From an optimization exercise on the open Yosys and OpenROAD flow, aimed at small area; shortcuts taken in it are not production practice.
Function was checked by simulation only, so behaviour that the tests miss may differ from the original.
Not every run is shown, and edits may drop behaviour that the tests do not exercise.

`flow/design.v`:
```
module IP_PS2_keyboard(clk,rst,ps2_clk,ps2_dat,ps2_code,ps2_done);
	input clk,rst,ps2_clk,ps2_dat;
	output reg[7:0] ps2_code; 
	output reg ps2_done;
	reg[7:0] PS2C_r; 
	wire PS2Cf;
	assign PS2Cf=(!rst)? 1'b1 : &PS2C_r;
	always @(posedge clk) 
		PS2C_r <= {ps2_clk,PS2C_r[7:1]};
	reg PS2Cf_d;
	always @(posedge clk or negedge rst)
		if(!rst) PS2Cf_d <= 1'b1;
		else PS2Cf_d <= PS2Cf;
	wire PS2Cf_fall = PS2Cf_d & ~PS2Cf;
	wire PS2Cf_rise = ~PS2Cf_d & PS2Cf;
	reg[10:0] register;
	always @(posedge clk or negedge rst) begin
		if(!rst) register<=11'h7ff;
		else if(PS2Cf_fall) register<={ps2_dat,register[10:1]};
	end
	reg[3:0] cnt;
	always @(posedge clk or negedge rst) begin
		if(!rst) cnt<=0;
		else if(PS2Cf_fall) begin
			if(cnt==10) cnt<=0; 
			else cnt<=cnt+4'd1;
		end
	end
	always @(posedge clk or negedge rst) begin
		if(!rst) begin 
			ps2_code<=8'h00;
			ps2_done<=0;
		end
		else if(PS2Cf_rise) begin
			if(cnt==10) begin
				if((register[9:2]!=8'hff)&(register[9:2]!=8'he0)&(register[9:2]!=8'hf0)) begin
					ps2_code<=register[9:2];
					ps2_done<=1;
				end				
			end
			else begin
				ps2_done<=0;
			end
		end
	end
endmodule
module ps2_deal_Model(clk,rst,ps2_done,ps2,P_up,P_down,P_left,P_right);
	input clk;
	input rst;
	input ps2_done;
	input [7:0]ps2;
	output reg P_up,P_down,P_left,P_right;
	always @(posedge clk or negedge rst)
		if(!rst)
			begin
				P_up <= 0; 
				P_down <= 0;
				P_left <= 0;
				P_right <= 0;
			end
		else if(ps2_done)
			case(ps2)
				8'h6b : P_left <= 1; 
				8'h72 : P_down <= 1;
				8'h74 : P_right <= 1;
				8'h75 : P_up <= 1;
				default: ;
			endcase
		else 
			begin
				P_up <= 0; 
				P_down <= 0;
				P_left <= 0;
				P_right <= 0;
			end
endmodule
module Game_control(clk,rst,P_up,P_down,P_left,P_right,vga_xpos,vga_ypos,vga_red,vga_green,vga_blue,the_end);
	input clk;
	input rst;
	input P_up,P_down,P_left,P_right;
	input [10:0]vga_xpos;
	input [9:0]vga_ypos;
	output vga_red;
	output vga_blue;
	output vga_green;
	output reg the_end;
	parameter DIV=2045;
	integer i,j;
	reg move,temp;
	always @(posedge clk or negedge rst)
		if(!rst)
			begin i <= 0; j <= 0; move <= 1'b0; temp <= 1'b0; end
		else if(i==DIV)
			begin i <= 1'b0; move <= ~move; end
		else if(j==DIV)
			begin j <= 1'b0; temp <= ~temp; end
		else
			begin i <= i + 1'b1; j <= j + 1'b1; end
	wire tick = (i!=DIV) && (j==DIV) && !temp;
	reg [3:0]state;
	parameter left=4'b0001,right=4'b0010,down=4'b0100,up=4'b1000;
	always @(posedge clk or negedge rst)
		if(!rst)
			state <= 4'b0000;
		else if(P_left)
			state <= left;
		else if(P_right)
			state <= right;
		else if(P_down)
			state <= down;
		else if(P_up)
			state <= up;
	parameter N=4;
	reg [11:0]m[2**N-1:0];
	reg [11:0]n[2**N-1:0];
	reg hit; 
	reg[N-1:0] hit_cnt;
	always @(negedge rst, posedge clk)
		if(!rst) begin 
			hit_cnt <= 1'b1;
			hit <= 1'b0;
		end
		else begin
			if(hit_cnt >= a) hit_cnt <= 1'b1;
			else begin
				hit_cnt <= hit_cnt + 1'b1;
				hit <= hit | ((m[0] == m[hit_cnt]) && (n[0] == n[hit_cnt]));
			end
		end
	wire wrap = (m[0] > 600) || (m[0] < 40) || (n[0] > 420) || (n[0] < 60);
	always @(posedge clk or negedge rst) begin
		if(!rst)
		begin m[0]<=200; n[0]<=200; the_end<=1'b0; end
		else if(tick) begin
			if(m[0] > 600)
				m[0] <= 40;
			else if(m[0] < 40)
				m[0] <= 600;
			else if( n[0] > 420)
				n[0] <= 60;
			else if( n[0] < 60)
				n[0] <= 420;
			else if(hit)
				begin m[0]<=0; n[0]<=0;the_end<=1'b1;end
			else
				begin
					case(state)
						left : m[0] <= m[0] - 12'd10;
						right : m[0] <= m[0] + 12'd10;
						down : n[0] <= n[0] + 12'd10;
						up: n[0] <= n[0] - 12'd10;
						default : m[0] <= m[0]+12'd10 ;
					endcase
				end
		end
	end
	integer long_cnt;
	always @(posedge clk)
		if(tick && !wrap && !hit)
			for(long_cnt=0; long_cnt<(2**N-1); long_cnt=long_cnt+1) begin
				m[long_cnt+1] <= m[long_cnt];
				n[long_cnt+1] <= n[long_cnt];
			end
	integer o,p,o_temp,p_temp;	
	always @(negedge rst,posedge clk)
		if(!rst) begin
				p <= 300; 
				o <= 300; 
				o_temp <= 100;
				p_temp <= 80;
		end
		else if(change)
			begin 
				p <= p_temp;
				o <= o_temp;
			end
		else if(o_temp > 400)
			o_temp <= 100;
		else if(o_temp <100)
			o_temp <= 400;
		else if(p_temp > 400)
			p_temp <= 80;
		else if(p_temp < 80)
			p_temp <= 400;
		else
			begin
				o_temp <= o_temp + 10;
				p_temp <= p_temp + 10;
			end
	reg change;
	always @(negedge rst, posedge clk)
		if(!rst) change <= 1'b0;   
		else 
		if(o==m[0] && p==n[0])
			change <= 1'b1;
		else
			change <= 1'b0;
	integer a;
	always @(negedge rst, posedge clk)
		if(!rst) a<=1'b0;    
		else if(!change && (o==m[0] && p==n[0])) begin
			if(a==2**N-1)    
				a <= 1'b0;
			else
				a <= a + 1'b1;
		end
	reg s_all;   
	integer dsp_cnt;
	always @(*) begin
		s_all = 0;
		for(dsp_cnt=0; dsp_cnt<2**N-1; dsp_cnt=dsp_cnt+1)
			if(dsp_cnt < a)
				s_all = s_all | s[dsp_cnt];
	end
	wire h;
	assign h = ((vga_xpos > m[0] ) && (vga_xpos < m[0] + 10) && (vga_ypos > n[0] ) && (vga_ypos < n[0] + 10) );
	reg s[2**N-2:0];
	integer s_cnt;
	always @(*) begin
		for(s_cnt=0; s_cnt<(2**N-1); s_cnt=s_cnt+1)
			s[s_cnt] = ((vga_xpos > m[s_cnt+1] ) && (vga_xpos < m[s_cnt+1] + 10) && (vga_ypos > n[s_cnt+1] ) && (vga_ypos < n[s_cnt+1] + 10) );
	end
	wire h_vaild = ((vga_xpos > 40 ) && (vga_xpos < 600 ) && (vga_ypos > 60	) && (vga_ypos < 420) ); 
	assign vga_green = h_vaild ? h : 1'b0;
	assign vga_blue = s_all;
	assign vga_red = ((vga_xpos > o ) && (vga_xpos < o + 10) && (vga_ypos > p	) && (vga_ypos < p + 10) );
endmodule
module Game_backgroud(vga_xpos,vga_ypos,vga_green);
	input [10:0]vga_xpos;
	input [9:0]vga_ypos;
	output vga_green;
	wire k1 , k2 , k3 , k4 ,k_all;
	assign k1 = ((vga_xpos > 30 ) && (vga_xpos < 40 ) && (vga_ypos > 50 ) && (vga_ypos < 440 ) );
	assign k2 = ((vga_xpos > 610 ) && (vga_xpos < 620 ) && (vga_ypos > 50 ) && (vga_ypos < 440 ) );
	assign k3 = ((vga_xpos > 30 ) && (vga_xpos <620 ) && (vga_ypos > 50 ) && (vga_ypos < 60 ) );
	assign k4 = ((vga_xpos > 30 ) && (vga_xpos < 620 ) && (vga_ypos > 430 ) && (vga_ypos < 440 ) );
	assign k_all = k1 | k2 | k3 | k4;
	wire d1,d2,d3,d4,d_all;
	assign d1 = ((vga_xpos > 40 ) && (vga_xpos < 50 ) && (vga_ypos > 20 ) && (vga_ypos < 40 ) );
	assign d2 = ((vga_xpos > 70 ) && (vga_xpos < 80 ) && (vga_ypos > 0 ) && (vga_ypos < 40 ) );
	assign d3 = ((vga_xpos > 40 ) && (vga_xpos <80 ) && (vga_ypos > 20 ) && (vga_ypos < 25 ) );
	assign d4 = ((vga_xpos > 40 ) && (vga_xpos < 80 ) && (vga_ypos > 35 ) && (vga_ypos < 40 ) );
	assign d_all = d1 | d2 | d3 | d4;
	wire l1,l2,l_all;
	assign l1 = ((vga_xpos > 200 ) && (vga_xpos < 210 ) && (vga_ypos > 0 ) && (vga_ypos < 40 ) );
	assign l2 = ((vga_xpos >200) && (vga_xpos < 230 ) && (vga_ypos > 35 ) && (vga_ypos < 40 ) );
	assign l_all = l1 | l2 ; 	
	wire h1,h2,h3,h_all;
	assign h1 = ((vga_xpos > 350 ) && (vga_xpos <360 ) && (vga_ypos > 0 ) && (vga_ypos < 40 ) );
	assign h2 = ((vga_xpos > 380 ) && (vga_xpos < 390 ) && (vga_ypos > 0 ) && (vga_ypos < 40 ) );
	assign h3 = ((vga_xpos > 350 ) && (vga_xpos < 390 ) && (vga_ypos > 18 ) && (vga_ypos < 23 ) );	
	assign h_all = h1 | h2 | h3 ;
	assign vga_green = k_all | d_all | l_all | h_all ;
endmodule
module merge(the_end,vga_b_green,vga_c_red,vga_c_green,vga_c_blue,vga_t_green,vga_red,vga_blue,vga_green);	
	input the_end;
	input vga_b_green;
	input vga_c_red;
	input vga_c_blue;
	input vga_c_green;
	input vga_t_green;
	output vga_red;
	output vga_blue;
	output vga_green;
	assign vga_red =  the_end ? 1'b0 : vga_c_red ;
	assign vga_blue = the_end ? 1'b0 : vga_c_blue;
	assign vga_green = the_end ? vga_t_green : (vga_b_green | vga_c_green);
endmodule
module The_End(vga_xpos,vga_ypos,vga_green);
	input [10:0] vga_xpos;
	input [9:0] vga_ypos;
	output vga_green;
	wire letter_t_1, letter_t_2,letter_t_all;
	assign letter_t_1  = ((vga_xpos > 60 ) && (vga_xpos < 120 ) && (vga_ypos > 200 ) && (vga_ypos < 205 ) );
	assign letter_t_2  = ((vga_xpos > 90 ) && (vga_xpos < 95 ) && (vga_ypos > 200 ) && (vga_ypos < 300 ) );
	assign letter_t_all = letter_t_1 | letter_t_2 ;
	wire letter_h_1, letter_h_2, letter_h_3,letter_h_all;
	assign letter_h_1  = ((vga_xpos > 160 ) && (vga_xpos < 165 ) && (vga_ypos > 200 ) && (vga_ypos < 300 ) );
	assign letter_h_2  = ((vga_xpos > 160 ) && (vga_xpos < 220 ) && (vga_ypos > 250 ) && (vga_ypos < 255 ) );
	assign letter_h_3  = ((vga_xpos > 215 ) && (vga_xpos < 220 ) && (vga_ypos > 250 ) && (vga_ypos < 300 ) );
	assign letter_h_all = letter_h_1 | letter_h_2 | letter_h_3;
	wire letter_e1_1, letter_e1_2,letter_e1_3, letter_e1_4, letter_e1_5 ,letter_e1_all;
	assign letter_e1_1  = ((vga_xpos > 260 ) && (vga_xpos < 320 ) && (vga_ypos > 220 ) && (vga_ypos < 225 ) );
	assign letter_e1_2  = ((vga_xpos > 260 ) && (vga_xpos < 265 ) && (vga_ypos > 220 ) && (vga_ypos < 300 ) );
	assign letter_e1_3  = ((vga_xpos > 260 ) && (vga_xpos < 320 ) && (vga_ypos > 250 ) && (vga_ypos < 255 ) );
	assign letter_e1_4  = ((vga_xpos > 260 ) && (vga_xpos < 320 ) && (vga_ypos > 295 ) && (vga_ypos < 300 ) );
	assign letter_e1_5  = ((vga_xpos > 315 ) && (vga_xpos < 320 ) && (vga_ypos > 220 ) && (vga_ypos < 255 ) );
	assign letter_e1_all = letter_e1_1 | letter_e1_2 | letter_e1_3 | letter_e1_4 | letter_e1_5;
	wire letter_e2_1, letter_e2_2,letter_e2_3, letter_e2_4 ,letter_e2_all;
	assign letter_e2_1  = ((vga_xpos > 360 ) && (vga_xpos < 420 ) && (vga_ypos > 200 ) && (vga_ypos < 205 ) );
	assign letter_e2_2  = ((vga_xpos > 360 ) && (vga_xpos < 365 ) && (vga_ypos > 200 ) && (vga_ypos < 300 ) );
	assign letter_e2_3  = ((vga_xpos > 360 ) && (vga_xpos < 410 ) && (vga_ypos > 250 ) && (vga_ypos < 255 ) );
	assign letter_e2_4  = ((vga_xpos > 360 ) && (vga_xpos < 420 ) && (vga_ypos > 295 ) && (vga_ypos < 300 ) );
	assign letter_e2_all = letter_e2_1 | letter_e2_2 | letter_e2_3 | letter_e2_4;	
	wire letter_n_1, letter_n_2, letter_n_3,letter_n_all;
	assign letter_n_1  = ((vga_xpos > 460 ) && (vga_xpos < 465 ) && (vga_ypos > 230 ) && (vga_ypos < 300 ) );
	assign letter_n_2  = ((vga_xpos > 460 ) && (vga_xpos < 520 ) && (vga_ypos > 230 ) && (vga_ypos < 235 ) );
	assign letter_n_3  = ((vga_xpos > 515 ) && (vga_xpos < 520 ) && (vga_ypos > 230 ) && (vga_ypos < 300 ) );
	assign letter_n_all = letter_n_1 | letter_n_2 | letter_n_3;	
	wire letter_d_1, letter_d_2,letter_d_3,letter_d_4,letter_d_all;
	assign letter_d_1  = ((vga_xpos > 560 ) && (vga_xpos < 565 ) && (vga_ypos > 250 ) && (vga_ypos < 300 ) );
	assign letter_d_2  = ((vga_xpos > 560 ) && (vga_xpos < 620 ) && (vga_ypos > 250 ) && (vga_ypos < 255 ) );
	assign letter_d_3  = ((vga_xpos > 560 ) && (vga_xpos < 620 ) && (vga_ypos > 295 ) && (vga_ypos < 300 ) );
	assign letter_d_4  = ((vga_xpos > 615 ) && (vga_xpos < 620 ) && (vga_ypos > 200 ) && (vga_ypos < 300 ) );
	assign letter_d_all = letter_d_1 | letter_d_2 | letter_d_3 | letter_d_4;
	assign vga_green = letter_t_all | letter_h_all | letter_e1_all | letter_e2_all | letter_n_all | letter_d_all; 
endmodule
module Game_Main_Model(clk,rst,P_up,P_down,P_left,P_right,vga_xpos,vga_ypos,vga_red,vga_blue,vga_green);
	input clk;
	input rst;
	input P_up,P_down,P_left,P_right;
	input [10:0]vga_xpos;
	input [9:0]vga_ypos;
	output vga_red;
	output vga_blue;
	output vga_green;
	wire [10:0]vga_xpos;
	wire [9:0]vga_ypos;
	wire vga_b_red,vga_b_blue,vga_b_green,vga_c_red,vga_c_blue,vga_c_green,vga_t_green,vga_f_blue,vga_red,vga_blue,vga_green;
	wire [200:0]s,m,n;
	wire s_all;
	wire [31:0]a;
	wire the_end;
	Game_control U1
					(.clk(clk),
					.rst(rst),
					.P_up(P_up),					
					.P_down(P_down),
					.P_left(P_left),
					.P_right(P_right),
					.vga_xpos(vga_xpos),
					.vga_ypos(vga_ypos),
					.vga_red(vga_c_red),
					.vga_blue(vga_c_blue),
					.vga_green(vga_c_green),
					.the_end(the_end));
	Game_backgroud U2
					(.vga_xpos(vga_xpos),
					.vga_ypos(vga_ypos),
					.vga_green(vga_b_green));
	merge U3
				(.the_end(the_end),
				.vga_b_green(vga_b_green),
				.vga_c_red(vga_c_red),
				.vga_c_blue(vga_c_blue),
				.vga_c_green(vga_c_green),
				.vga_t_green(vga_t_green),
				.vga_red(vga_red),
				.vga_blue(vga_blue),
				.vga_green(vga_green));	
	The_End U4
				(.vga_xpos(vga_xpos),
				.vga_ypos(vga_ypos),
				.vga_green(vga_t_green));					
endmodule
module IP_VGA_640X480(clk,rst,rgb_sig,vga_rgb,vga_hs,vga_vs,vga_xypos);
	input clk;
	input rst;
	input[2:0] rgb_sig;
	output[2:0] vga_rgb;
	output vga_hs, vga_vs;
	output[20:0] vga_xypos;
	parameter H_CNT_MAX=10'd800; 
	parameter H_HS=10'd96;
	parameter H_BP=10'd48;
	parameter H_DISP=10'd640;
	parameter H_FP=10'd16;
	parameter H_Left=H_HS+H_BP;
	parameter H_Right=H_HS+H_BP+H_DISP;
	parameter V_CNT_MAX=10'd521;
	parameter V_HS=10'd2;
	parameter V_BP=10'd29;
	parameter V_DISP=10'd480;
	parameter V_FP=10'd10;
	parameter V_Left=V_HS+V_BP;
	parameter V_Right=V_HS+V_BP+V_DISP;	
	reg clk_25M;
	always@(posedge clk or negedge rst)
		if(!rst) clk_25M<=0;
		else clk_25M<=~clk_25M;
	reg[9:0] h_cnt,v_cnt;
	always@(posedge clk or negedge rst) begin
		if(!rst) begin
			h_cnt<=0;
			v_cnt<=0;
		end
		else if(!clk_25M) begin
			if(h_cnt==(H_CNT_MAX-1)) begin
				h_cnt<=0;
				if(v_cnt==(V_CNT_MAX-1)) v_cnt<=0;
				else v_cnt<=v_cnt+10'd1;
			end
			else h_cnt<=h_cnt+10'd1;
		end
	end
	wire[10:0]vga_xpos;
	wire[9:0]vga_ypos;
	assign vga_xypos={vga_xpos,vga_ypos};
	assign vga_xpos = h_cnt - H_Left;
	assign vga_ypos = v_cnt - V_Left;
	assign vga_hs=(h_cnt<H_HS)? 1'b0: 1'b1;
	assign vga_vs=(v_cnt<V_HS)? 1'b0: 1'b1;
	wire disp_valid;
	assign disp_valid=((h_cnt>=H_Left)&&(h_cnt<H_Right)&& (v_cnt>=V_Left)&&(v_cnt<V_Right)) ? 1'b1:1'b0;
	assign vga_rgb = disp_valid ? rgb_sig : 3'b000;
endmodule
module Game
	(
		input clk,
		input rst,
		input ps2_clk,
		input ps2_dat,
        output vga_hs,
        output vga_vs,
		output[2:0] vga_rgb
	);
	wire P_up,P_down,P_left,P_right,ps2_done,vga_red,vga_blue,vga_green;
	wire[2:0] vga_color;
	wire [7:0]ps2;
	wire [7:0]ps2_code;
	wire [10:0]vga_xpos;
	wire [9:0]vga_ypos;
	wire [20:0]vga_zuobiao;
	assign vga_color={vga_red,vga_green,vga_blue};
	assign {vga_xpos,vga_ypos}=vga_zuobiao;
	IP_PS2_keyboard U0(.clk(clk),
	                .rst(rst),
	                .ps2_clk(ps2_clk),
	                .ps2_dat(ps2_dat),
	                .ps2_done(ps2_done),
	                .ps2_code(ps2));
	ps2_deal_Model U1
				(.clk(clk),
				.rst(rst),
				.ps2_done(ps2_done),
				.ps2(ps2),
				.P_up(P_up),
				.P_down(P_down),
				.P_left(P_left),
				.P_right(P_right));
	Game_Main_Model U2
				(.clk(clk),
				.rst(rst),
				.P_up(P_up),
				.P_down(P_down),
				.P_left(P_left),
				.P_right(P_right),
				.vga_xpos(vga_xpos),
                .vga_ypos(vga_ypos),
				.vga_red(vga_red),
				.vga_blue(vga_blue),
				.vga_green(vga_green));
	IP_VGA_640X480 U3(.clk(clk),
	                   .rst(rst),
	                   .rgb_sig(vga_color), 
	                   .vga_rgb(vga_rgb),														
	                   .vga_hs(vga_hs),
	                   .vga_vs(vga_vs),
	                   .vga_xypos(vga_zuobiao));
endmodule
```
`flow/run.sh`:
```
#!/bin/bash
# synth_recipe.tcl (not shown) runs the flow's synth.tcl, then flattens the netlist and writes it again
# the make line also repeats each setting of config.mk as NAME=value (left out here)
make -C /OpenROAD-flow-scripts/flow DESIGN_CONFIG=/design/flow/config.mk WORK_HOME=/design/flow/orfs CLKGATE_MAP_FILE= SYNTH_SCRIPT=/design/flow/synth_recipe.tcl finish
```
`flow/config.mk`:
```
export PLATFORM = sky130hd
export DESIGN_NAME = Game
export DESIGN_NICKNAME = Game
export VERILOG_FILES = /design/flow/design.v
export SDC_FILE = /design/flow/constraint.sdc
export NUM_CORES = 4
export LEC_CHECK = 0
export CAP_MARGIN = 20
export CORE_MARGIN = 2
export CORE_UTILIZATION = 40
export SLEW_MARGIN = 20
```
`flow/constraint.sdc`:
```
create_clock -name core_clock -period 11.0 [get_ports {clk}]
set_input_delay 2.2000 -clock core_clock [delete_from_list [all_inputs] [get_ports {clk}]]
set_output_delay 2.2000 -clock core_clock [all_outputs]
set_load 0.01 [all_outputs]
```
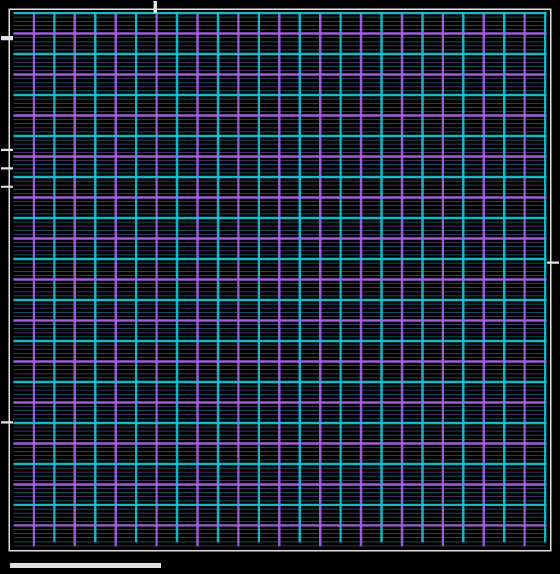
*Floorplan with the power grid, run 1*
Bar = 100 um. Pins as bars on the die edge.
legend:
  VSS:
    color: purple
  VDD:
    color: cyan
met5 straps: 26
signal pins: 9
Core ar.: 125000 sq um
die width: 358 um
Die Span Y: 358 um

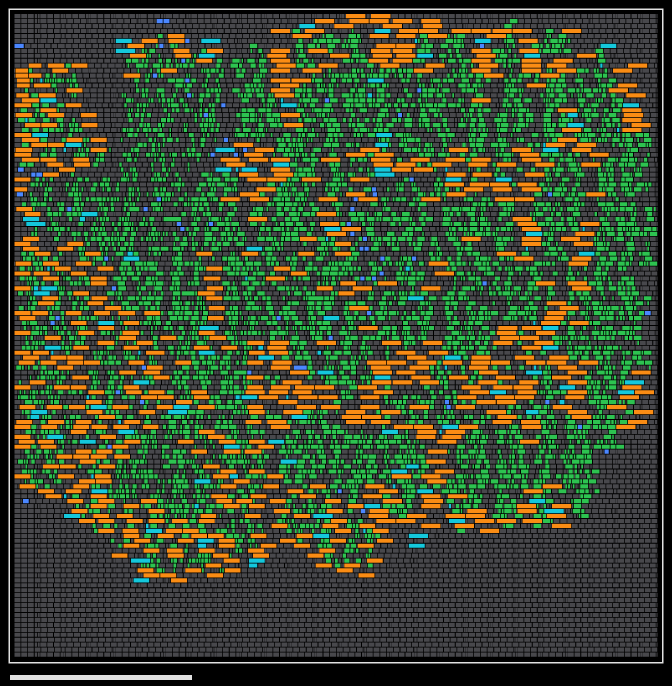
*Placement by cell class, run 1*
Bar = 100 um. Fill, decap, tap and diode cells in gray.
legend:
  remaining buffers and delay cells:
    color: blue
    cells: 68
  clock drivers and dummy loads:
    color: cyan
    cells: 136
  registers:
    color: orange
    cells: 640
  remaining logic cells:
    color: green
    cells: 4533
Finished Core Util: 0.439
fin area: 54900 sq um
Cell Rows: 130
Seq/total area: 0.322

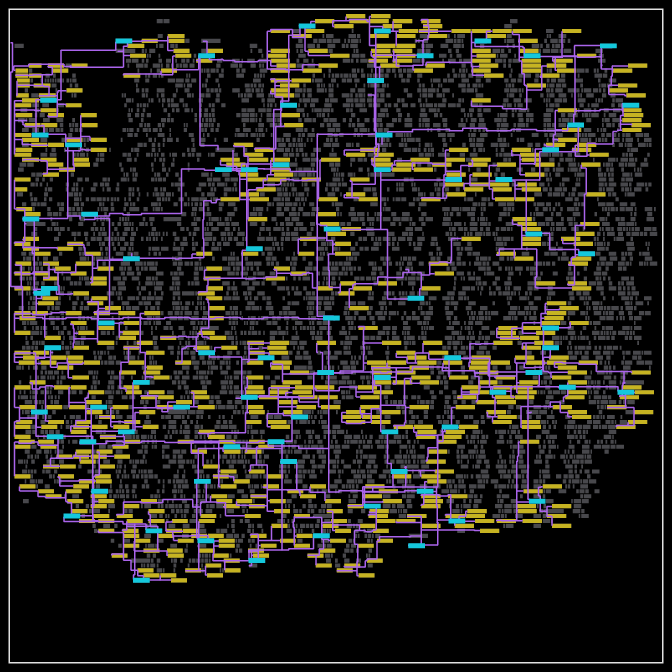
*Clock network drawn from the DEF, run 1*
legend:
  flip-flops:
    color: yellow
    count: 640
  clock-net drivers:
    color: cyan
    count: 75
  clock wires:
    color: purple
    length: 9870 um
flops lie: all over the die
routed clock nets: 76
Clk Latency, worst-skew pair: 0.70 ns
Post-Route Skew: 0.0261 ns

==> out/qor.csv, run 1 <==
stage,metric,value,unit
setup_path,Required @ worst endpoint,8.80,ns
setup_path,CP Class,register to primary output,
route,Vias,42700,
worst_hold_path,Min-Delay Path Depth,0,
logic_synthesis,prevailing post-synth register cell,edfxtp_1,
layout,Multi-In Gates,4095,
cts,clk root buf,clkbuf_16,
floorplan,Die Area,128000,sq um
cts,CTS resizes,0,
logic_synthesis,xor and xnor area share after synthesis,0.0762,
logic_synthesis,number of synthesized register bits,640,
setup_path,critical path arrival,6.94,ns
global_routing,met1 Resource Use GR,0.337,
logic_synthesis,Synth area leader,edfxtp_1,
layout,Filler cells,12000,
logic_synthesis,Synth Area in Compound Gates,0.161,
setup_path,CP cell instances,inv_2 -> buf_4 -> ha_1 -> inv_2 -> ha_1 -> nand4_1 -> a211oi_1 -> o221ai_1 -> a2111o_1 -> a2111oi_0 -> nand4_1 -> o32ai_1 -> o41ai_1 -> a41oi_1 -> clkdlybuf4s50_1,
layout,biggest registers after layout,"U2.U1.m x176, U2.U1.n x176",
sta,Min Hold Slack,0.350,ns
sta,post-layout min period,9.14,ns
layout,clock network area share,0.0469,
global_routing,all-layer global routing usage,0.258,
global_routing,M3 GR Usage,0.0539,
cts,TritonCTS clock tree,yes,
global_routing,initial antenna violation count,3,
floorplan,io pins,9,
logic_synthesis,mux contribution to synthesized area,0.0209,
logic_synthesis,Post-Synthesis Cells,5316,
setup_path,worst setup path startpoint,U3.h_cnt[4]$_DFFE_PN0N_,
setup_path,cells on worst reg2reg path,8,
global_routing,most used routing layer,met2,
sta,Worst-Margin Slew,1.11,ns
setup_path,critical path's largest stage delay,0.91,ns
logic_synthesis,Syn Area/Cell,9.45,sq um
setup_path,family with the most delay on the worst path,compound AO/OA/AOI/OAI gates,
route,Avg WL per Cell,23.9,um
logic_synthesis,Synth Area in Simple Gates,0.162,
logic_synthesis,"count leader, synth",ha_1,
cts,Clock Tree Buf Depth,3,
route,top layer in use,met5,
cts,CTS Hold Buffers Added,0,
route,first-pass iteration count of the detailed router,9,
sta,FMAX,109,MHz
layout,Nets,6065,
floorplan,Initial Util,0.402,
layout,Multi-input gate area,30400,sq um
logic_synthesis,largest family of logic cells by synthesized area,adder cells,
logic_synthesis,syn_nets,6063,
floorplan,Tap Count,1650,
worst_hold_path,Hold Crit Start,U0.PS2C_r[2]$_DFF_P_,
logic_synthesis,"EDFF count, synth",330,
job,max cap viols,0,
global_routing,pin count of the biggest net entering global routing,150,
setup_path,Critical Path Source Type,register,
setup_path,FF-to-FF setup slack,6.43,ns
logic_synthesis,Area contributors post-synth,"edfxtp_1 (20%), ha_1 (18%), dfrtp_1 (14%), xnor2_1 (6.1%), o21ai_0 (3.4%)",
logic_synthesis,Yosys Warn Count,7,
outcome,status,finished clean,
global_routing,GRT overflow,0,
global_routing,Global Route met2 Usage,0.409,
setup_path,crit-path max FO,40,
worst_hold_path,Hold Path Class,register to register,
setup_path,CP max stage cell,dfrtp_1,
logic_synthesis,Synth top cells by count,"ha_1 (741), inv_1 (436), xnor2_1 (347), nor2_1 (344), o21ai_0 (338)",
layout,Layout clock buffers,93,
setup_path,worst setup path end,vga_rgb[1],
setup_path,Stages on worst setup path,15,
placement,Area after DPL,52400,sq um
layout,Seq cells,640,
layout,"commonest non-fill, non-tap cells in the layout","ha_1 (740), inv_1 (424), xnor2_1 (346)",
### Wiring by layer, run 1

Bar = 100 um. Only two layers are drawn.
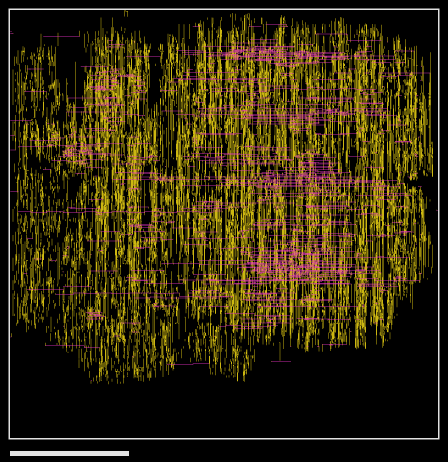

## Run 2: files that changed since run 1, shown whole
==> flow/design.v <==
module IP_PS2_keyboard(clk,rst,ps2_clk,ps2_dat,key,key_stb);
	input clk,rst,ps2_clk,ps2_dat;
	output reg [1:0] key;
	output key_stb;
	reg [3:0] fc;
	always @(posedge clk or negedge rst)
		if(!rst) fc <= 4'd9;
		else if(ps2_clk) begin
			if(fc==4'd10) fc <= 4'd1;
			else if(fc[3]) fc <= 4'd9;
			else fc <= fc + 4'd1;
		end
		else begin
			if(fc==4'd8 || fc==4'd9) fc <= 4'd10;
			else fc <= 4'd0;
		end
	wire rise = (fc==4'd8);
	wire fall = (fc==4'd10);
	reg [3:0] bc;
	always @(posedge clk or negedge rst)
		if(!rst) bc <= 4'd0;
		else if(fall) bc <= (bc==4'd10) ? 4'd0 : bc + 4'd1;
	reg ok;
	reg e;
	always @(*)
		case(bc)
			4'd3: e = ~key[0];
			4'd4: e = key[1] & key[0];
			4'd5: e = ~(key[1] & key[0]);
			4'd6: e = 1'b1;
			4'd7: e = 1'b1;
			default: e = 1'b0;
		endcase
	always @(posedge clk)
		if(fall) begin
			if(bc==4'd1) begin key[1] <= ps2_dat; ok <= 1'b1; end
			if(bc==4'd2) key[0] <= ps2_dat;
			if(bc>=4'd3 && bc<=4'd8) ok <= ok & (ps2_dat == e);
		end
	reg d1,d2;
	always @(posedge clk or negedge rst)
		if(!rst) begin d1 <= 1'b0; d2 <= 1'b0; end
		else begin d1 <= rise && (bc==4'd10); d2 <= d1; end
	assign key_stb = d2 & ok;
endmodule
module ps2_deal_Model(clk,rst,key,key_stb,dir);
	input clk;
	input rst;
	input [1:0] key;
	input key_stb;
	output reg [1:0] dir;
	always @(posedge clk or negedge rst)
		if(!rst) dir <= 2'b00;
		else if(key_stb) dir <= key;
endmodule
module Game_control(clk,rst,dir,cx,sx,cy,sy,vis,vga_red,vga_green,vga_blue,the_end);
	input clk;
	input rst;
	input [1:0] dir;
	input [6:0] cx;
	input [3:0] sx;
	input [5:0] cy;
	input [3:0] sy;
	input vis;
	output vga_red;
	output vga_blue;
	output vga_green;
	output reg the_end;
	reg [10:0] lfsr;
	reg temp;
	wire lfsr_top = &lfsr;
	always @(posedge clk or negedge rst)
		if(!rst) begin lfsr <= 11'h7fe; temp <= 1'b0; end
		else begin
			lfsr <= {lfsr[9:0], lfsr[10]^lfsr[8]};
			if(lfsr_top) temp <= ~temp;
		end
	wire tick = lfsr_top & ~temp;
	reg [5:0] hx, hy;
	reg hit;
	wire wx_hi = (hx==6'd51);    
	wire wx_lo = (hx==6'd57);    
	wire wy_hi = (hy==6'd43);
	wire wy_lo = (hy==6'd5);
	wire wrap = wx_hi | wx_lo | wy_hi | wy_lo;
	always @(posedge clk or negedge rst)
		if(!rst) begin hx <= 6'd10; hy <= 6'd20; the_end <= 1'b0; end
		else if(tick) begin
			if(wx_hi) hx <= 6'd58;
			else if(wx_lo) hx <= 6'd50;
			else if(wy_hi) hy <= 6'd6;
			else if(wy_lo) hy <= 6'd42;
			else if(hit) the_end <= 1'b1;
			else case(dir)
				2'b11: hx <= hx - 6'd1;
				2'b01: hy <= hy + 6'd1;
				2'b10: hy <= hy - 6'd1;
				default: hx <= hx + 6'd1;
			endcase
		end
	reg [5:0] bx[1:15];
	reg [5:0] by[1:15];
	integer k;
	always @(posedge clk)
		if(tick && !wrap && !hit) begin
			bx[1] <= hx; by[1] <= hy;
			for(k=2; k<=15; k=k+1) begin
				bx[k] <= bx[k-1]; by[k] <= by[k-1];
			end
		end
	reg [4:0] fx, ot;
	reg [5:0] fy, pt;
	reg change;
	reg [3:0] a;
	wire eat = (hx=={1'b0,fx}) && (hy==fy);
	always @(posedge clk or negedge rst)
		if(!rst) begin
			fx <= 5'd20; fy <= 6'd30; ot <= 5'd0; pt <= 6'd8;
			change <= 1'b0; a <= 4'd0;
		end
		else begin
			change <= eat;
			if(eat && !change) a <= a + 4'd1;
			if(change) begin fx <= ot; fy <= pt; end
			else if(ot==5'd31) ot <= 5'd0;
			else if(pt==6'd41) pt <= 6'd8;
			else begin ot <= ot + 5'd1; pt <= pt + 6'd1; end
		end
	wire [5:0] qx = vis ? cx[5:0] : hx;
	wire [5:0] qy = vis ? cy : hy;
	reg [15:1] e;
	reg any, pe;
	reg [3:0] hc;
	always @(*) begin
		any = 1'b0;
		pe = 1'b0;
		for(k=1; k<=15; k=k+1) begin
			e[k] = (qx==bx[k]) && (qy==by[k]);
			if(vis ? (k <= a) : (k < a)) any = any | e[k];
			if(hc == k) pe = pe | e[k];
		end
	end
	reg pend;
	wire wrapinc = eat && !change && (a==4'd15);
	always @(posedge clk or negedge rst)
		if(!rst) begin hc <= 4'd1; pend <= 1'b0; hit <= 1'b0; end
		else begin
			if(!vis) begin
				if((any && !wrapinc) || (pend && pe)) hit <= 1'b1;
			end
			if(wrapinc) pend <= (hc!=4'd15);
			else if(!vis) pend <= 1'b0;
			if(!(wrapinc && hc!=4'd15) && !pend)
				hc <= (hc >= a) ? 4'd1 : hc + 4'd1;
		end
	wire sub_ok = (sx!=4'd0) && (sy!=4'd0);
	wire hin = !(hx==6'd50 || hx==6'd51 || hx==6'd57) && !(hy==6'd5 || hy==6'd42 || hy==6'd43);
	assign vga_green = sub_ok && hin && (cx[5:0]==hx) && (cy==hy);
	assign vga_blue = sub_ok && any;
	assign vga_red = sub_ok && (cx[5:0]=={1'b0,fx}) && (cy==fy);
endmodule
module Game_backgroud(cx,sx,cy,sy,vga_green);
	input [6:0] cx;
	input [3:0] sx;
	input [5:0] cy;
	input [3:0] sy;
	output vga_green;
	assign vga_green =
		(((cx > 7'd57) || ((cx == 7'd57) && (sx > 4'd0))) && (cx < 7'd58) && ((cy > 7'd5) || ((cy == 7'd5) && (sy > 4'd0))) && (cy < 7'd44)) |
		(((cx > 7'd115) || ((cx == 7'd115) && (sx > 4'd0))) && (cx < 7'd116) && ((cy > 7'd5) || ((cy == 7'd5) && (sy > 4'd0))) && (cy < 7'd44)) |
		(((cx > 7'd57) || ((cx == 7'd57) && (sx > 4'd0))) && (cx < 7'd116) && ((cy > 7'd5) || ((cy == 7'd5) && (sy > 4'd0))) && (cy < 7'd6)) |
		(((cx > 7'd57) || ((cx == 7'd57) && (sx > 4'd0))) && (cx < 7'd116) && ((cy > 7'd43) || ((cy == 7'd43) && (sy > 4'd0))) && (cy < 7'd44)) |
		(((cx > 7'd58) || ((cx == 7'd58) && (sx > 4'd0))) && (cx < 7'd59) && ((cy > 7'd2) || ((cy == 7'd2) && (sy > 4'd0))) && (cy < 7'd4)) |
		(((cx > 7'd61) || ((cx == 7'd61) && (sx > 4'd0))) && (cx < 7'd62) && ((cy > 7'd0) || ((cy == 7'd0) && (sy > 4'd0))) && (cy < 7'd4)) |
		(((cx > 7'd58) || ((cx == 7'd58) && (sx > 4'd0))) && (cx < 7'd62) && ((cy > 7'd2) || ((cy == 7'd2) && (sy > 4'd0))) && ((cy < 7'd2) || ((cy == 7'd2) && (sy < 4'd5)))) |
		(((cx > 7'd58) || ((cx == 7'd58) && (sx > 4'd0))) && (cx < 7'd62) && ((cy > 7'd3) || ((cy == 7'd3) && (sy > 4'd5))) && (cy < 7'd4)) |
		(((cx > 7'd74) || ((cx == 7'd74) && (sx > 4'd0))) && (cx < 7'd75) && ((cy > 7'd0) || ((cy == 7'd0) && (sy > 4'd0))) && (cy < 7'd4)) |
		(((cx > 7'd74) || ((cx == 7'd74) && (sx > 4'd0))) && (cx < 7'd77) && ((cy > 7'd3) || ((cy == 7'd3) && (sy > 4'd5))) && (cy < 7'd4)) |
		(((cx > 7'd89) || ((cx == 7'd89) && (sx > 4'd0))) && (cx < 7'd90) && ((cy > 7'd0) || ((cy == 7'd0) && (sy > 4'd0))) && (cy < 7'd4)) |
		(((cx > 7'd92) || ((cx == 7'd92) && (sx > 4'd0))) && (cx < 7'd93) && ((cy > 7'd0) || ((cy == 7'd0) && (sy > 4'd0))) && (cy < 7'd4)) |
		(((cx > 7'd89) || ((cx == 7'd89) && (sx > 4'd0))) && (cx < 7'd93) && ((cy > 7'd1) || ((cy == 7'd1) && (sy > 4'd8))) && ((cy < 7'd2) || ((cy == 7'd2) && (sy < 4'd3))));
endmodule
module merge(the_end,vga_b_green,vga_c_red,vga_c_green,vga_c_blue,vga_t_green,vga_red,vga_blue,vga_green);
	input the_end;
	input vga_b_green;
	input vga_c_red;
	input vga_c_blue;
	input vga_c_green;
	input vga_t_green;
	output vga_red;
	output vga_blue;
	output vga_green;
	assign vga_red =  the_end ? 1'b0 : vga_c_red ;
	assign vga_blue = the_end ? 1'b0 : vga_c_blue;
	assign vga_green = the_end ? vga_t_green : (vga_b_green | vga_c_green);
endmodule
module The_End(cx,sx,cy,sy,vga_green);
	input [6:0] cx;
	input [3:0] sx;
	input [5:0] cy;
	input [3:0] sy;
	output vga_green;
	assign vga_green =
		(((cx > 7'd60) || ((cx == 7'd60) && (sx > 4'd0))) && (cx < 7'd66) && ((cy > 7'd20) || ((cy == 7'd20) && (sy > 4'd0))) && ((cy < 7'd20) || ((cy == 7'd20) && (sy < 4'd5)))) |
		(((cx > 7'd63) || ((cx == 7'd63) && (sx > 4'd0))) && ((cx < 7'd63) || ((cx == 7'd63) && (sx < 4'd5))) && ((cy > 7'd20) || ((cy == 7'd20) && (sy > 4'd0))) && (cy < 7'd30)) |
		(((cx > 7'd70) || ((cx == 7'd70) && (sx > 4'd0))) && ((cx < 7'd70) || ((cx == 7'd70) && (sx < 4'd5))) && ((cy > 7'd20) || ((cy == 7'd20) && (sy > 4'd0))) && (cy < 7'd30)) |
		(((cx > 7'd70) || ((cx == 7'd70) && (sx > 4'd0))) && (cx < 7'd76) && ((cy > 7'd25) || ((cy == 7'd25) && (sy > 4'd0))) && ((cy < 7'd25) || ((cy == 7'd25) && (sy < 4'd5)))) |
		(((cx > 7'd75) || ((cx == 7'd75) && (sx > 4'd5))) && (cx < 7'd76) && ((cy > 7'd25) || ((cy == 7'd25) && (sy > 4'd0))) && (cy < 7'd30)) |
		(((cx > 7'd80) || ((cx == 7'd80) && (sx > 4'd0))) && (cx < 7'd86) && ((cy > 7'd22) || ((cy == 7'd22) && (sy > 4'd0))) && ((cy < 7'd22) || ((cy == 7'd22) && (sy < 4'd5)))) |
		(((cx > 7'd80) || ((cx == 7'd80) && (sx > 4'd0))) && ((cx < 7'd80) || ((cx == 7'd80) && (sx < 4'd5))) && ((cy > 7'd22) || ((cy == 7'd22) && (sy > 4'd0))) && (cy < 7'd30)) |
		(((cx > 7'd80) || ((cx == 7'd80) && (sx > 4'd0))) && (cx < 7'd86) && ((cy > 7'd25) || ((cy == 7'd25) && (sy > 4'd0))) && ((cy < 7'd25) || ((cy == 7'd25) && (sy < 4'd5)))) |
		(((cx > 7'd80) || ((cx == 7'd80) && (sx > 4'd0))) && (cx < 7'd86) && ((cy > 7'd29) || ((cy == 7'd29) && (sy > 4'd5))) && (cy < 7'd30)) |
		(((cx > 7'd85) || ((cx == 7'd85) && (sx > 4'd5))) && (cx < 7'd86) && ((cy > 7'd22) || ((cy == 7'd22) && (sy > 4'd0))) && ((cy < 7'd25) || ((cy == 7'd25) && (sy < 4'd5)))) |
		(((cx > 7'd90) || ((cx == 7'd90) && (sx > 4'd0))) && (cx < 7'd96) && ((cy > 7'd20) || ((cy == 7'd20) && (sy > 4'd0))) && ((cy < 7'd20) || ((cy == 7'd20) && (sy < 4'd5)))) |
		(((cx > 7'd90) || ((cx == 7'd90) && (sx > 4'd0))) && ((cx < 7'd90) || ((cx == 7'd90) && (sx < 4'd5))) && ((cy > 7'd20) || ((cy == 7'd20) && (sy > 4'd0))) && (cy < 7'd30)) |
		(((cx > 7'd90) || ((cx == 7'd90) && (sx > 4'd0))) && (cx < 7'd95) && ((cy > 7'd25) || ((cy == 7'd25) && (sy > 4'd0))) && ((cy < 7'd25) || ((cy == 7'd25) && (sy < 4'd5)))) |
		(((cx > 7'd90) || ((cx == 7'd90) && (sx > 4'd0))) && (cx < 7'd96) && ((cy > 7'd29) || ((cy == 7'd29) && (sy > 4'd5))) && (cy < 7'd30)) |
		(((cx > 7'd100) || ((cx == 7'd100) && (sx > 4'd0))) && ((cx < 7'd100) || ((cx == 7'd100) && (sx < 4'd5))) && ((cy > 7'd23) || ((cy == 7'd23) && (sy > 4'd0))) && (cy < 7'd30)) |
		(((cx > 7'd100) || ((cx == 7'd100) && (sx > 4'd0))) && (cx < 7'd106) && ((cy > 7'd23) || ((cy == 7'd23) && (sy > 4'd0))) && ((cy < 7'd23) || ((cy == 7'd23) && (sy < 4'd5)))) |
		(((cx > 7'd105) || ((cx == 7'd105) && (sx > 4'd5))) && (cx < 7'd106) && ((cy > 7'd23) || ((cy == 7'd23) && (sy > 4'd0))) && (cy < 7'd30)) |
		(((cx > 7'd110) || ((cx == 7'd110) && (sx > 4'd0))) && ((cx < 7'd110) || ((cx == 7'd110) && (sx < 4'd5))) && ((cy > 7'd25) || ((cy == 7'd25) && (sy > 4'd0))) && (cy < 7'd30)) |
		(((cx > 7'd110) || ((cx == 7'd110) && (sx > 4'd0))) && (cx < 7'd116) && ((cy > 7'd25) || ((cy == 7'd25) && (sy > 4'd0))) && ((cy < 7'd25) || ((cy == 7'd25) && (sy < 4'd5)))) |
		(((cx > 7'd110) || ((cx == 7'd110) && (sx > 4'd0))) && (cx < 7'd116) && ((cy > 7'd29) || ((cy == 7'd29) && (sy > 4'd5))) && (cy < 7'd30)) |
		(((cx > 7'd115) || ((cx == 7'd115) && (sx > 4'd5))) && (cx < 7'd116) && ((cy > 7'd20) || ((cy == 7'd20) && (sy > 4'd0))) && (cy < 7'd30));
endmodule
module Game_Main_Model(clk,rst,dir,cx,sx,cy,sy,vis,vga_red,vga_blue,vga_green);
	input clk;
	input rst;
	input [1:0] dir;
	input [6:0] cx;
	input [3:0] sx;
	input [5:0] cy;
	input [3:0] sy;
	input vis;
	output vga_red;
	output vga_blue;
	output vga_green;
	wire vga_b_green,vga_c_red,vga_c_blue,vga_c_green,vga_t_green;
	wire the_end;
	Game_control U1(.clk(clk),.rst(rst),.dir(dir),.cx(cx),.sx(sx),.cy(cy),.sy(sy),.vis(vis),
		.vga_red(vga_c_red),.vga_green(vga_c_green),.vga_blue(vga_c_blue),.the_end(the_end));
	Game_backgroud U2(.cx(cx),.sx(sx),.cy(cy),.sy(sy),.vga_green(vga_b_green));
	merge U3(.the_end(the_end),.vga_b_green(vga_b_green),.vga_c_red(vga_c_red),
		.vga_c_blue(vga_c_blue),.vga_c_green(vga_c_green),.vga_t_green(vga_t_green),
		.vga_red(vga_red),.vga_blue(vga_blue),.vga_green(vga_green));
	The_End U4(.cx(cx),.sx(sx),.cy(cy),.sy(sy),.vga_green(vga_t_green));
endmodule
module IP_VGA_640X480(clk,rst,rgb_sig,vga_rgb,vga_hs,vga_vs,cx,sx,cy,sy,vis);
	input clk;
	input rst;
	input[2:0] rgb_sig;
	output[2:0] vga_rgb;
	output vga_hs, vga_vs;
	output reg [6:0] cx;
	output reg [3:0] sx;
	output reg [5:0] cy;
	output reg [3:0] sy;
	output vis;
	reg clk_25M;
	always@(posedge clk or negedge rst)
		if(!rst) clk_25M<=0;
		else clk_25M<=~clk_25M;
	wire h_end = (cx==7'd119) && (sx==4'd5);
	wire v_end = (cy==6'd48) && (sy==4'd9);
	always@(posedge clk or negedge rst) begin
		if(!rst) begin
			cx<=7'd39; sx<=4'd6;
			cy<=6'd60; sy<=4'd9;
		end
		else if(!clk_25M) begin
			if(h_end) begin
				cx<=7'd39; sx<=4'd6;
				if(v_end) begin cy<=6'd60; sy<=4'd9; end
				else if(sy==4'd9) begin sy<=4'd0; cy<=cy+6'd1; end
				else sy<=sy+4'd1;
			end
			else if(sx==4'd9) begin sx<=4'd0; cx<=cx+7'd1; end
			else sx<=sx+4'd1;
		end
	end
	assign vga_hs = !((cx < 7'd49) || ((cx==7'd49) && (sx < 4'd2)));
	assign vga_vs = !(((cy==6'd60) && (sy==4'd9)) || ((cy==6'd61) && (sy==4'd0)));
	assign vis = (cx >= 7'd54) && (cx <= 7'd117) && (cy < 6'd48);
	assign vga_rgb = vis ? rgb_sig : 3'b000;
endmodule
module Game
	(
		input clk,
		input rst,
		input ps2_clk,
		input ps2_dat,
        output vga_hs,
        output vga_vs,
		output[2:0] vga_rgb
	);
	wire key_stb,vis,vga_red,vga_blue,vga_green;
	wire [1:0] key, dir;
	wire [6:0] cx;
	wire [3:0] sx, sy;
	wire [5:0] cy;
	IP_PS2_keyboard U0(.clk(clk),.rst(rst),.ps2_clk(ps2_clk),.ps2_dat(ps2_dat),
		.key(key),.key_stb(key_stb));
	ps2_deal_Model U1(.clk(clk),.rst(rst),.key(key),.key_stb(key_stb),.dir(dir));
	Game_Main_Model U2(.clk(clk),.rst(rst),.dir(dir),.cx(cx),.sx(sx),.cy(cy),.sy(sy),.vis(vis),
		.vga_red(vga_red),.vga_blue(vga_blue),.vga_green(vga_green));
	IP_VGA_640X480 U3(.clk(clk),.rst(rst),.rgb_sig({vga_red,vga_green,vga_blue}),
		.vga_rgb(vga_rgb),.vga_hs(vga_hs),.vga_vs(vga_vs),.cx(cx),.sx(sx),.cy(cy),.sy(sy),.vis(vis));
endmodule
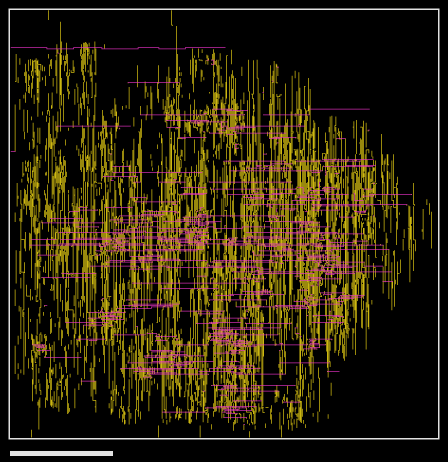
*Wiring by layer, run 2*
Bar = 50 um. Only two layers are drawn.
legend:
  M2:
    color: yellow
    wire_length: 23.6 mm
  M3:
    color: magenta
    wire_length: 5010 um
final wirelength: 53500 um
Avg WL per Cell: 25.7 um

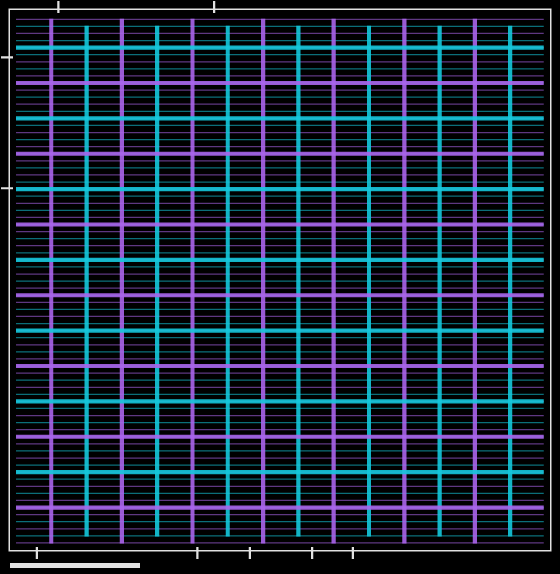
*Floorplan with the power grid, run 2*
Bar = 50 um. Pins as bars on the die edge.
legend:
  VSS:
    color: purple
  VDD:
    color: cyan
met4 straps: 14
met5 straps: 14
rows: 74
Die Span Y: 208 um
die width: 208 um

==> out/qor.csv, run 2 <==
stage,metric,value,unit
outcome,status,finished clean,
layout,Filler cells,3758,
setup_path,cells on worst reg2reg path,12,
setup_path,Required @ worst endpoint,8.80,ns
layout,Seq cells,275,
layout,fin area,18200,sq um
logic_synthesis,Post-synth ARST share,0.335,
setup_path,Critical R2R Launch,U3.cx[5]$_DFFE_PN1P_,
worst_hold_path,Min-Delay Path Depth,0,
worst_hold_path,Hold Crit Start,U0.d1$_DFF_PN0_,
logic_synthesis,Synth Area in Simple Gates,0.129,
cts,Clock Tree Buf Depth,3,
worst_hold_path,Hold Path Class,register to register,
sta,Max Slew Vio Count,0,
logic_synthesis,Post-Synthesis Cells,1554,
setup_path,CP max stage cell,o21ai_4,
logic_synthesis,mux contribution to synthesized area,0.0258,
logic_synthesis,"EDFF count, synth",183,
global_routing,met1 Resource Use GR,0.343,
logic_synthesis,"count leader, synth",edfxtp_1,
global_routing,most used routing layer,met2,
logic_synthesis,Synth top cells by count,"edfxtp_1 (183), xor2_1 (134), xnor2_1 (115), nand2_1 (93), nor2_1 (80)",
logic_synthesis,xor and xnor area share after synthesis,0.132,
floorplan,Die Area,43100,sq um
layout,Nets,1566,
setup_path,CP Class,register to primary output,
global_routing,initial antenna violation count,0,
cts,CTS resizes,0,
cts,clk root buf,clkbuf_16,
logic_synthesis,Yosys Warn Count,6,
global_routing,GRT overflow,0,
route,Vias,13100,
setup_path,CP cell instances,buf_4 -> nand3_1 -> o21ai_4 -> buf_4 -> mux2i_1 -> o22ai_1 -> a211o_1 -> or3_1 -> nand4_1 -> o21a_1 -> nor2_2 -> a2111oi_2 -> clkdlybuf4s50_1,
setup_path,worst setup path startpoint,U3.cx[5]$_DFFE_PN1P_,
layout,fraction of area in multi-input gates,0.442,
setup_path,worst setup path end,vga_rgb[0],
logic_synthesis,Synth area leader,edfxtp_1,
sta,FMAX,120,MHz
logic_synthesis,Syn Area/Cell,10.7,sq um
layout,Layout clock buffers,37,
global_routing,Global Route met2 Usage,0.372,
layout,Multi-input gate area,8040,sq um
floorplan,Tap Count,532,
sta,final hold violation count,0,
layout,Seq/total area,0.431,
layout,Multi-In Gates,1110,
logic_synthesis,largest family of logic cells by synthesized area,compound AO/OA/AOI/OAI gates,
logic_synthesis,post-synthesis sequential area ratio,0.473,
sta,post-layout min period,8.35,ns
floorplan,Initial Util,0.406,
cts,H-tree lvl count,1,
logic_synthesis,Synth Area in Compound Gates,0.168,
global_routing,M3 GR Usage,0.0422,
sta,Setup-failing EPs final,0,
route,first-pass iteration count of the detailed router,6,
setup_path,crit-path max FO,26,
setup_path,Stages on worst setup path,13,
route,top layer in use,met4,
floorplan,io pins,9,
sta,Worst-Margin Slew,1.18,ns
logic_synthesis,syn_nets,1596,
placement,Area after DPL,17100,sq um
sta,Min Hold Slack,0.359,ns
setup_path,critical path's largest stage delay,0.89,ns
job,max cap viols,0,
layout,"commonest non-fill, non-tap cells in the layout","edfxtp_1 (183), xor2_1 (134), xnor2_1 (115)",
setup_path,Critical Path Source Type,register,
logic_synthesis,Area contributors post-synth,"edfxtp_1 (33%), dfrtp_1 (8.5%), xor2_1 (7.1%), xnor2_1 (6.1%), dfstp_2 (5.7%)",
setup_path,FF-to-FF setup slack,6.16,ns
layout,clock network area share,0.0591,
route,met3 routed WL,5010,um
cts,TritonCTS clock tree,yes,
setup_path,Worst Path Buf+Inv,3,
global_routing,vias in the first global route,12700,
global_routing,first-pass GRT wire length,81100,um
setup_path,critical path arrival,6.15,ns
layout,biggest registers after layout,"U2.U1.bx x90, U2.U1.by x90, U2.U1.lfsr x11",
cts,CTS Hold Buffers Added,0,
layout,largest class,multi-input gates,
logic_synthesis,prevailing post-synth register cell,edfxtp_1,
logic_synthesis,number of synthesized register bits,275,
global_routing,pin count of the biggest net entering global routing,176,
global_routing,all-layer global routing usage,0.244,
setup_path,family with the most delay on the worst path,compound AO/OA/AOI/OAI gates,
layout,Inserted Diodes,1,
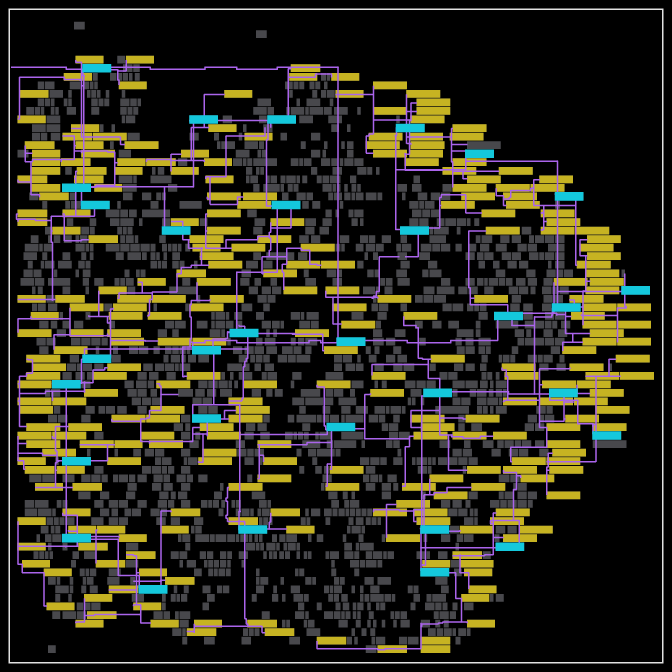
*Clock network drawn from the DEF, run 2*
legend:
  flip-flops:
    color: yellow
    count: 275
  clock wires:
    color: purple
    length: 3890 um
  clock-net drivers:
    color: cyan
    count: 31
flops lie: all over the die
routed clock nets: 32
Clk Latency, worst-skew pair: 0.60 ns
Post-Route Skew: 0.0327 ns

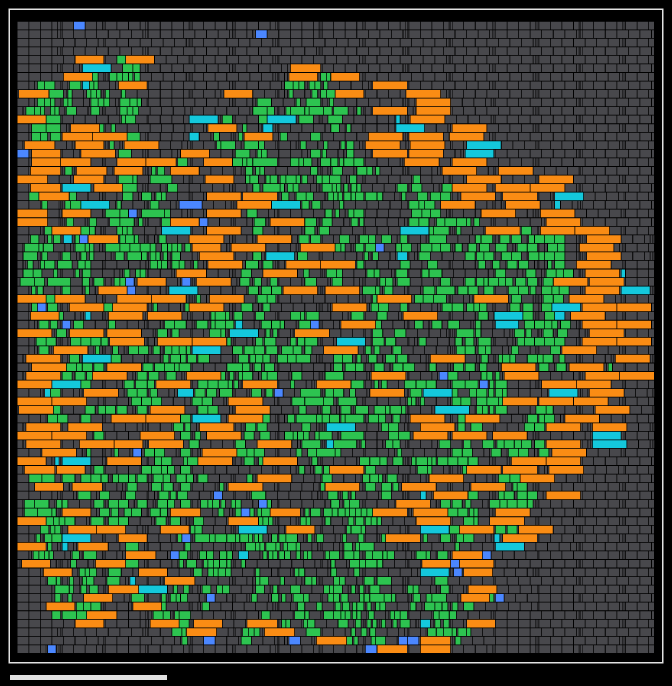
*Placement by cell class, run 2*
Bar = 50 um. Fill, decap, tap and diode cells in gray.
legend:
  registers:
    color: orange
    cells: 275
  remaining buffers and delay cells:
    color: blue
    cells: 34
  remaining logic cells:
    color: green
    cells: 1182
  clock drivers and dummy loads:
    color: cyan
    cells: 58
Cell Rows: 74
Finished Core Util: 0.445
Core ar.: 40800 sq um

### Track usage over the die, run 2

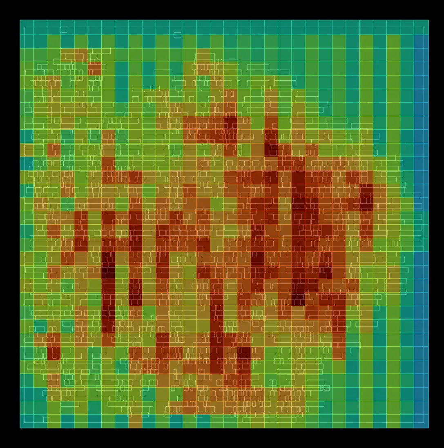

--- run 3 (diff from run 2) ---
--- a/flow/config.mk
+++ b/flow/config.mk
@@ -7,5 +7,6 @@
 export LEC_CHECK = 0
 export CAP_MARGIN = 20
 export CORE_MARGIN = 2
-export CORE_UTILIZATION = 40
+export CORE_UTILIZATION = 60
 export SLEW_MARGIN = 20
+export SYNTH_HIERARCHICAL = 1
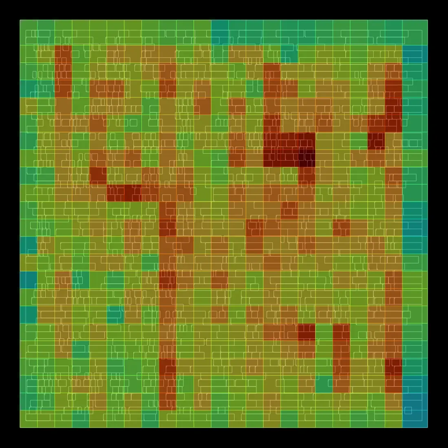
*Track usage over the die, run 3*
most used routing layer: met2
Avg WL per Cell: 20.6 um

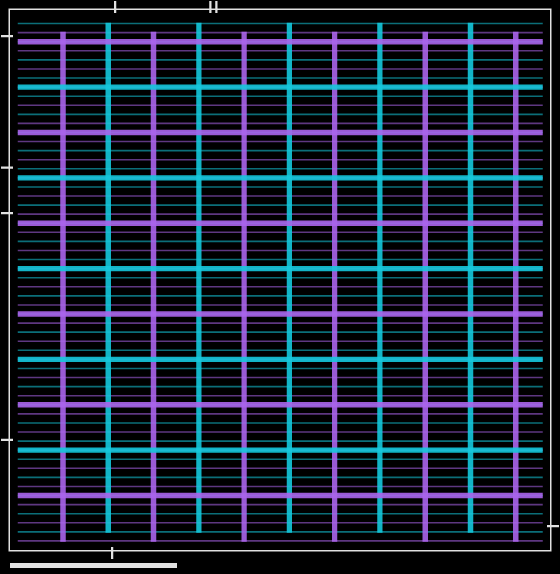
*Floorplan with the power grid, run 3*
Bar = 50 um. Pins as bars on the die edge.
legend:
  VSS:
    color: purple
  VDD:
    color: cyan
met1 rails: 58
signal pins: 9
Core ar.: 24400 sq um
die width: 162 um
Die Span Y: 162 um

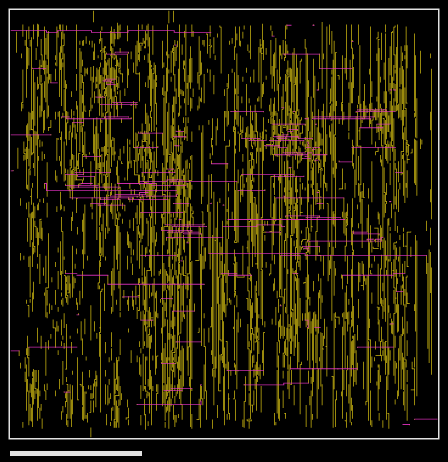
*Wiring by layer, run 3*
Bar = 50 um. Only two layers are drawn.
legend:
  M2:
    color: yellow
    wire_length: 15500 um
  M3:
    color: magenta
    wire_length: 1530 um
all-layer global routing usage: 0.253
final wirelength: 32600 um
Vias: 9494

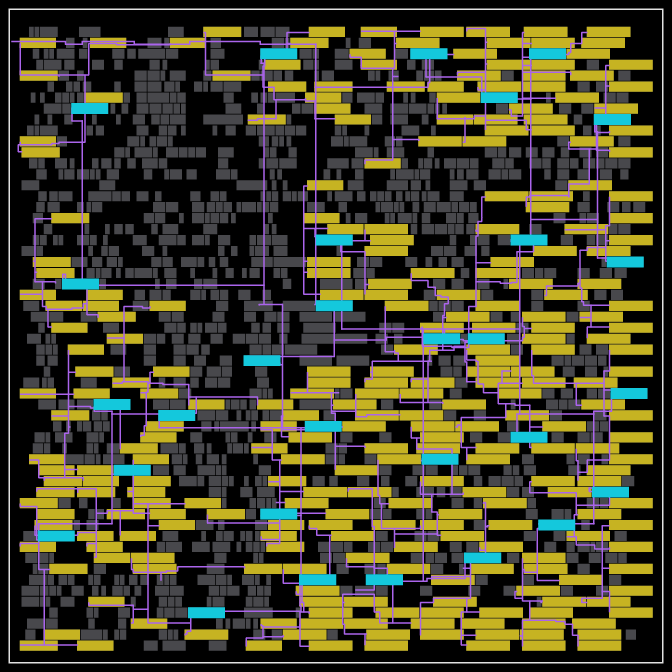
*Clock network drawn from the DEF, run 3*
legend:
  clock-net drivers:
    color: cyan
    count: 29
  clock wires:
    color: purple
    length: 3440 um
  flip-flops:
    color: yellow
    count: 275
routed clock nets: 30
flops lie: all over the die
Clk Latency, worst-skew pair: 0.57 ns
Post-Route Skew: 0.0162 ns

==> out/qor.csv, run 3 <==
stage,metric,value,unit
global_routing,GRT overflow,0,
setup_path,critical path's largest stage delay,0.90,ns
global_routing,vias in the first global route,9265,
layout,"commonest non-fill, non-tap cells in the layout","xnor2_1 (225), edfxtp_1 (183), nand2_1 (59)",
logic_synthesis,Post-synth ARST share,0.335,
setup_path,CP max stage cell,dfstp_2,
logic_synthesis,mux contribution to synthesized area,0.0370,
setup_path,Required @ worst endpoint,8.80,ns
logic_synthesis,syn_nets,1279,
global_routing,M3 GR Usage,0.0317,
setup_path,worst setup path startpoint,U3.cx[1]$_DFFE_PN1P_,
logic_synthesis,xor and xnor area share after synthesis,0.142,
layout,fin area,16000,sq um
logic_synthesis,Yosys Warn Count,12,
global_routing,pin count of the biggest net entering global routing,82,
setup_path,cells on worst reg2reg path,15,
layout,largest class,registers,
sta,Setup-failing EPs final,0,
logic_synthesis,"count leader, synth",xnor2_1,
layout,fraction of area in multi-input gates,0.410,
worst_hold_path,Hold Path Class,register to register,
floorplan,Initial Util,0.613,
layout,Multi-input gate area,6560,sq um
logic_synthesis,Synth area leader,edfxtp_1,
placement,Area after DPL,15100,sq um
floorplan,Cell Rows,57,
layout,Inserted Diodes,0,
logic_synthesis,prevailing post-synth register cell,edfxtp_1,
route,first-pass iteration count of the detailed router,5,
worst_hold_path,Min-Delay Path Depth,0,
layout,Seq cells,275,
logic_synthesis,Syn Area/Cell,12.1,sq um
cts,TritonCTS clock tree,yes,
job,max cap viols,0,
outcome,status,finished clean,
setup_path,critical path arrival,6.04,ns
setup_path,Worst Path Buf+Inv,4,
setup_path,CP cell instances,ha_1 -> o21ai_0 -> a21oi_1 -> o221ai_1 -> inv_1 -> buf_4 -> mux2i_4 -> xnor2_1 -> nor4_1 -> nand3_1 -> o22ai_1 -> a22oi_1 -> a31oi_2 -> nor4b_2 -> nor3_1 -> nor2b_1 -> inv_1 -> nor2_1 -> clkdlybuf4s50_1,
logic_synthesis,Synth Area in Compound Gates,0.0919,
layout,clock network area share,0.0542,
setup_path,Stages on worst setup path,19,
layout,Layout clock buffers,47,
cts,H-tree lvl count,1,
setup_path,Critical R2R Launch,U3.cx[1]$_DFFE_PN1P_,
### Placement by cell class, run 3

Bar = 50 um. Fill, decap, tap and diode cells in gray.
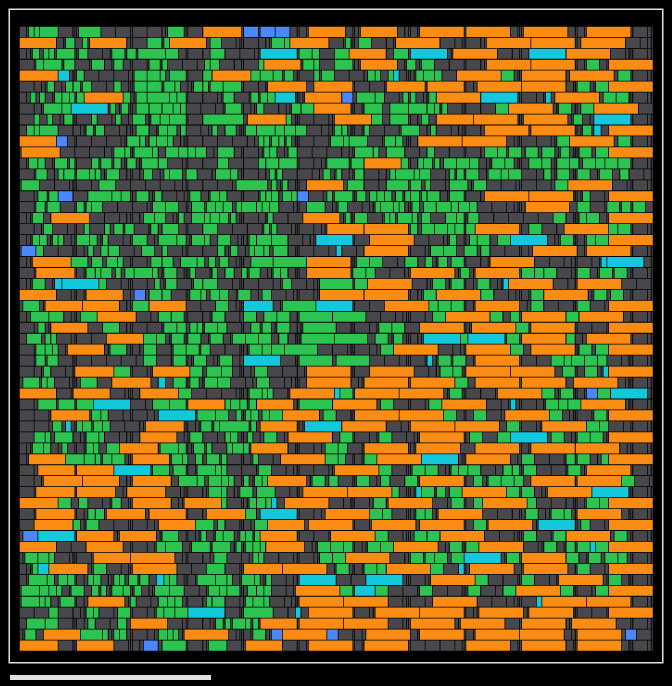

--- run 4 (diff from run 3) ---
--- a/flow/design.v
+++ b/flow/design.v
@@ -53,7 +53,7 @@
 		if(!rst) dir <= 2'b00;
 		else if(key_stb) dir <= key;
 endmodule
-module Game_control(clk,rst,dir,cx,sx,cy,sy,vis,vga_red,vga_green,vga_blue,the_end);
+module Game_control(clk,rst,dir,cx,sx,cy,sy,bnd,vga_red,vga_green,vga_blue,the_end);
 	input clk;
 	input rst;
 	input [1:0] dir;
@@ -61,7 +61,7 @@
 	input [3:0] sx;
 	input [5:0] cy;
 	input [3:0] sy;
-	input vis;
+	input bnd;
 	output vga_red;
 	output vga_blue;
 	output vga_green;
@@ -78,16 +78,17 @@
 	wire tick = lfsr_top & ~temp;
 	reg [5:0] hx, hy;
 	reg hit;
-	wire wx_hi = (hx==6'd51);    
-	wire wx_lo = (hx==6'd57);    
+	wire [5:0] hxp1 = hx + 6'd1;
+	wire wx_hi = (hx==6'd50);    
+	wire wx_lo = (hx==6'd56);    
 	wire wy_hi = (hy==6'd43);
 	wire wy_lo = (hy==6'd5);
 	wire wrap = wx_hi | wx_lo | wy_hi | wy_lo;
 	always @(posedge clk or negedge rst)
-		if(!rst) begin hx <= 6'd10; hy <= 6'd20; the_end <= 1'b0; end
+		if(!rst) begin hx <= 6'd9; hy <= 6'd20; the_end <= 1'b0; end
 		else if(tick) begin
-			if(wx_hi) hx <= 6'd58;
-			else if(wx_lo) hx <= 6'd50;
+			if(wx_hi) hx <= 6'd57;
+			else if(wx_lo) hx <= 6'd49;
 			else if(wy_hi) hy <= 6'd6;
 			else if(wy_lo) hy <= 6'd42;
 			else if(hit) the_end <= 1'b1;
@@ -95,69 +96,102 @@
 				2'b11: hx <= hx - 6'd1;
 				2'b01: hy <= hy + 6'd1;
 				2'b10: hy <= hy - 6'd1;
-				default: hx <= hx + 6'd1;
+				default: hx <= hxp1;
 			endcase
 		end
-	reg [5:0] bx[1:15];
-	reg [5:0] by[1:15];
-	integer k;
-	always @(posedge clk)
-		if(tick && !wrap && !hit) begin
-			bx[1] <= hx; by[1] <= hy;
-			for(k=2; k<=15; k=k+1) begin
-				bx[k] <= bx[k-1]; by[k] <= by[k-1];
-			end
-		end
-	reg [4:0] fx, ot;
+	wire shift = tick && !wrap && !hit;
+	reg [4:0] fx1, ot;
 	reg [5:0] fy, pt;
 	reg change;
 	reg [3:0] a;
-	wire eat = (hx=={1'b0,fx}) && (hy==fy);
+	wire eat = (hxp1=={1'b0,fx1}) && (hy==fy);
 	always @(posedge clk or negedge rst)
 		if(!rst) begin
-			fx <= 5'd20; fy <= 6'd30; ot <= 5'd0; pt <= 6'd8;
+			fx1 <= 5'd20; fy <= 6'd30; ot <= 5'd0; pt <= 6'd8;
 			change <= 1'b0; a <= 4'd0;
 		end
 		else begin
 			change <= eat;
 			if(eat && !change) a <= a + 4'd1;
-			if(change) begin fx <= ot; fy <= pt; end
+			if(change) begin fx1 <= ot; fy <= pt; end
 			else if(ot==5'd31) ot <= 5'd0;
 			else if(pt==6'd41) pt <= 6'd8;
 			else begin ot <= ot + 5'd1; pt <= pt + 6'd1; end
 		end
-	wire [5:0] qx = vis ? cx[5:0] : hx;
-	wire [5:0] qy = vis ? cy : hy;
-	reg [15:1] e;
-	reg any, pe;
-	reg [3:0] hc;
+	reg [31:0] rv;
+	reg [3:0] R;
+	reg pf, sk;
+	reg [1:0] pd;
+	wire [3:0] Rn = R + 4'd1 + {3'd0,shift};
+	wire [1:0] d = (pf && R==4'd1) ? pd : rv[1:0];
+	always @(posedge clk)
+		rv <= {(shift && R==4'd0) ? dir : d, rv[31:2]};
+	always @(posedge clk or negedge rst)
+		if(!rst) begin R <= 4'd0; pf <= 1'b0; sk <= 1'b0; end
+		else begin
+			R <= Rn;
+			sk <= shift && (R==4'd15);
+			if(shift && R!=4'd0) pf <= 1'b1;
+			else if(R==4'd1) pf <= 1'b0;
+		end
+	always @(posedge clk)
+		if(shift) pd <= dir;
+	reg [5:0] ax, ay;
+	wire anchor = (R==4'd0) || (shift && R==4'd15);
+	reg [5:0] px, py;
 	always @(*) begin
-		any = 1'b0;
-		pe = 1'b0;
-		for(k=1; k<=15; k=k+1) begin
-			e[k] = (qx==bx[k]) && (qy==by[k]);
-			if(vis ? (k <= a) : (k < a)) any = any | e[k];
-			if(hc == k) pe = pe | e[k];
+		px = ax; py = ay;
+		if(anchor) begin px = hx; py = hy; end
+		else if(!sk) case(d)
+			2'b11: px = (ax==6'd49) ? 6'd57 : ax + 6'd1;
+			2'b00: px = (ax==6'd57) ? 6'd49 : ax - 6'd1;
+			2'b01: py = (ay==6'd6) ? 6'd42 : ay - 6'd1;
+			2'b10: py = (ay==6'd42) ? 6'd6 : ay + 6'd1;
+		endcase
+	end
+	always @(posedge clk) begin ax <= px; ay <= py; end
+	wire colm = (cx < 7'd53) || (cx > 7'd116);
+	wire [5:0] qx = colm ? hx : cx[5:0];
+	wire [5:0] qy = colm ? hy : cy;
+	wire match = ({px,py} == {qx,qy});
+	reg [3:0] nmi, cmi;
+	reg nm0, cm0;
+	wire take = match && (R!=4'd0) && ((nmi==4'd0) || (R < nmi));
+	wire [3:0] mmi = take ? R : nmi;
+	wire mm0 = nm0 | (match && (R==4'd0));
+	wire [3:0] smmi = mm0 ? 4'd1 : (mmi==4'd0) ? 4'd0 : mmi + 4'd1;
+	wire [3:0] scmi = cm0 ? 4'd1 : (cmi==4'd0) ? 4'd0 : cmi + 4'd1;
+	always @(posedge clk) begin
+		if(bnd) begin
+			cmi <= shift ? smmi : mmi;
+			cm0 <= shift ? 1'b0 : mm0;
+			nmi <= 4'd0;
+			nm0 <= 1'b0;
+		end
+		else begin
+			if(shift) begin cmi <= scmi; cm0 <= 1'b0; end
+			nmi <= shift ? smmi : mmi;
+			nm0 <= shift ? 1'b0 : mm0;
 		end
 	end
+	reg [3:0] hc;
 	reg pend;
 	wire wrapinc = eat && !change && (a==4'd15);
 	always @(posedge clk or negedge rst)
 		if(!rst) begin hc <= 4'd1; pend <= 1'b0; hit <= 1'b0; end
 		else begin
-			if(!vis) begin
-				if((any && !wrapinc) || (pend && pe)) hit <= 1'b1;
-			end
+			if(colm && match && (((R!=4'd0) && (R < a) && !wrapinc) || (pend && (R==hc))))
+				hit <= 1'b1;
 			if(wrapinc) pend <= (hc!=4'd15);
-			else if(!vis) pend <= 1'b0;
+			else if(colm && (R==hc)) pend <= 1'b0;
 			if(!(wrapinc && hc!=4'd15) && !pend)
 				hc <= (hc >= a) ? 4'd1 : hc + 4'd1;
 		end
 	wire sub_ok = (sx!=4'd0) && (sy!=4'd0);
-	wire hin = !(hx==6'd50 || hx==6'd51 || hx==6'd57) && !(hy==6'd5 || hy==6'd42 || hy==6'd43);
-	assign vga_green = sub_ok && hin && (cx[5:0]==hx) && (cy==hy);
-	assign vga_blue = sub_ok && any;
-	assign vga_red = sub_ok && (cx[5:0]=={1'b0,fx}) && (cy==fy);
+	wire hin = !(hx==6'd49 || hx==6'd50 || hx==6'd56) && !(hy==6'd5 || hy==6'd42 || hy==6'd43);
+	assign vga_green = sub_ok && hin && (cx[5:0]==hxp1) && (cy==hy);
+	assign vga_blue = sub_ok && (cmi!=4'd0) && (cmi <= a);
+	assign vga_red = sub_ok && (cx[5:0]=={1'b0,fx1}) && (cy==fy);
 endmodule
 module Game_backgroud(cx,sx,cy,sy,vga_green);
 	input [6:0] cx;
@@ -223,7 +257,7 @@
 		(((cx > 7'd110) || ((cx == 7'd110) && (sx > 4'd0))) && (cx < 7'd116) && ((cy > 7'd29) || ((cy == 7'd29) && (sy > 4'd5))) && (cy < 7'd30)) |
 		(((cx > 7'd115) || ((cx == 7'd115) && (sx > 4'd5))) && (cx < 7'd116) && ((cy > 7'd20) || ((cy == 7'd20) && (sy > 4'd0))) && (cy < 7'd30));
 endmodule
-module Game_Main_Model(clk,rst,dir,cx,sx,cy,sy,vis,vga_red,vga_blue,vga_green);
+module Game_Main_Model(clk,rst,dir,cx,sx,cy,sy,vis,bnd,vga_red,vga_blue,vga_green);
 	input clk;
 	input rst;
 	input [1:0] dir;
@@ -232,12 +266,13 @@
 	input [5:0] cy;
 	input [3:0] sy;
 	input vis;
+	input bnd;
 	output vga_red;
 	output vga_blue;
 	output vga_green;
 	wire vga_b_green,vga_c_red,vga_c_blue,vga_c_green,vga_t_green;
 	wire the_end;
-	Game_control U1(.clk(clk),.rst(rst),.dir(dir),.cx(cx),.sx(sx),.cy(cy),.sy(sy),.vis(vis),
+	Game_control U1(.clk(clk),.rst(rst),.dir(dir),.cx(cx),.sx(sx),.cy(cy),.sy(sy),.bnd(bnd),
 		.vga_red(vga_c_red),.vga_green(vga_c_green),.vga_blue(vga_c_blue),.the_end(the_end));
 	Game_backgroud U2(.cx(cx),.sx(sx),.cy(cy),.sy(sy),.vga_green(vga_b_green));
 	merge U3(.the_end(the_end),.vga_b_green(vga_b_green),.vga_c_red(vga_c_red),
@@ -245,7 +280,7 @@
 		.vga_red(vga_red),.vga_blue(vga_blue),.vga_green(vga_green));
 	The_End U4(.cx(cx),.sx(sx),.cy(cy),.sy(sy),.vga_green(vga_t_green));
 endmodule
-module IP_VGA_640X480(clk,rst,rgb_sig,vga_rgb,vga_hs,vga_vs,cx,sx,cy,sy,vis);
+module IP_VGA_640X480(clk,rst,rgb_sig,vga_rgb,vga_hs,vga_vs,cx,sx,cy,sy,vis,bnd);
 	input clk;
 	input rst;
 	input[2:0] rgb_sig;
@@ -256,6 +291,7 @@
 	output reg [5:0] cy;
 	output reg [3:0] sy;
 	output vis;
+	output bnd;
 	reg clk_25M;
 	always@(posedge clk or negedge rst)
 		if(!rst) clk_25M<=0;
@@ -280,6 +316,7 @@
 	end
 	assign vga_hs = !((cx < 7'd49) || ((cx==7'd49) && (sx < 4'd2)));
 	assign vga_vs = !(((cy==6'd60) && (sy==4'd9)) || ((cy==6'd61) && (sy==4'd0)));
+	assign bnd = !clk_25M && (sx==4'd9);
 	assign vis = (cx >= 7'd54) && (cx <= 7'd117) && (cy < 6'd48);
 	assign vga_rgb = vis ? rgb_sig : 3'b000;
 endmodule
@@ -293,7 +330,7 @@
         output vga_vs,
 		output[2:0] vga_rgb
 	);
-	wire key_stb,vis,vga_red,vga_blue,vga_green;
+	wire key_stb,vis,bnd,vga_red,vga_blue,vga_green;
 	wire [1:0] key, dir;
 	wire [6:0] cx;
 	wire [3:0] sx, sy;
@@ -301,8 +338,8 @@
 	IP_PS2_keyboard U0(.clk(clk),.rst(rst),.ps2_clk(ps2_clk),.ps2_dat(ps2_dat),
 		.key(key),.key_stb(key_stb));
 	ps2_deal_Model U1(.clk(clk),.rst(rst),.key(key),.key_stb(key_stb),.dir(dir));
-	Game_Main_Model U2(.clk(clk),.rst(rst),.dir(dir),.cx(cx),.sx(sx),.cy(cy),.sy(sy),.vis(vis),
+	Game_Main_Model U2(.clk(clk),.rst(rst),.dir(dir),.cx(cx),.sx(sx),.cy(cy),.sy(sy),.vis(vis),.bnd(bnd),
 		.vga_red(vga_red),.vga_blue(vga_blue),.vga_green(vga_green));
 	IP_VGA_640X480 U3(.clk(clk),.rst(rst),.rgb_sig({vga_red,vga_green,vga_blue}),
-		.vga_rgb(vga_rgb),.vga_hs(vga_hs),.vga_vs(vga_vs),.cx(cx),.sx(sx),.cy(cy),.sy(sy),.vis(vis));
+		.vga_rgb(vga_rgb),.vga_hs(vga_hs),.vga_vs(vga_vs),.cx(cx),.sx(sx),.cy(cy),.sy(sy),.vis(vis),.bnd(bnd));
 endmodule
--- a/flow/config.mk
+++ b/flow/config.mk
@@ -9,4 +9,3 @@
 export CORE_MARGIN = 2
 export CORE_UTILIZATION = 60
 export SLEW_MARGIN = 20
-export SYNTH_HIERARCHICAL = 1
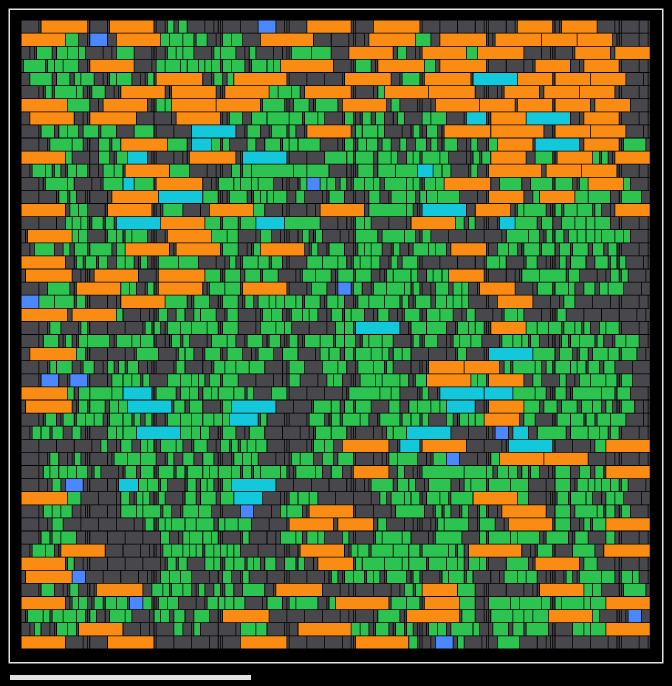
*Placement by cell class, run 4*
Bar = 50 um. Fill, decap, tap and diode cells in gray.
legend:
  remaining logic cells:
    color: green
    cells: 967
  clock drivers and dummy loads:
    color: cyan
    cells: 32
  registers:
    color: orange
    cells: 157
  remaining buffers and delay cells:
    color: blue
    cells: 15
Finished Core Util: 0.647
Seq/total area: 0.342
Cell Rows: 48
Core ar.: 17100 sq um
fin area: 11000 sq um

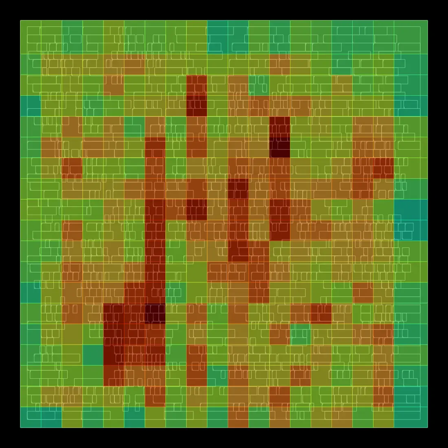
*Track usage over the die, run 4*
met1 Resource Use GR: 0.406
Avg WL per Cell: 18.2 um
Global Route met2 Usage: 0.442
all-layer global routing usage: 0.285
M3 GR Usage: 0.0576

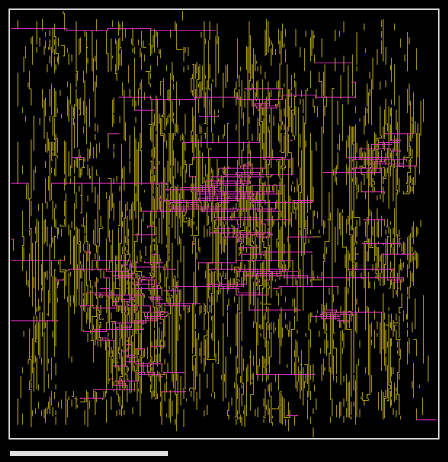
*Wiring by layer, run 4*
Bar = 50 um. Only two layers are drawn.
legend:
  M2:
    color: yellow
    wire_length: 11300 um
  M3:
    color: magenta
    wire_length: 1730 um
Vias: 8812
final wirelength: 25400 um

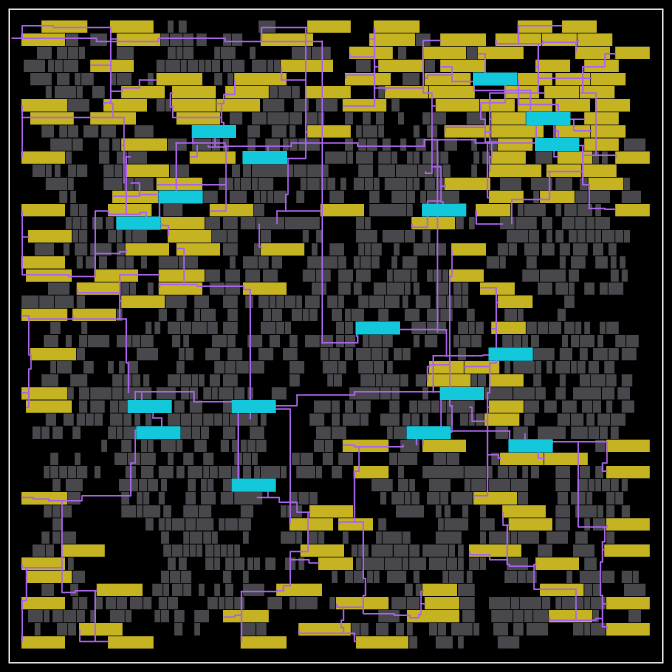
*Clock network drawn from the DEF, run 4*
legend:
  clock wires:
    color: purple
    length: 2030 um
  clock-net drivers:
    color: cyan
    count: 17
  flip-flops:
    color: yellow
    count: 157
flops lie: all over the die
Clk Latency, worst-skew pair: 0.44 ns
Post-Route Skew: 0.0105 ns

==> out/qor.csv, run 4 <==
stage,metric,value,unit
outcome,status,finished clean,
global_routing,first-pass GRT wire length,41700,um
sta,Max Slew Vio Count,0,
floorplan,io pins,9,
global_routing,vias in the first global route,8012,
cts,H-tree lvl count,4,
logic_synthesis,post-synthesis sequential area ratio,0.365,
logic_synthesis,largest family of logic cells by synthesized area,simple AND/OR/NAND/NOR gates,
logic_synthesis,Post-synth ARST share,0.624,
setup_path,Required @ worst endpoint,8.80,ns
setup_path,family with the most delay on the worst path,simple AND/OR/NAND/NOR gates,
setup_path,cells on worst reg2reg path,20,
job,max cap viols,0,
sta,Setup-failing EPs final,0,
setup_path,crit end category,primary output,
route,top layer in use,met4,
global_routing,initial antenna violation count,0,
sta,FMAX,141,MHz
setup_path,CP max stage cell,dfrtp_1,
setup_path,Critical R2R Launch,U2.U1.R[1]$_DFF_PN0_,
layout,max reg flops,32,
floorplan,Initial Util,0.607,
route,M1 WL,11800,um
layout,Nets,1220,
logic_synthesis,Post-Synthesis Cells,1194,
setup_path,CP cell instances,nor2_1 -> or4_4 -> and2_1 -> nor2_1 -> nand2_1 -> or3_1 -> o21ai_0 -> o21ai_0 -> o21ai_0 -> nand2_1 -> a31o_2 -> a311oi_1 -> clkdlybuf4s50_1,
route,first-pass iteration count of the detailed router,6,
logic_synthesis,Synth Area in Compound Gates,0.189,
layout,Layout clock buffers,17,
setup_path,critical path arrival,4.92,ns
logic_synthesis,Syn Area/Cell,8.67,sq um
setup_path,CP Class,register to primary output,
route,met3 routed WL,1730,um
layout,Filler cells,1438,
floorplan,Tap Count,225,
sta,post-layout min period,7.12,ns
floorplan,Die Span Y,135,um
logic_synthesis,Synth area leader,dfrtp_1,
layout,fraction of area in multi-input gates,0.546,
logic_synthesis,"count leader, synth",nand2_1,
logic_synthesis,number of synthesized register bits,157,
layout,"most common cell after layout, fill and taps aside",nand2_1,
layout,Multi-In Gates,913,
setup_path,Worst Path Buf+Inv,1,
sta,Worst-Margin Slew,0.978,ns
global_routing,GRT overflow,0,
setup_path,FF-to-FF setup slack,5.05,ns
global_routing,pin count of the biggest net entering global routing,67,
setup_path,worst setup path startpoint,U3.cx[3]$_DFFE_PN0P_,
worst_hold_path,Min-Delay Path Depth,0,
placement,Area after DPL,10400,sq um
layout,"commonest non-fill, non-tap cells in the layout","nand2_1 (118), nor2_1 (90), o21ai_0 (82)",
logic_synthesis,Synth Area in Simple Gates,0.226,
logic_synthesis,mux contribution to synthesized area,0.0298,
cts,CTS resizes,0,
cts,Clock Tree Buf Depth,2,
setup_path,Stages on worst setup path,13,
layout,Inserted Diodes,0,
setup_path,crit-path max FO,24,
logic_synthesis,Synth top cells by count,"nand2_1 (118), nor2_1 (90), o21ai_0 (82), a21oi_1 (67), dfrtp_1 (62)",
cts,clk root buf,clkbuf_16,
logic_synthesis,xor and xnor area share after synthesis,0.0660,
layout,clock network area share,0.0554,
logic_synthesis,Yosys Warn Count,4,
setup_path,Critical Path Source Type,register,
logic_synthesis,prevailing post-synth register cell,dfrtp_1,
sta,Min Hold Slack,0.328,ns
sta,final hold violation count,0,
layout,largest class,multi-input gates,
logic_synthesis,Area contributors post-synth,"dfrtp_1 (15%), dfxtp_1 (9.5%), dfstp_2 (9.1%), ha_1 (6.9%), nand2_1 (4.3%)",
setup_path,critical path's largest stage delay,0.90,ns
cts,TritonCTS clock tree,yes,
layout,Seq cells,157,
setup_path,worst setup path end,vga_rgb[1],
### Floorplan with the power grid, run 4

Bar = 50 um. Pins as bars on the die edge.
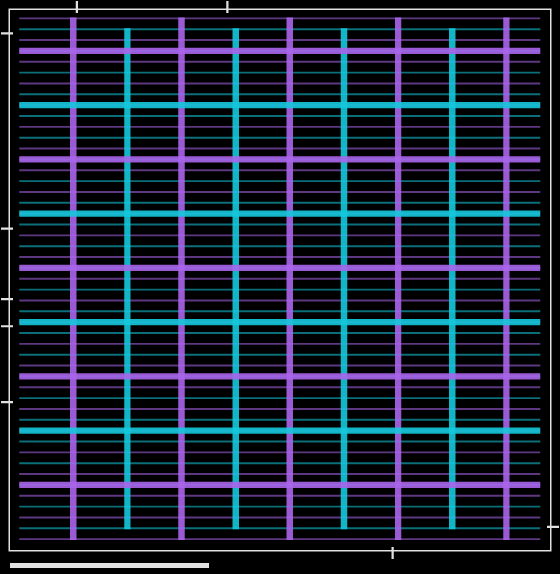

--- run 5 (diff from run 4) ---
==> flow/flow/run.sh (new file) <==
#!/bin/bash
# Layout flow: the standard synthesis, then the combinational logic is
# mapped again for area (flip-flops kept as they are: same instances, names
# and cell types), then the standard layout from floorplan to finish.
set -euo pipefail
W=$PWD
R=$W/orfs/results/$FLOW_PLATFORM/Game/base
L=$W/orfs/logs/$FLOW_PLATFORM/Game/base
bash standard.sh $R/1_2_yosys.v > std_synth.log 2>&1
cp $R/1_2_yosys.v $W/1_2_yosys.std.v
bash flow/remap.sh $W/1_2_yosys.std.v $W/1_2_yosys.remap.v $L/1_2_yosys.log $W/flow/abc_area.script > remap.log 2>&1
cp $W/1_2_yosys.remap.v $R/1_2_yosys.v
bash standard.sh > std_flow.log 2>&1
==> flow/flow/abc_area.script (new file) <==
strash
dc2
dch
map -a
strash
dc2
dch
map -a
strash
dch
map -a
topo
==> flow/flow/remap.sh (new file) <==
#!/bin/bash
# remap.sh IN.v OUT.v YOSYSLOG ABCSCRIPT: maps the combinational logic of a
# mapped netlist again for area; the flip-flops (their instances, names and
# cell types) are kept as they are.
set -euo pipefail
IN=$1; OUT=$2; YLOG=$3; ABCS=$4
LIB=$FLOW_HOME/platforms/sky130hd/lib/sky130_fd_sc_hd__tt_025C_1v80.lib
DU=$(grep -o -- "-dont_use [A-Za-z0-9_]*" "$YLOG" | sort -u | tr '\n' ' ')
SEQ=$(python3 - "$LIB" <<'P'
import re, sys
t = open(sys.argv[1]).read()
cells = re.split(r'\n\s*cell\s*\(\s*"?', t)[1:]
print(' '.join(re.match(r'(\w+)', c).group(1) for c in cells
      if re.search(r'\b(ff|latch|statetable|ff_bank)\s*\(', c) or 'clock_gating' in c))
P
)
cat > remap.ys <<Y
read_liberty -ignore_miss_func $LIB
blackbox $SEQ
read_verilog $IN
hierarchy -top Game
flatten
opt_clean -purge
abc -script $ABCS -liberty $LIB $DU
opt_clean -purge
hilomap -singleton -hicell sky130_fd_sc_hd__conb_1 HI -locell sky130_fd_sc_hd__conb_1 LO
splitnets
opt_clean -purge
tee -o remap_stat.txt stat -liberty $LIB
write_verilog -noattr -nohex -nodec $OUT
Y
YS=${YOSYS_EXE:-$(command -v yosys || echo $FLOW_HOME/../tools/install/yosys/bin/yosys)}
"$YS" -s remap.ys
==> flow/standard.sh (new file) <==
#!/bin/bash
# synth_recipe.tcl (not shown) runs the flow's synth.tcl, then flattens the netlist and writes it again
# the make line also repeats each setting of config.mk as NAME=value (left out here)
make -C /OpenROAD-flow-scripts/flow DESIGN_CONFIG=/design/flow/config.mk WORK_HOME=/design/flow/orfs CLKGATE_MAP_FILE= SYNTH_SCRIPT=/design/flow/synth_recipe.tcl "${@:-finish}"
removed: flow/run.sh
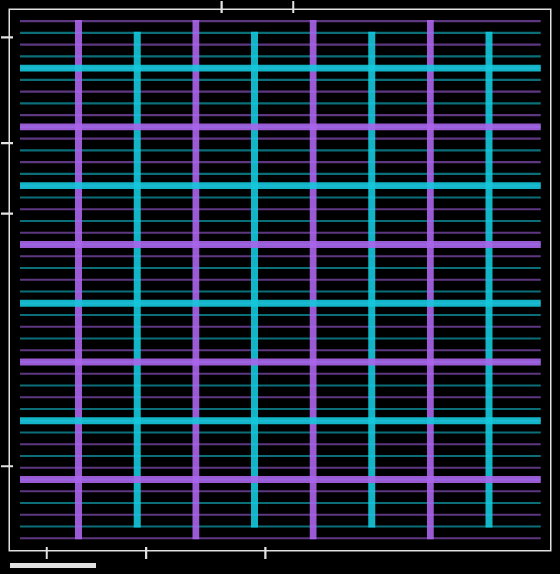
*Floorplan with the power grid, run 5*
Bar = 20 um. Pins as bars on the die edge.
legend:
  VSS:
    color: purple
  VDD:
    color: cyan
signal pins: 9
met1 rails: 45
rows: 44
met5 straps: 8
met4 straps: 8
Die Span Y: 125 um
Core ar.: 14400 sq um
die width: 125 um

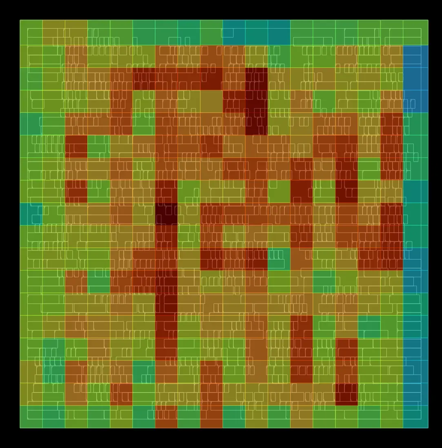
*Track usage over the die, run 5*
met1 Resource Use GR: 0.461
Finished Core Util: 0.675

==> out/qor.csv, run 5 <==
stage,metric,value,unit
outcome,status,finished clean,
worst_hold_path,Min-Delay Path Depth,0,
cts,CTS resizes,0,
setup_path,Critical R2R Launch,U2.U1.hx[4]$_DFFE_PN0P_,
floorplan,Initial Util,0.609,
floorplan,io pins,9,
worst_hold_path,Hold Crit Start,U2.U1.rv[31]$_DFF_P_,
sta,Min Hold Slack,0.322,ns
floorplan,Cell Rows,44,
layout,Seq/total area,0.388,
setup_path,cells on worst reg2reg path,29,
worst_hold_path,Hold Path Class,register to register,
cts,clk root buf,clkbuf_16,
sta,post-layout min period,6.21,ns
cts,Clock Tree Buf Depth,2,
layout,Seq cells,157,
setup_path,crit-path max FO,29,
global_routing,initial antenna violation count,0,
sta,Setup-failing EPs final,0,
cts,TritonCTS clock tree,yes,
setup_path,family with the most delay on the worst path,compound AO/OA/AOI/OAI gates,
logic_synthesis,syn_nets,1210,
layout,fin area,9740,sq um
layout,max reg flops,32,
layout,Nets,1242,
floorplan,Die Area,15600,sq um
layout,Multi-In Gates,838,
layout,biggest registers after layout,"U2.U1.rv x32, U2.U1.lfsr x11, U3.cx x7",
layout,"most common cell after layout, fill and taps aside",nor2_1,
floorplan,Tap Count,184,
sta,Max Slew Vio Count,0,
layout,Filler cells,1242,
route,top layer in use,met4,
global_routing,Global Route met2 Usage,0.454,
setup_path,FF-to-FF setup slack,4.79,ns
setup_path,critical path arrival,6.37,ns
setup_path,Critical Path Source Type,register,
route,met3 routed WL,2110,um
global_routing,pin count of the biggest net entering global routing,58,
setup_path,critical path's largest stage delay,0.51,ns
route,first-pass iteration count of the detailed router,6,
logic_synthesis,Syn Area/Cell,7.28,sq um
global_routing,most used routing layer,met1,
setup_path,worst setup path end,U2.U1.cmi[2]$_DFFE_PP_,
layout,fraction of area in multi-input gates,0.432,
sta,Worst-Margin Slew,0.772,ns
setup_path,CP Class,register to register,
logic_synthesis,Yosys Warn Count,4,
setup_path,Stages on worst setup path,29,
global_routing,vias in the first global route,7868,
setup_path,CP max stage cell,dfrtp_1,
global_routing,M3 GR Usage,0.0732,
sta,final hold violation count,0,
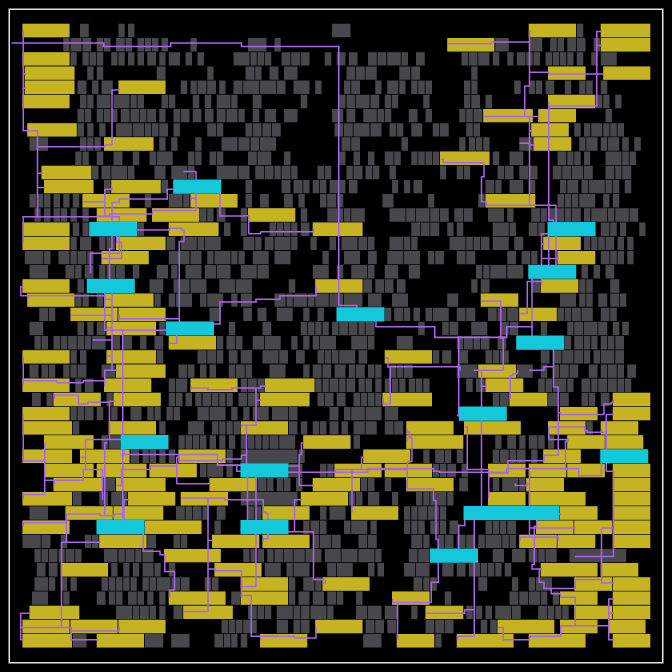
*Clock network drawn from the DEF, run 5*
legend:
  clock wires:
    color: purple
    length: 1970 um
  clock-net drivers:
    color: cyan
    count: 17
  flip-flops:
    color: yellow
    count: 157
flops lie: all over the die
routed clock nets: 18
Post-Route Skew: 0.0133 ns
Clk Latency, worst-skew pair: 0.43 ns

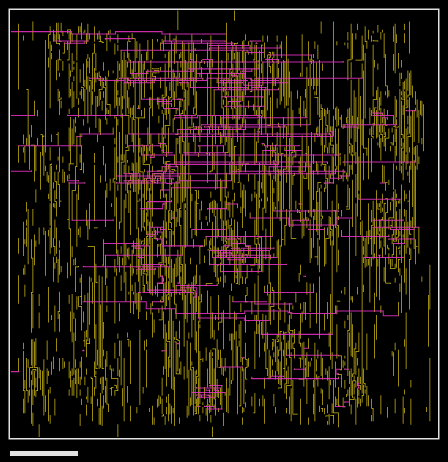
*Wiring by layer, run 5*
Bar = 20 um. Only two layers are drawn.
legend:
  M3:
    color: magenta
    wire_length: 2110 um
  M2:
    color: yellow
    wire_length: 9960 um
final wirelength: 23500 um
Avg WL per Cell: 16.4 um
Vias: 8504
all-layer global routing usage: 0.311

### Placement by cell class, run 5

Bar = 20 um. Fill, decap, tap and diode cells in gray.
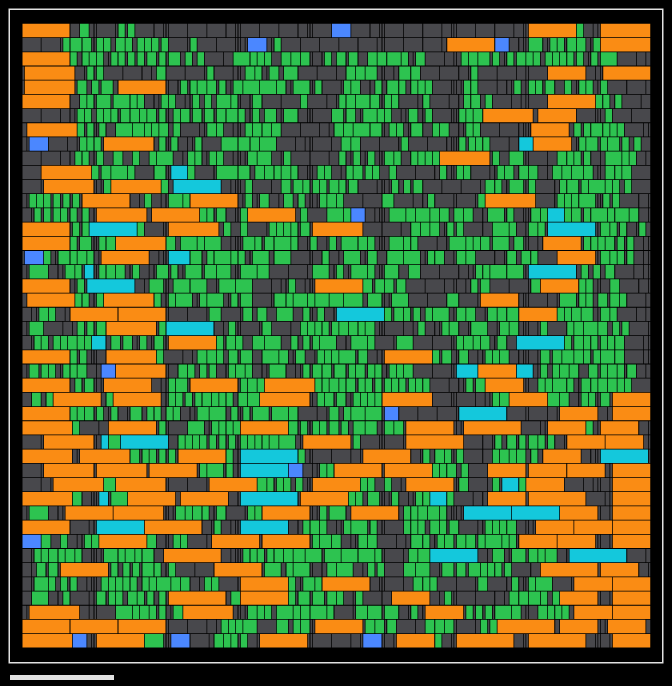

--- run 6 (diff from run 5) ---
--- a/flow/design.v
+++ b/flow/design.v
@@ -68,11 +68,11 @@
 	output reg the_end;
 	reg [10:0] lfsr;
 	reg temp;
-	wire lfsr_top = &lfsr;
+	wire lfsr_top = (lfsr==11'h400);
 	always @(posedge clk or negedge rst)
-		if(!rst) begin lfsr <= 11'h7fe; temp <= 1'b0; end
+		if(!rst) begin lfsr <= 11'h000; temp <= 1'b0; end
 		else begin
-			lfsr <= {lfsr[9:0], lfsr[10]^lfsr[8]};
+			lfsr <= {lfsr[9:0], ~(lfsr[10]^lfsr[8])};
 			if(lfsr_top) temp <= ~temp;
 		end
 	wire tick = lfsr_top & ~temp;
@@ -92,12 +92,8 @@
 			else if(wy_hi) hy <= 6'd6;
 			else if(wy_lo) hy <= 6'd42;
 			else if(hit) the_end <= 1'b1;
-			else case(dir)
-				2'b11: hx <= hx - 6'd1;
-				2'b01: hy <= hy + 6'd1;
-				2'b10: hy <= hy - 6'd1;
-				default: hx <= hxp1;
-			endcase
+			else if(dir[0] ^ dir[1]) hy <= hy + {{5{dir[1]}},1'b1};
+			else hx <= hx + {{5{dir[1]}},1'b1};
 		end
 	wire shift = tick && !wrap && !hit;
 	reg [4:0] fx1, ot;
@@ -139,15 +135,18 @@
 	reg [5:0] ax, ay;
 	wire anchor = (R==4'd0) || (shift && R==4'd15);
 	reg [5:0] px, py;
+	wire xs = (d==2'b11) || (d==2'b00);
+	wire xdn = (d==2'b00);
+	wire ydn = (d==2'b01);
+	wire [5:0] xa = ax + {{5{xdn}},1'b1};
+	wire [5:0] ya = ay + {{5{ydn}},1'b1};
 	always @(*) begin
 		px = ax; py = ay;
 		if(anchor) begin px = hx; py = hy; end
-		else if(!sk) case(d)
-			2'b11: px = (ax==6'd49) ? 6'd57 : ax + 6'd1;
-			2'b00: px = (ax==6'd57) ? 6'd49 : ax - 6'd1;
-			2'b01: py = (ay==6'd6) ? 6'd42 : ay - 6'd1;
-			2'b10: py = (ay==6'd42) ? 6'd6 : ay + 6'd1;
-		endcase
+		else if(!sk) begin
+			if(xs) px = (!xdn && ax==6'd49) ? 6'd57 : (xdn && ax==6'd57) ? 6'd49 : xa;
+			else py = (ydn && ay==6'd6) ? 6'd42 : (!ydn && ay==6'd42) ? 6'd6 : ya;
+		end
 	end
 	always @(posedge clk) begin ax <= px; ay <= py; end
 	wire colm = (cx < 7'd53) || (cx > 7'd116);
@@ -155,21 +154,21 @@
 	wire [5:0] qy = colm ? hy : cy;
 	wire match = ({px,py} == {qx,qy});
 	reg [3:0] nmi, cmi;
-	reg nm0, cm0;
+	reg nm0;
 	wire take = match && (R!=4'd0) && ((nmi==4'd0) || (R < nmi));
 	wire [3:0] mmi = take ? R : nmi;
 	wire mm0 = nm0 | (match && (R==4'd0));
 	wire [3:0] smmi = mm0 ? 4'd1 : (mmi==4'd0) ? 4'd0 : mmi + 4'd1;
-	wire [3:0] scmi = cm0 ? 4'd1 : (cmi==4'd0) ? 4'd0 : cmi + 4'd1;
+	wire hcmp = (cx[5:0]==hxp1) && (cy==hy);
+	wire [3:0] scmi = hcmp ? 4'd1 : (cmi==4'd0) ? 4'd0 : cmi + 4'd1;
 	always @(posedge clk) begin
 		if(bnd) begin
 			cmi <= shift ? smmi : mmi;
-			cm0 <= shift ? 1'b0 : mm0;
 			nmi <= 4'd0;
 			nm0 <= 1'b0;
 		end
 		else begin
-			if(shift) begin cmi <= scmi; cm0 <= 1'b0; end
+			if(shift) cmi <= scmi;
 			nmi <= shift ? smmi : mmi;
 			nm0 <= shift ? 1'b0 : mm0;
 		end
--- a/flow/flow/run.sh
+++ b/flow/flow/run.sh
@@ -10,4 +10,6 @@
 cp $R/1_2_yosys.v $W/1_2_yosys.std.v
 bash flow/remap.sh $W/1_2_yosys.std.v $W/1_2_yosys.remap.v $L/1_2_yosys.log $W/flow/abc_area.script > remap.log 2>&1
 cp $W/1_2_yosys.remap.v $R/1_2_yosys.v
-bash standard.sh > std_flow.log 2>&1
+# clock tree: clkbuf_8 buffers and no dummy loads (the default tree uses
+# clkbuf_16 and adds dummy loads for balance)
+bash standard.sh "CTS_ARGS=-sink_clustering_enable -repair_clock_nets -dont_use_dummy_load -buf_list sky130_fd_sc_hd__clkbuf_8" finish > std_flow.log 2>&1
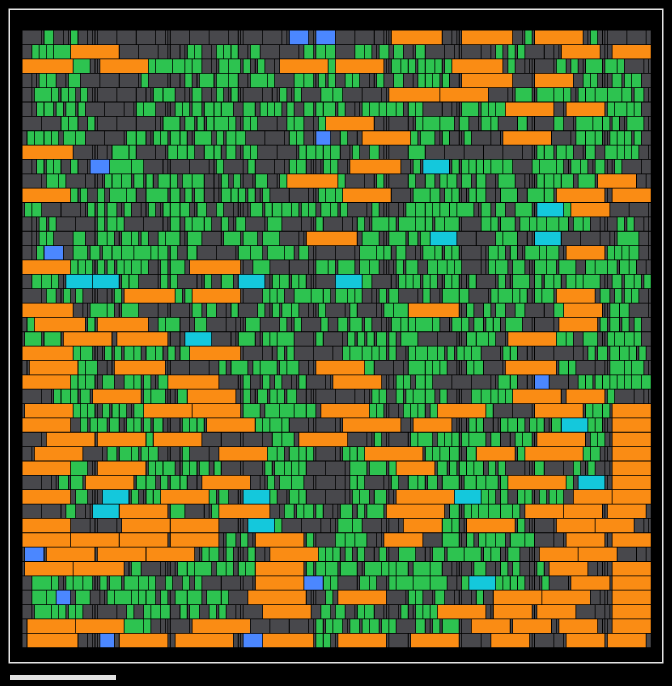
*Placement by cell class, run 6*
Bar = 20 um. Fill, decap, tap and diode cells in gray.
legend:
  registers:
    color: orange
    cells: 156
  remaining buffers and delay cells:
    color: blue
    cells: 11
  clock-net drivers:
    color: cyan
    cells: 17
  remaining logic cells:
    color: green
    cells: 1009
Cell Rows: 43
Core ar.: 13900 sq um
Finished Core Util: 0.655
fin area: 9130 sq um
Seq/total area: 0.409

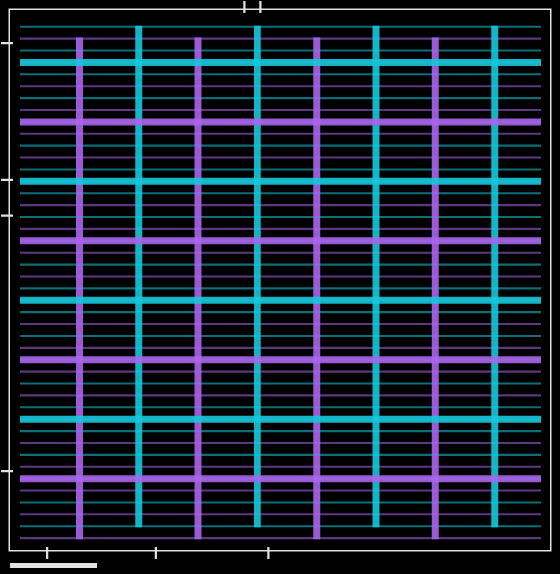
*Floorplan with the power grid, run 6*
Bar = 20 um. Pins as bars on the die edge.
legend:
  VDD:
    color: cyan
  VSS:
    color: purple
signal pins: 9
rows: 43
Die Span Y: 124 um
die width: 124 um

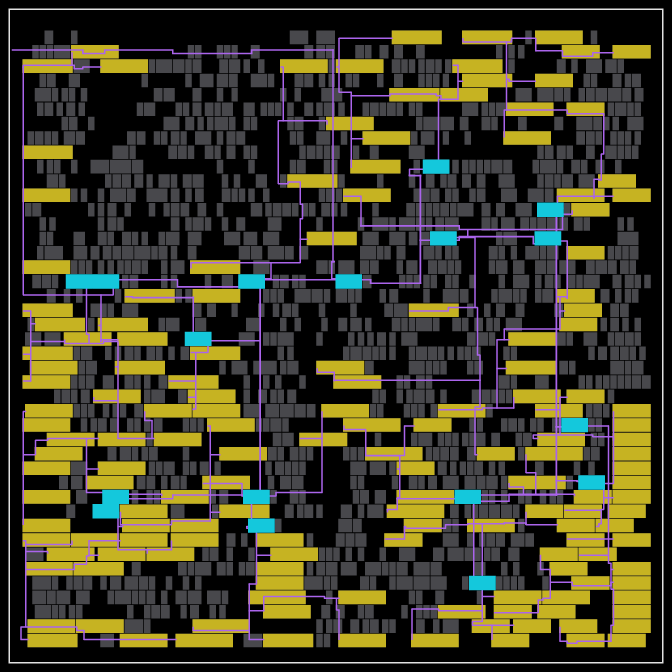
*Clock network drawn from the DEF, run 6*
legend:
  clock wires:
    color: purple
    length: 1860 um
  clock-net drivers:
    color: cyan
    count: 17
  flip-flops:
    color: yellow
    count: 156
flops lie: all over the die
Post-Route Skew: 0.0296 ns

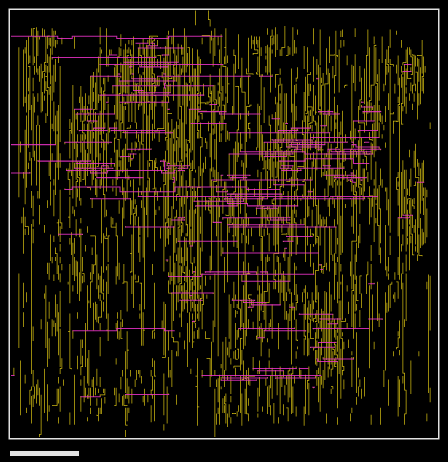
*Wiring by layer, run 6*
Bar = 20 um. Only two layers are drawn.
legend:
  M2:
    color: yellow
    wire_length: 10100 um
  M3:
    color: magenta
    wire_length: 1730 um
Avg WL per Cell: 16.7 um
Vias: 8115
all-layer global routing usage: 0.312
final wirelength: 22900 um

==> out/qor.csv, run 6 <==
stage,metric,value,unit
sta,Min Hold Slack,0.306,ns
layout,Multi-input gate area,4110,sq um
cts,Clock Tree Buf Depth,2,
sta,FMAX,154,MHz
worst_hold_path,Hold Crit Start,U2.U1.rv[25]$_DFF_P_,
setup_path,crit end category,primary output,
floorplan,io pins,9,
setup_path,worst setup path startpoint,U2.U1.hx[0]$_DFFE_PN1P_,
layout,Inserted Diodes,0,
floorplan,Die Area,15300,sq um
layout,"commonest non-fill, non-tap cells in the layout","nor2_1 (215), clkinv_1 (194), nand2_1 (152)",
layout,Filler cells,1285,
layout,Nets,1199,
setup_path,crit-path max FO,7,
setup_path,family with the most delay on the worst path,buffers and inverters,
sta,Worst-Margin Slew,1.08,ns
global_routing,most used routing layer,met2,
cts,clk root buf,clkbuf_8,
outcome,status,finished clean,
setup_path,critical path arrival,4.27,ns
global_routing,Global Route met2 Usage,0.476,
setup_path,CP cell instances,clkinv_1 -> nor2_1 -> clkinv_1 -> nor2_1 -> clkinv_1 -> nor3_1 -> xor2_1 -> clkinv_1 -> o2111ai_1 -> nor2_1 -> nand4_1 -> nand4_1 -> o311a_2 -> clkdlybuf4s50_1,
cts,TritonCTS clock tree,yes,
global_routing,vias in the first global route,7481,
layout,biggest registers after layout,"U2.U1.rv x32, U2.U1.lfsr x11, U3.cx x7",
layout,Seq cells,156,
placement,Area after DPL,8890,sq um
setup_path,critical path's largest stage delay,0.64,ns
job,max cap viols,0,
layout,max reg flops,32,
route,M1 WL,10400,um
setup_path,Stages on worst setup path,14,
cts,CTS Hold Buffers Added,0,
cts,"Clk Latency, worst-skew pair",0.47,ns
setup_path,FF-to-FF setup slack,4.98,ns
floorplan,Initial Util,0.615,
global_routing,initial antenna violation count,0,
setup_path,cells on worst reg2reg path,30,
sta,post-layout min period,6.47,ns
### Track usage over the die, run 6

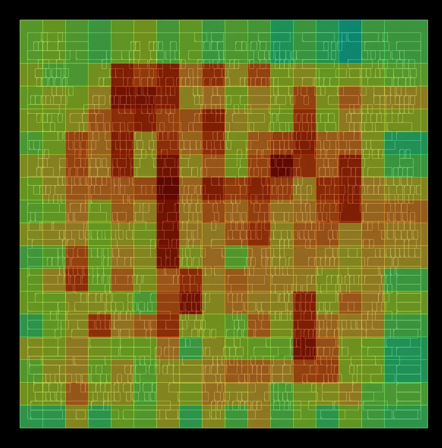

--- run 7 (diff from run 6) ---
==> flow/flow/abc_area.script (replaced) <==
strash
dc2
dch
map -a
strash
dc2
dch
map -a
strash
dc2
dch
map -a
strash
dch
amap
topo
--- a/flow/flow/remap.sh
+++ b/flow/flow/remap.sh
@@ -30,4 +30,8 @@
 write_verilog -noattr -nohex -nodec $OUT
 Y
 YS=${YOSYS_EXE:-$(command -v yosys || echo $FLOW_HOME/../tools/install/yosys/bin/yosys)}
-"$YS" -s remap.ys
+# keep the standard netlist if the mapping failed or lost logic
+if ! "$YS" -s remap.ys; then cp "$IN" "$OUT"; exit 0; fi
+NI=$(grep -c "sky130_fd_sc_hd__" "$IN" || true)
+NO=$(grep -c "sky130_fd_sc_hd__" "$OUT" || true)
+if [ "$NO" -lt $((NI / 2)) ]; then echo "remap lost logic ($NO of $NI cells): kept the standard netlist"; cp "$IN" "$OUT"; fi
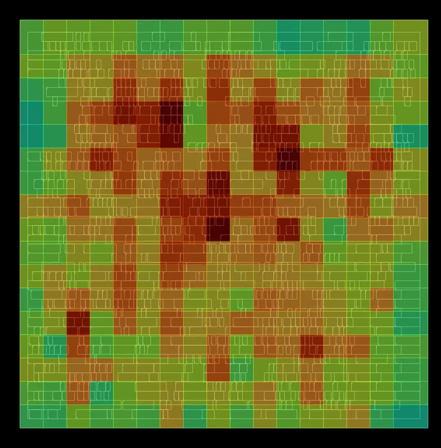
*Track usage over the die, run 7*
Finished Core Util: 0.658
all-layer global routing usage: 0.322
met1 Resource Use GR: 0.457
M3 GR Usage: 0.0684
Global Route met2 Usage: 0.480

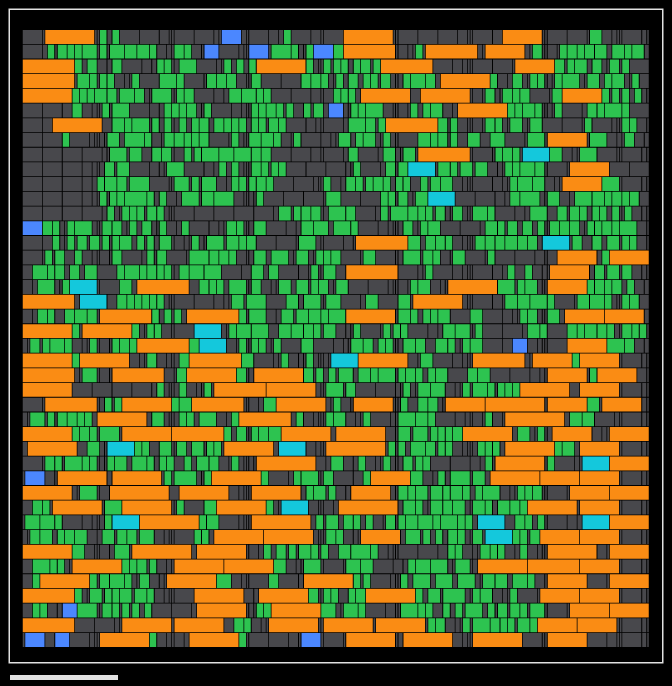
*Placement by cell class, run 7*
Bar = 20 um. Fill, decap, tap and diode cells in gray.
legend:
  remaining buffers and delay cells:
    color: blue
    cells: 12
  registers:
    color: orange
    cells: 156
  remaining logic cells:
    color: green
    cells: 872
  clock-net drivers:
    color: cyan
    cells: 17
Cell Rows: 42
Core ar.: 13200 sq um
fin area: 8720 sq um

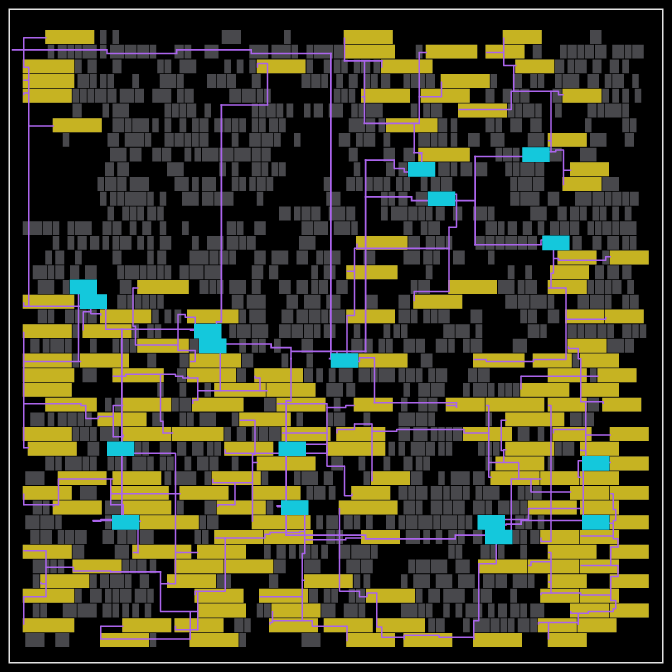
*Clock network drawn from the DEF, run 7*
legend:
  clock wires:
    color: purple
    length: 1880 um
  flip-flops:
    color: yellow
    count: 156
  clock-net drivers:
    color: cyan
    count: 17
routed clock nets: 18
flops lie: all over the die
Clk Latency, worst-skew pair: 0.46 ns

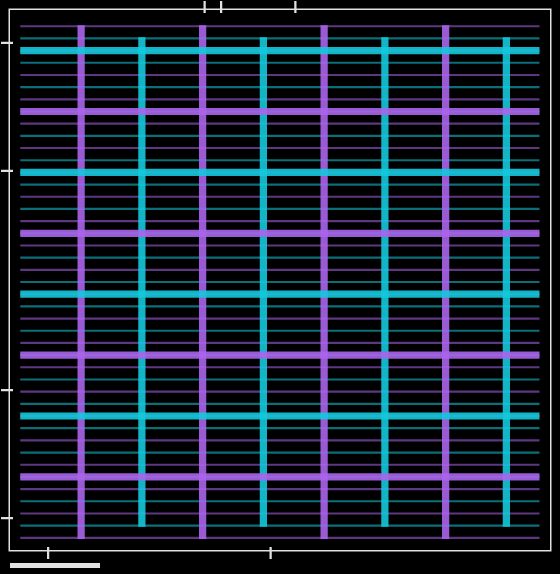
*Floorplan with the power grid, run 7*
Bar = 20 um. Pins as bars on the die edge.
legend:
  VSS:
    color: purple
  VDD:
    color: cyan
met5 straps: 8
met4 straps: 8
signal pins: 9
met1 rails: 43
rows: 42
Die Span Y: 121 um
die width: 121 um

==> out/qor.csv, run 7 <==
stage,metric,value,unit
sta,Min Hold Slack,0.321,ns
setup_path,Required @ worst endpoint,8.80,ns
layout,clock network area share,0.0268,
cts,clk root buf,clkbuf_8,
layout,largest class,multi-input gates,
sta,post-layout min period,6.98,ns
global_routing,most used routing layer,met2,
setup_path,CP cell instances,clkinv_1 -> nor2_1 -> clkinv_1 -> nor2_1 -> clkinv_1 -> nor2_1 -> clkinv_1 -> nor2_1 -> clkinv_1 -> o22ai_1 -> clkinv_1 -> a21oi_1 -> o2111ai_1 -> o41ai_1 -> nor3_1 -> nor3_1 -> clkdlybuf4s50_1,
setup_path,family with the most delay on the worst path,buffers and inverters,
sta,Setup-failing EPs final,0,
floorplan,io pins,9,
sta,Post-Route Skew,0.0270,ns
cts,CTS resizes,0,
floorplan,Initial Util,0.616,
route,first-pass iteration count of the detailed router,9,
layout,"most common cell after layout, fill and taps aside",nor2_1,
sta,FMAX,143,MHz
floorplan,Die Area,14500,sq um
setup_path,FF-to-FF setup slack,4.45,ns
setup_path,crit-path max FO,8,
layout,max reg flops,32,
setup_path,Stages on worst setup path,17,
route,M1 WL,9890,um
job,max cap viols,0,
worst_hold_path,Min-Delay Path Depth,0,
setup_path,Worst Path Buf+Inv,7,
global_routing,pin count of the biggest net entering global routing,65,
setup_path,CP max stage cell,dfstp_2,
layout,Layout clock buffers,17,
setup_path,critical path arrival,4.78,ns
worst_hold_path,Hold Path Class,register to register,
route,final wirelength,22600,um
sta,Max Slew Vio Count,0,
setup_path,cells on worst reg2reg path,28,
layout,Nets,1063,
logic_synthesis,Post-Synthesis Cells,1028,
global_routing,vias in the first global route,7221,
outcome,status,finished clean,
route,Vias,7909,
setup_path,crit end category,primary output,
layout,Seq/total area,0.429,
route,Avg WL per Cell,18.3,um
layout,biggest registers after layout,"U2.U1.rv x32, U2.U1.lfsr x11, U3.cx x7",
cts,H-tree lvl count,4,
global_routing,initial antenna violation count,0,
setup_path,worst setup path startpoint,U2.U1.hx[0]$_DFFE_PN1P_,
layout,fraction of area in multi-input gates,0.444,
route,met3 routed WL,1990,um
cts,TritonCTS clock tree,yes,
layout,Seq cells,156,
logic_synthesis,Yosys Warn Count,4,
### Wiring by layer, run 7

Bar = 20 um. Only two layers are drawn.
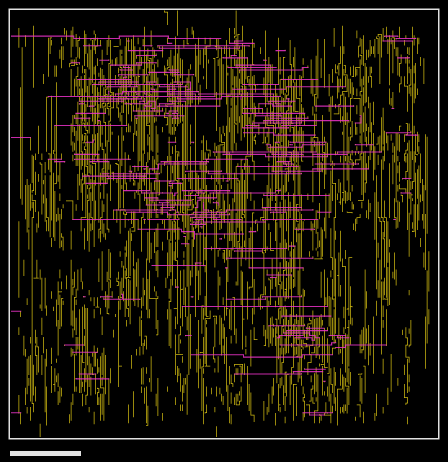

--- run 8 (diff from run 7) ---
==> flow/flow/run.sh (replaced) <==
#!/bin/bash
# Layout flow: the standard synthesis, then the combinational logic is
# mapped again for area with a few ABC scripts, smallest kept (flip-flops kept as they are: same instances, names
# and cell types), then the standard layout from floorplan to finish.
set -euo pipefail
W=$PWD
R=$W/orfs/results/$FLOW_PLATFORM/Game/base
L=$W/orfs/logs/$FLOW_PLATFORM/Game/base
bash standard.sh $R/1_2_yosys.v > std_synth.log 2>&1
cp $R/1_2_yosys.v $W/1_2_yosys.std.v
bash flow/search.sh $W/1_2_yosys.std.v $W/1_2_yosys.remap.v $L/1_2_yosys.log > remap.log 2>&1
cp $W/1_2_yosys.remap.v $R/1_2_yosys.v
# clock tree: clkbuf_8 buffers and no dummy loads (the default tree uses
# clkbuf_16 and adds dummy loads for balance)
bash standard.sh "CTS_ARGS=-sink_clustering_enable -repair_clock_nets -dont_use_dummy_load -buf_list sky130_fd_sc_hd__clkbuf_8" finish > std_flow.log 2>&1
==> flow/flow/abc_b1.script (new file) <==
strash
dc2
dch
map -a
strash
dc2
dch
map -a
strash
dc2
dch
map -a
strash
dch
map -a
topo
==> flow/flow/abc_b6.script (new file) <==
strash
dc2
dch
map -a
strash
dc2
dch
map -a
strash
dc2
dch
map -a
strash
dch
amap
topo
==> flow/flow/abc_b8.script (new file) <==
strash
dc2
dch
amap
strash
dc2
dch
amap
strash
dc2
dch
amap
topo
==> flow/flow/abc_c1.script (new file) <==
strash
dc2
dch
map -a
strash
dc2
dch
map -a
strash
dc2
dch
map -a
strash
dc2
dch
map -a
strash
dc2
dch
map -a
strash
dch
amap
topo
==> flow/flow/search.sh (new file) <==
#!/bin/bash
# search.sh IN.v OUT.v YOSYSLOG: maps the logic again with each ABC script
# in flow/abc_*.script, for a few rounds, and keeps the smallest netlist.
set -euo pipefail
IN=$1; OUT=$2; YLOG=$3
FL=$(cd "$(dirname "$0")" && pwd)
cur=$IN
area() { grep "Chip area" "$1" | awk '{print $NF}'; }
best=""
for round in 1 2 3; do
  rbest=""; rarea=""
  for s in "$FL"/abc_*.script; do
    n=$(basename "$s" .script)
    d=remap_r${round}_$n; mkdir -p $d
    ( cd $d && bash "$FL/remap.sh" "$cur" "$PWD/out.v" "$YLOG" "$s" > remap.log 2>&1 ) || continue
    [ -f $d/remap_stat.txt ] || continue
    a=$(area $d/remap_stat.txt)
    echo "round $round $n: $a"
    if [ -z "$rarea" ] || python3 -c "import sys; sys.exit(0 if $a < $rarea else 1)"; then rarea=$a; rbest=$PWD/$d/out.v; fi
  done
  [ -n "$rbest" ] || break
  if [ -n "$best" ] && ! python3 -c "import sys; sys.exit(0 if $rarea < $barea else 1)"; then break; fi
  best=$rbest; barea=$rarea; cur=$rbest
  echo "round $round best: $barea ($best)"
done
if [ -n "$best" ]; then cp "$best" "$OUT"; else cp "$IN" "$OUT"; fi
removed: flow/flow/abc_area.script
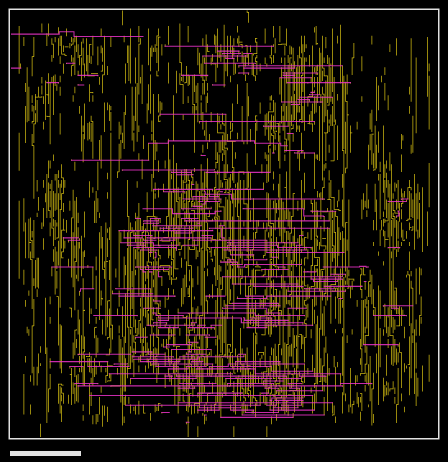
*Wiring by layer, run 8*
Bar = 20 um. Only two layers are drawn.
legend:
  M3:
    color: magenta
    wire_length: 2400 um
  M2:
    color: yellow
    wire_length: 8960 um
Vias: 7820
Avg WL per Cell: 18.1 um

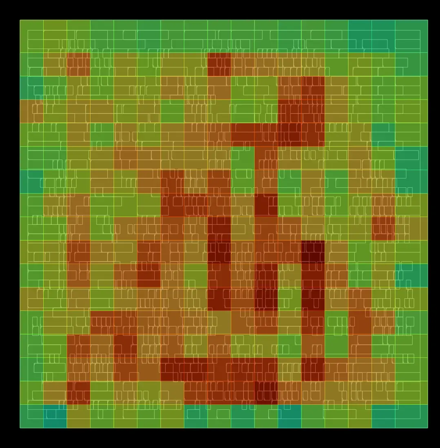
*Track usage over the die, run 8*
most used routing layer: met1
M3 GR Usage: 0.0803
met1 Resource Use GR: 0.481
all-layer global routing usage: 0.315

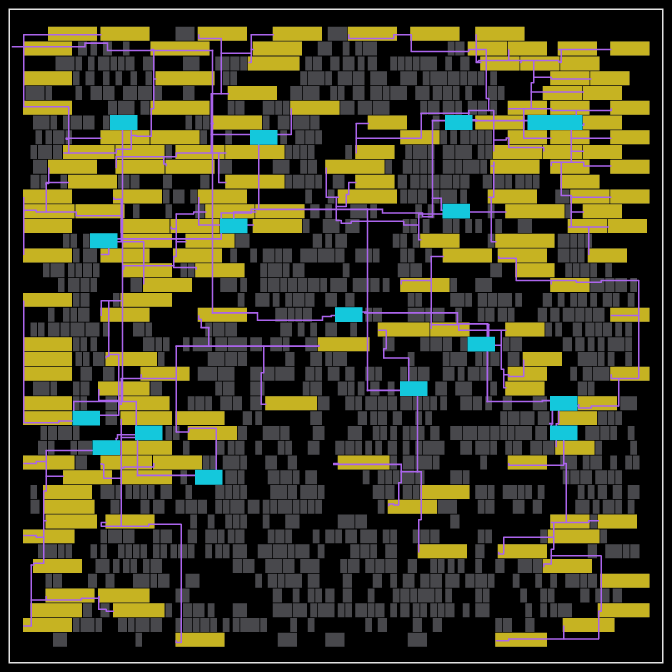
*Clock network drawn from the DEF, run 8*
legend:
  clock wires:
    color: purple
    length: 1780 um
  flip-flops:
    color: yellow
    count: 156
  clock-net drivers:
    color: cyan
    count: 17
routed clock nets: 18
flops lie: all over the die
Post-Route Skew: 0.0244 ns

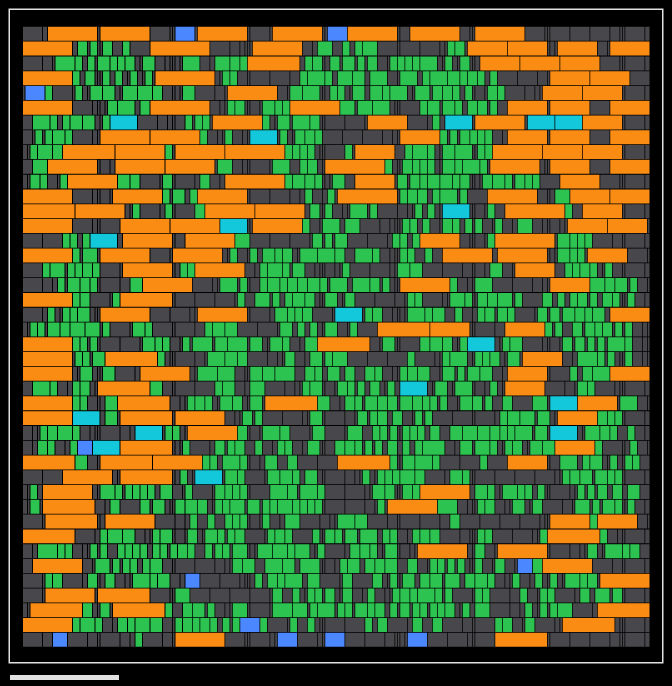
*Placement by cell class, run 8*
Bar = 20 um. Fill, decap, tap and diode cells in gray.
legend:
  clock-net drivers:
    color: cyan
    cells: 17
  remaining logic cells:
    color: green
    cells: 864
  remaining buffers and delay cells:
    color: blue
    cells: 11
  registers:
    color: orange
    cells: 156
Finished Core Util: 0.654
Seq/total area: 0.433
fin area: 8630 sq um
Core ar.: 13200 sq um

==> out/qor.csv, run 8 <==
stage,metric,value,unit
setup_path,CP Class,register to primary output,
setup_path,crit-path max FO,15,
setup_path,FF-to-FF setup slack,4.43,ns
layout,Seq. cell area,3740,sq um
setup_path,critical path's largest stage delay,0.63,ns
setup_path,Critical Path Source Type,register,
cts,Clock Tree Buf Depth,2,
logic_synthesis,Yosys Warn Count,4,
outcome,status,finished clean,
layout,clock network area share,0.0271,
logic_synthesis,syn_nets,1024,
layout,largest class,multi-input gates,
cts,"Clk Latency, worst-skew pair",0.46,ns
cts,CTS sink cnt,156,
setup_path,RR Endpoint,U2.U1.cmi[2]$_DFFE_PP_,
setup_path,Stages on worst setup path,10,
route,first-pass iteration count of the detailed router,6,
global_routing,first-pass GRT wire length,35500,um
layout,layout cells sized above 1,0.0458,
worst_hold_path,Min-Delay Path Depth,0,
cts,clk root buf,clkbuf_8,
cts,H-tree lvl count,4,
sta,Min Hold Slack,0.319,ns
floorplan,Tap Count,176,
global_routing,initial antenna violation count,0,
layout,Nets,1054,
job,max cap viols,0,
setup_path,critical path arrival,4.63,ns
layout,Layout clock buffers,17,
cts,TritonCTS clock tree,yes,
cts,post-CTS setup buffers,0,
layout,fin cells,1224,
global_routing,vias in the first global route,6887,
setup_path,CP cell instances,clkinv_1 -> o22ai_1 -> a311oi_1 -> a2111o_1 -> or4_1 -> o41ai_1 -> nor3_1 -> nor2_1 -> o21a_1 -> clkdlybuf4s50_1,
floorplan,Initial Util,0.612,
global_routing,pin count of the biggest net entering global routing,68,
floorplan,Die Area,14400,sq um
layout,biggest registers after layout,"U2.U1.rv x32, U2.U1.lfsr x11, U3.cx x7",
layout,Layout area overhead,6.90,%
setup_path,family with the most delay on the worst path,compound AO/OA/AOI/OAI gates,
layout,Seq cells,156,
setup_path,Required @ worst endpoint,8.80,ns
cts,"CTS clk-pin slew, worst paths",0.09,ns
route,met3 routed WL,2400,um
sta,Worst-Margin Slew,0.798,ns
worst_hold_path,Hold Path Class,register to register,
layout,NonClk Buf Share,0.0116,
placement,routability cong.,1.05,
sta,FMAX,146,MHz
route,top layer in use,met4,
layout,Multi-In Gates,712,
worst_hold_path,Hold Crit Start,U2.U1.rv[20]$_DFF_P_,
setup_path,crit end category,primary output,
layout,max reg flops,32,
placement,Area after DPL,8390,sq um
setup_path,worst setup path end,vga_rgb[1],
route,M1 WL,10100,um
layout,Inserted Diodes,0,
layout,Filler cells,1134,
setup_path,Worst Path Buf+Inv,2,
floorplan,Die Span Y,120,um
layout,"most common cell after layout, fill and taps aside",nor2_1,
floorplan,Cell Rows,42,
floorplan,die width,120,um
logic_synthesis,Post-Synthesis Cells,1020,
setup_path,worst setup path startpoint,U3.cx[3]$_DFFE_PN0P_,
setup_path,cells on worst reg2reg path,26,
sta,final hold violation count,0,
global_routing,GRT overflow,0,
layout,invs w/o clock,152,
logic_synthesis,Syn Area/Cell,7.91,sq um
route,final wirelength,22100,um
setup_path,Critical R2R Launch,U2.U1.hy[4]$_DFFE_PN1P_,
sta,post-layout min period,6.83,ns
route,ANT nets after route,0,
layout,Multi-input gate area,3770,sq um
layout,fraction of area in multi-input gates,0.437,
sta,Setup-failing EPs final,0,
global_routing,Global Route met2 Usage,0.434,
cts,CTS Hold Buffers Added,0,
sta,final worst-path cycle share,0.621,
setup_path,CP max stage cell,dfrtp_1,
sta,worst setup margin,4.17,ns
sta,Max Slew Vio Count,0,
layout,"commonest non-fill, non-tap cells in the layout","nor2_1 (204), clkinv_1 (152), o22ai_1 (78)",
floorplan,io pins,9,
cts,CTS resizes,0,
placement,Buffers on Ports,8,

re-timing with driven ports:
The flow's constraints put no driver on any port. The routed layouts listed below were extracted and timed again, unchanged, in two steps. Step 1 sets driving cells, clkbuf_16 on the clock port and buf_2 on the other inputs (assumed; they add their load-dependent delay and slew). Step 2 moves the port delays by t, midway between the first and last clock arrival at a register: inputs arrive t later, outputs are due t later. That takes back most of the time a late clock gives input paths. Slacks: ideal / step 1 / step 2; pairs: ideal / step 1.
| run | t, ns | slack for setup (ns) | hold slack, ns | clock arrival spread, ns | cell pins on the clock port's net |
|---|---|---|---|---|---|
| run 1 | 0.760 | 1.855 / 1.785 / 2.545 | 0.350 / 0.350 / 0.350 | 0.027 / 0.028 | 1 |
| run 2 | 0.637 | 2.652 / 2.599 / 3.235 | 0.359 / 0.359 / 0.359 | 0.033 / 0.033 | 1 |
| run 3 | 0.607 | 2.761 / 2.714 / 3.321 | 0.348 / 0.348 / 0.348 | 0.017 / 0.018 | 1 |
| run 4 | 0.482 | 3.885 / 3.838 / 4.320 | 0.328 / 0.328 / 0.328 | 0.010 / 0.010 | 1 |
| run 5 | 0.469 | 4.791 / 4.791 / 4.791 | 0.322 / 0.322 / 0.322 | 0.014 / 0.014 | 1 |
| run 6 | 0.488 | 4.526 / 4.487 / 4.975 | 0.306 / 0.306 / 0.306 | 0.040 / 0.039 | 1 |
| run 7 | 0.490 | 4.021 / 3.979 / 4.447 | 0.321 / 0.321 / 0.321 | 0.027 / 0.027 | 1 |
| run 8 | 0.481 | 4.172 / 4.134 / 4.432 | 0.319 / 0.319 / 0.319 | 0.024 / 0.024 | 1 |
After both steps every run listed still meets setup and hold.
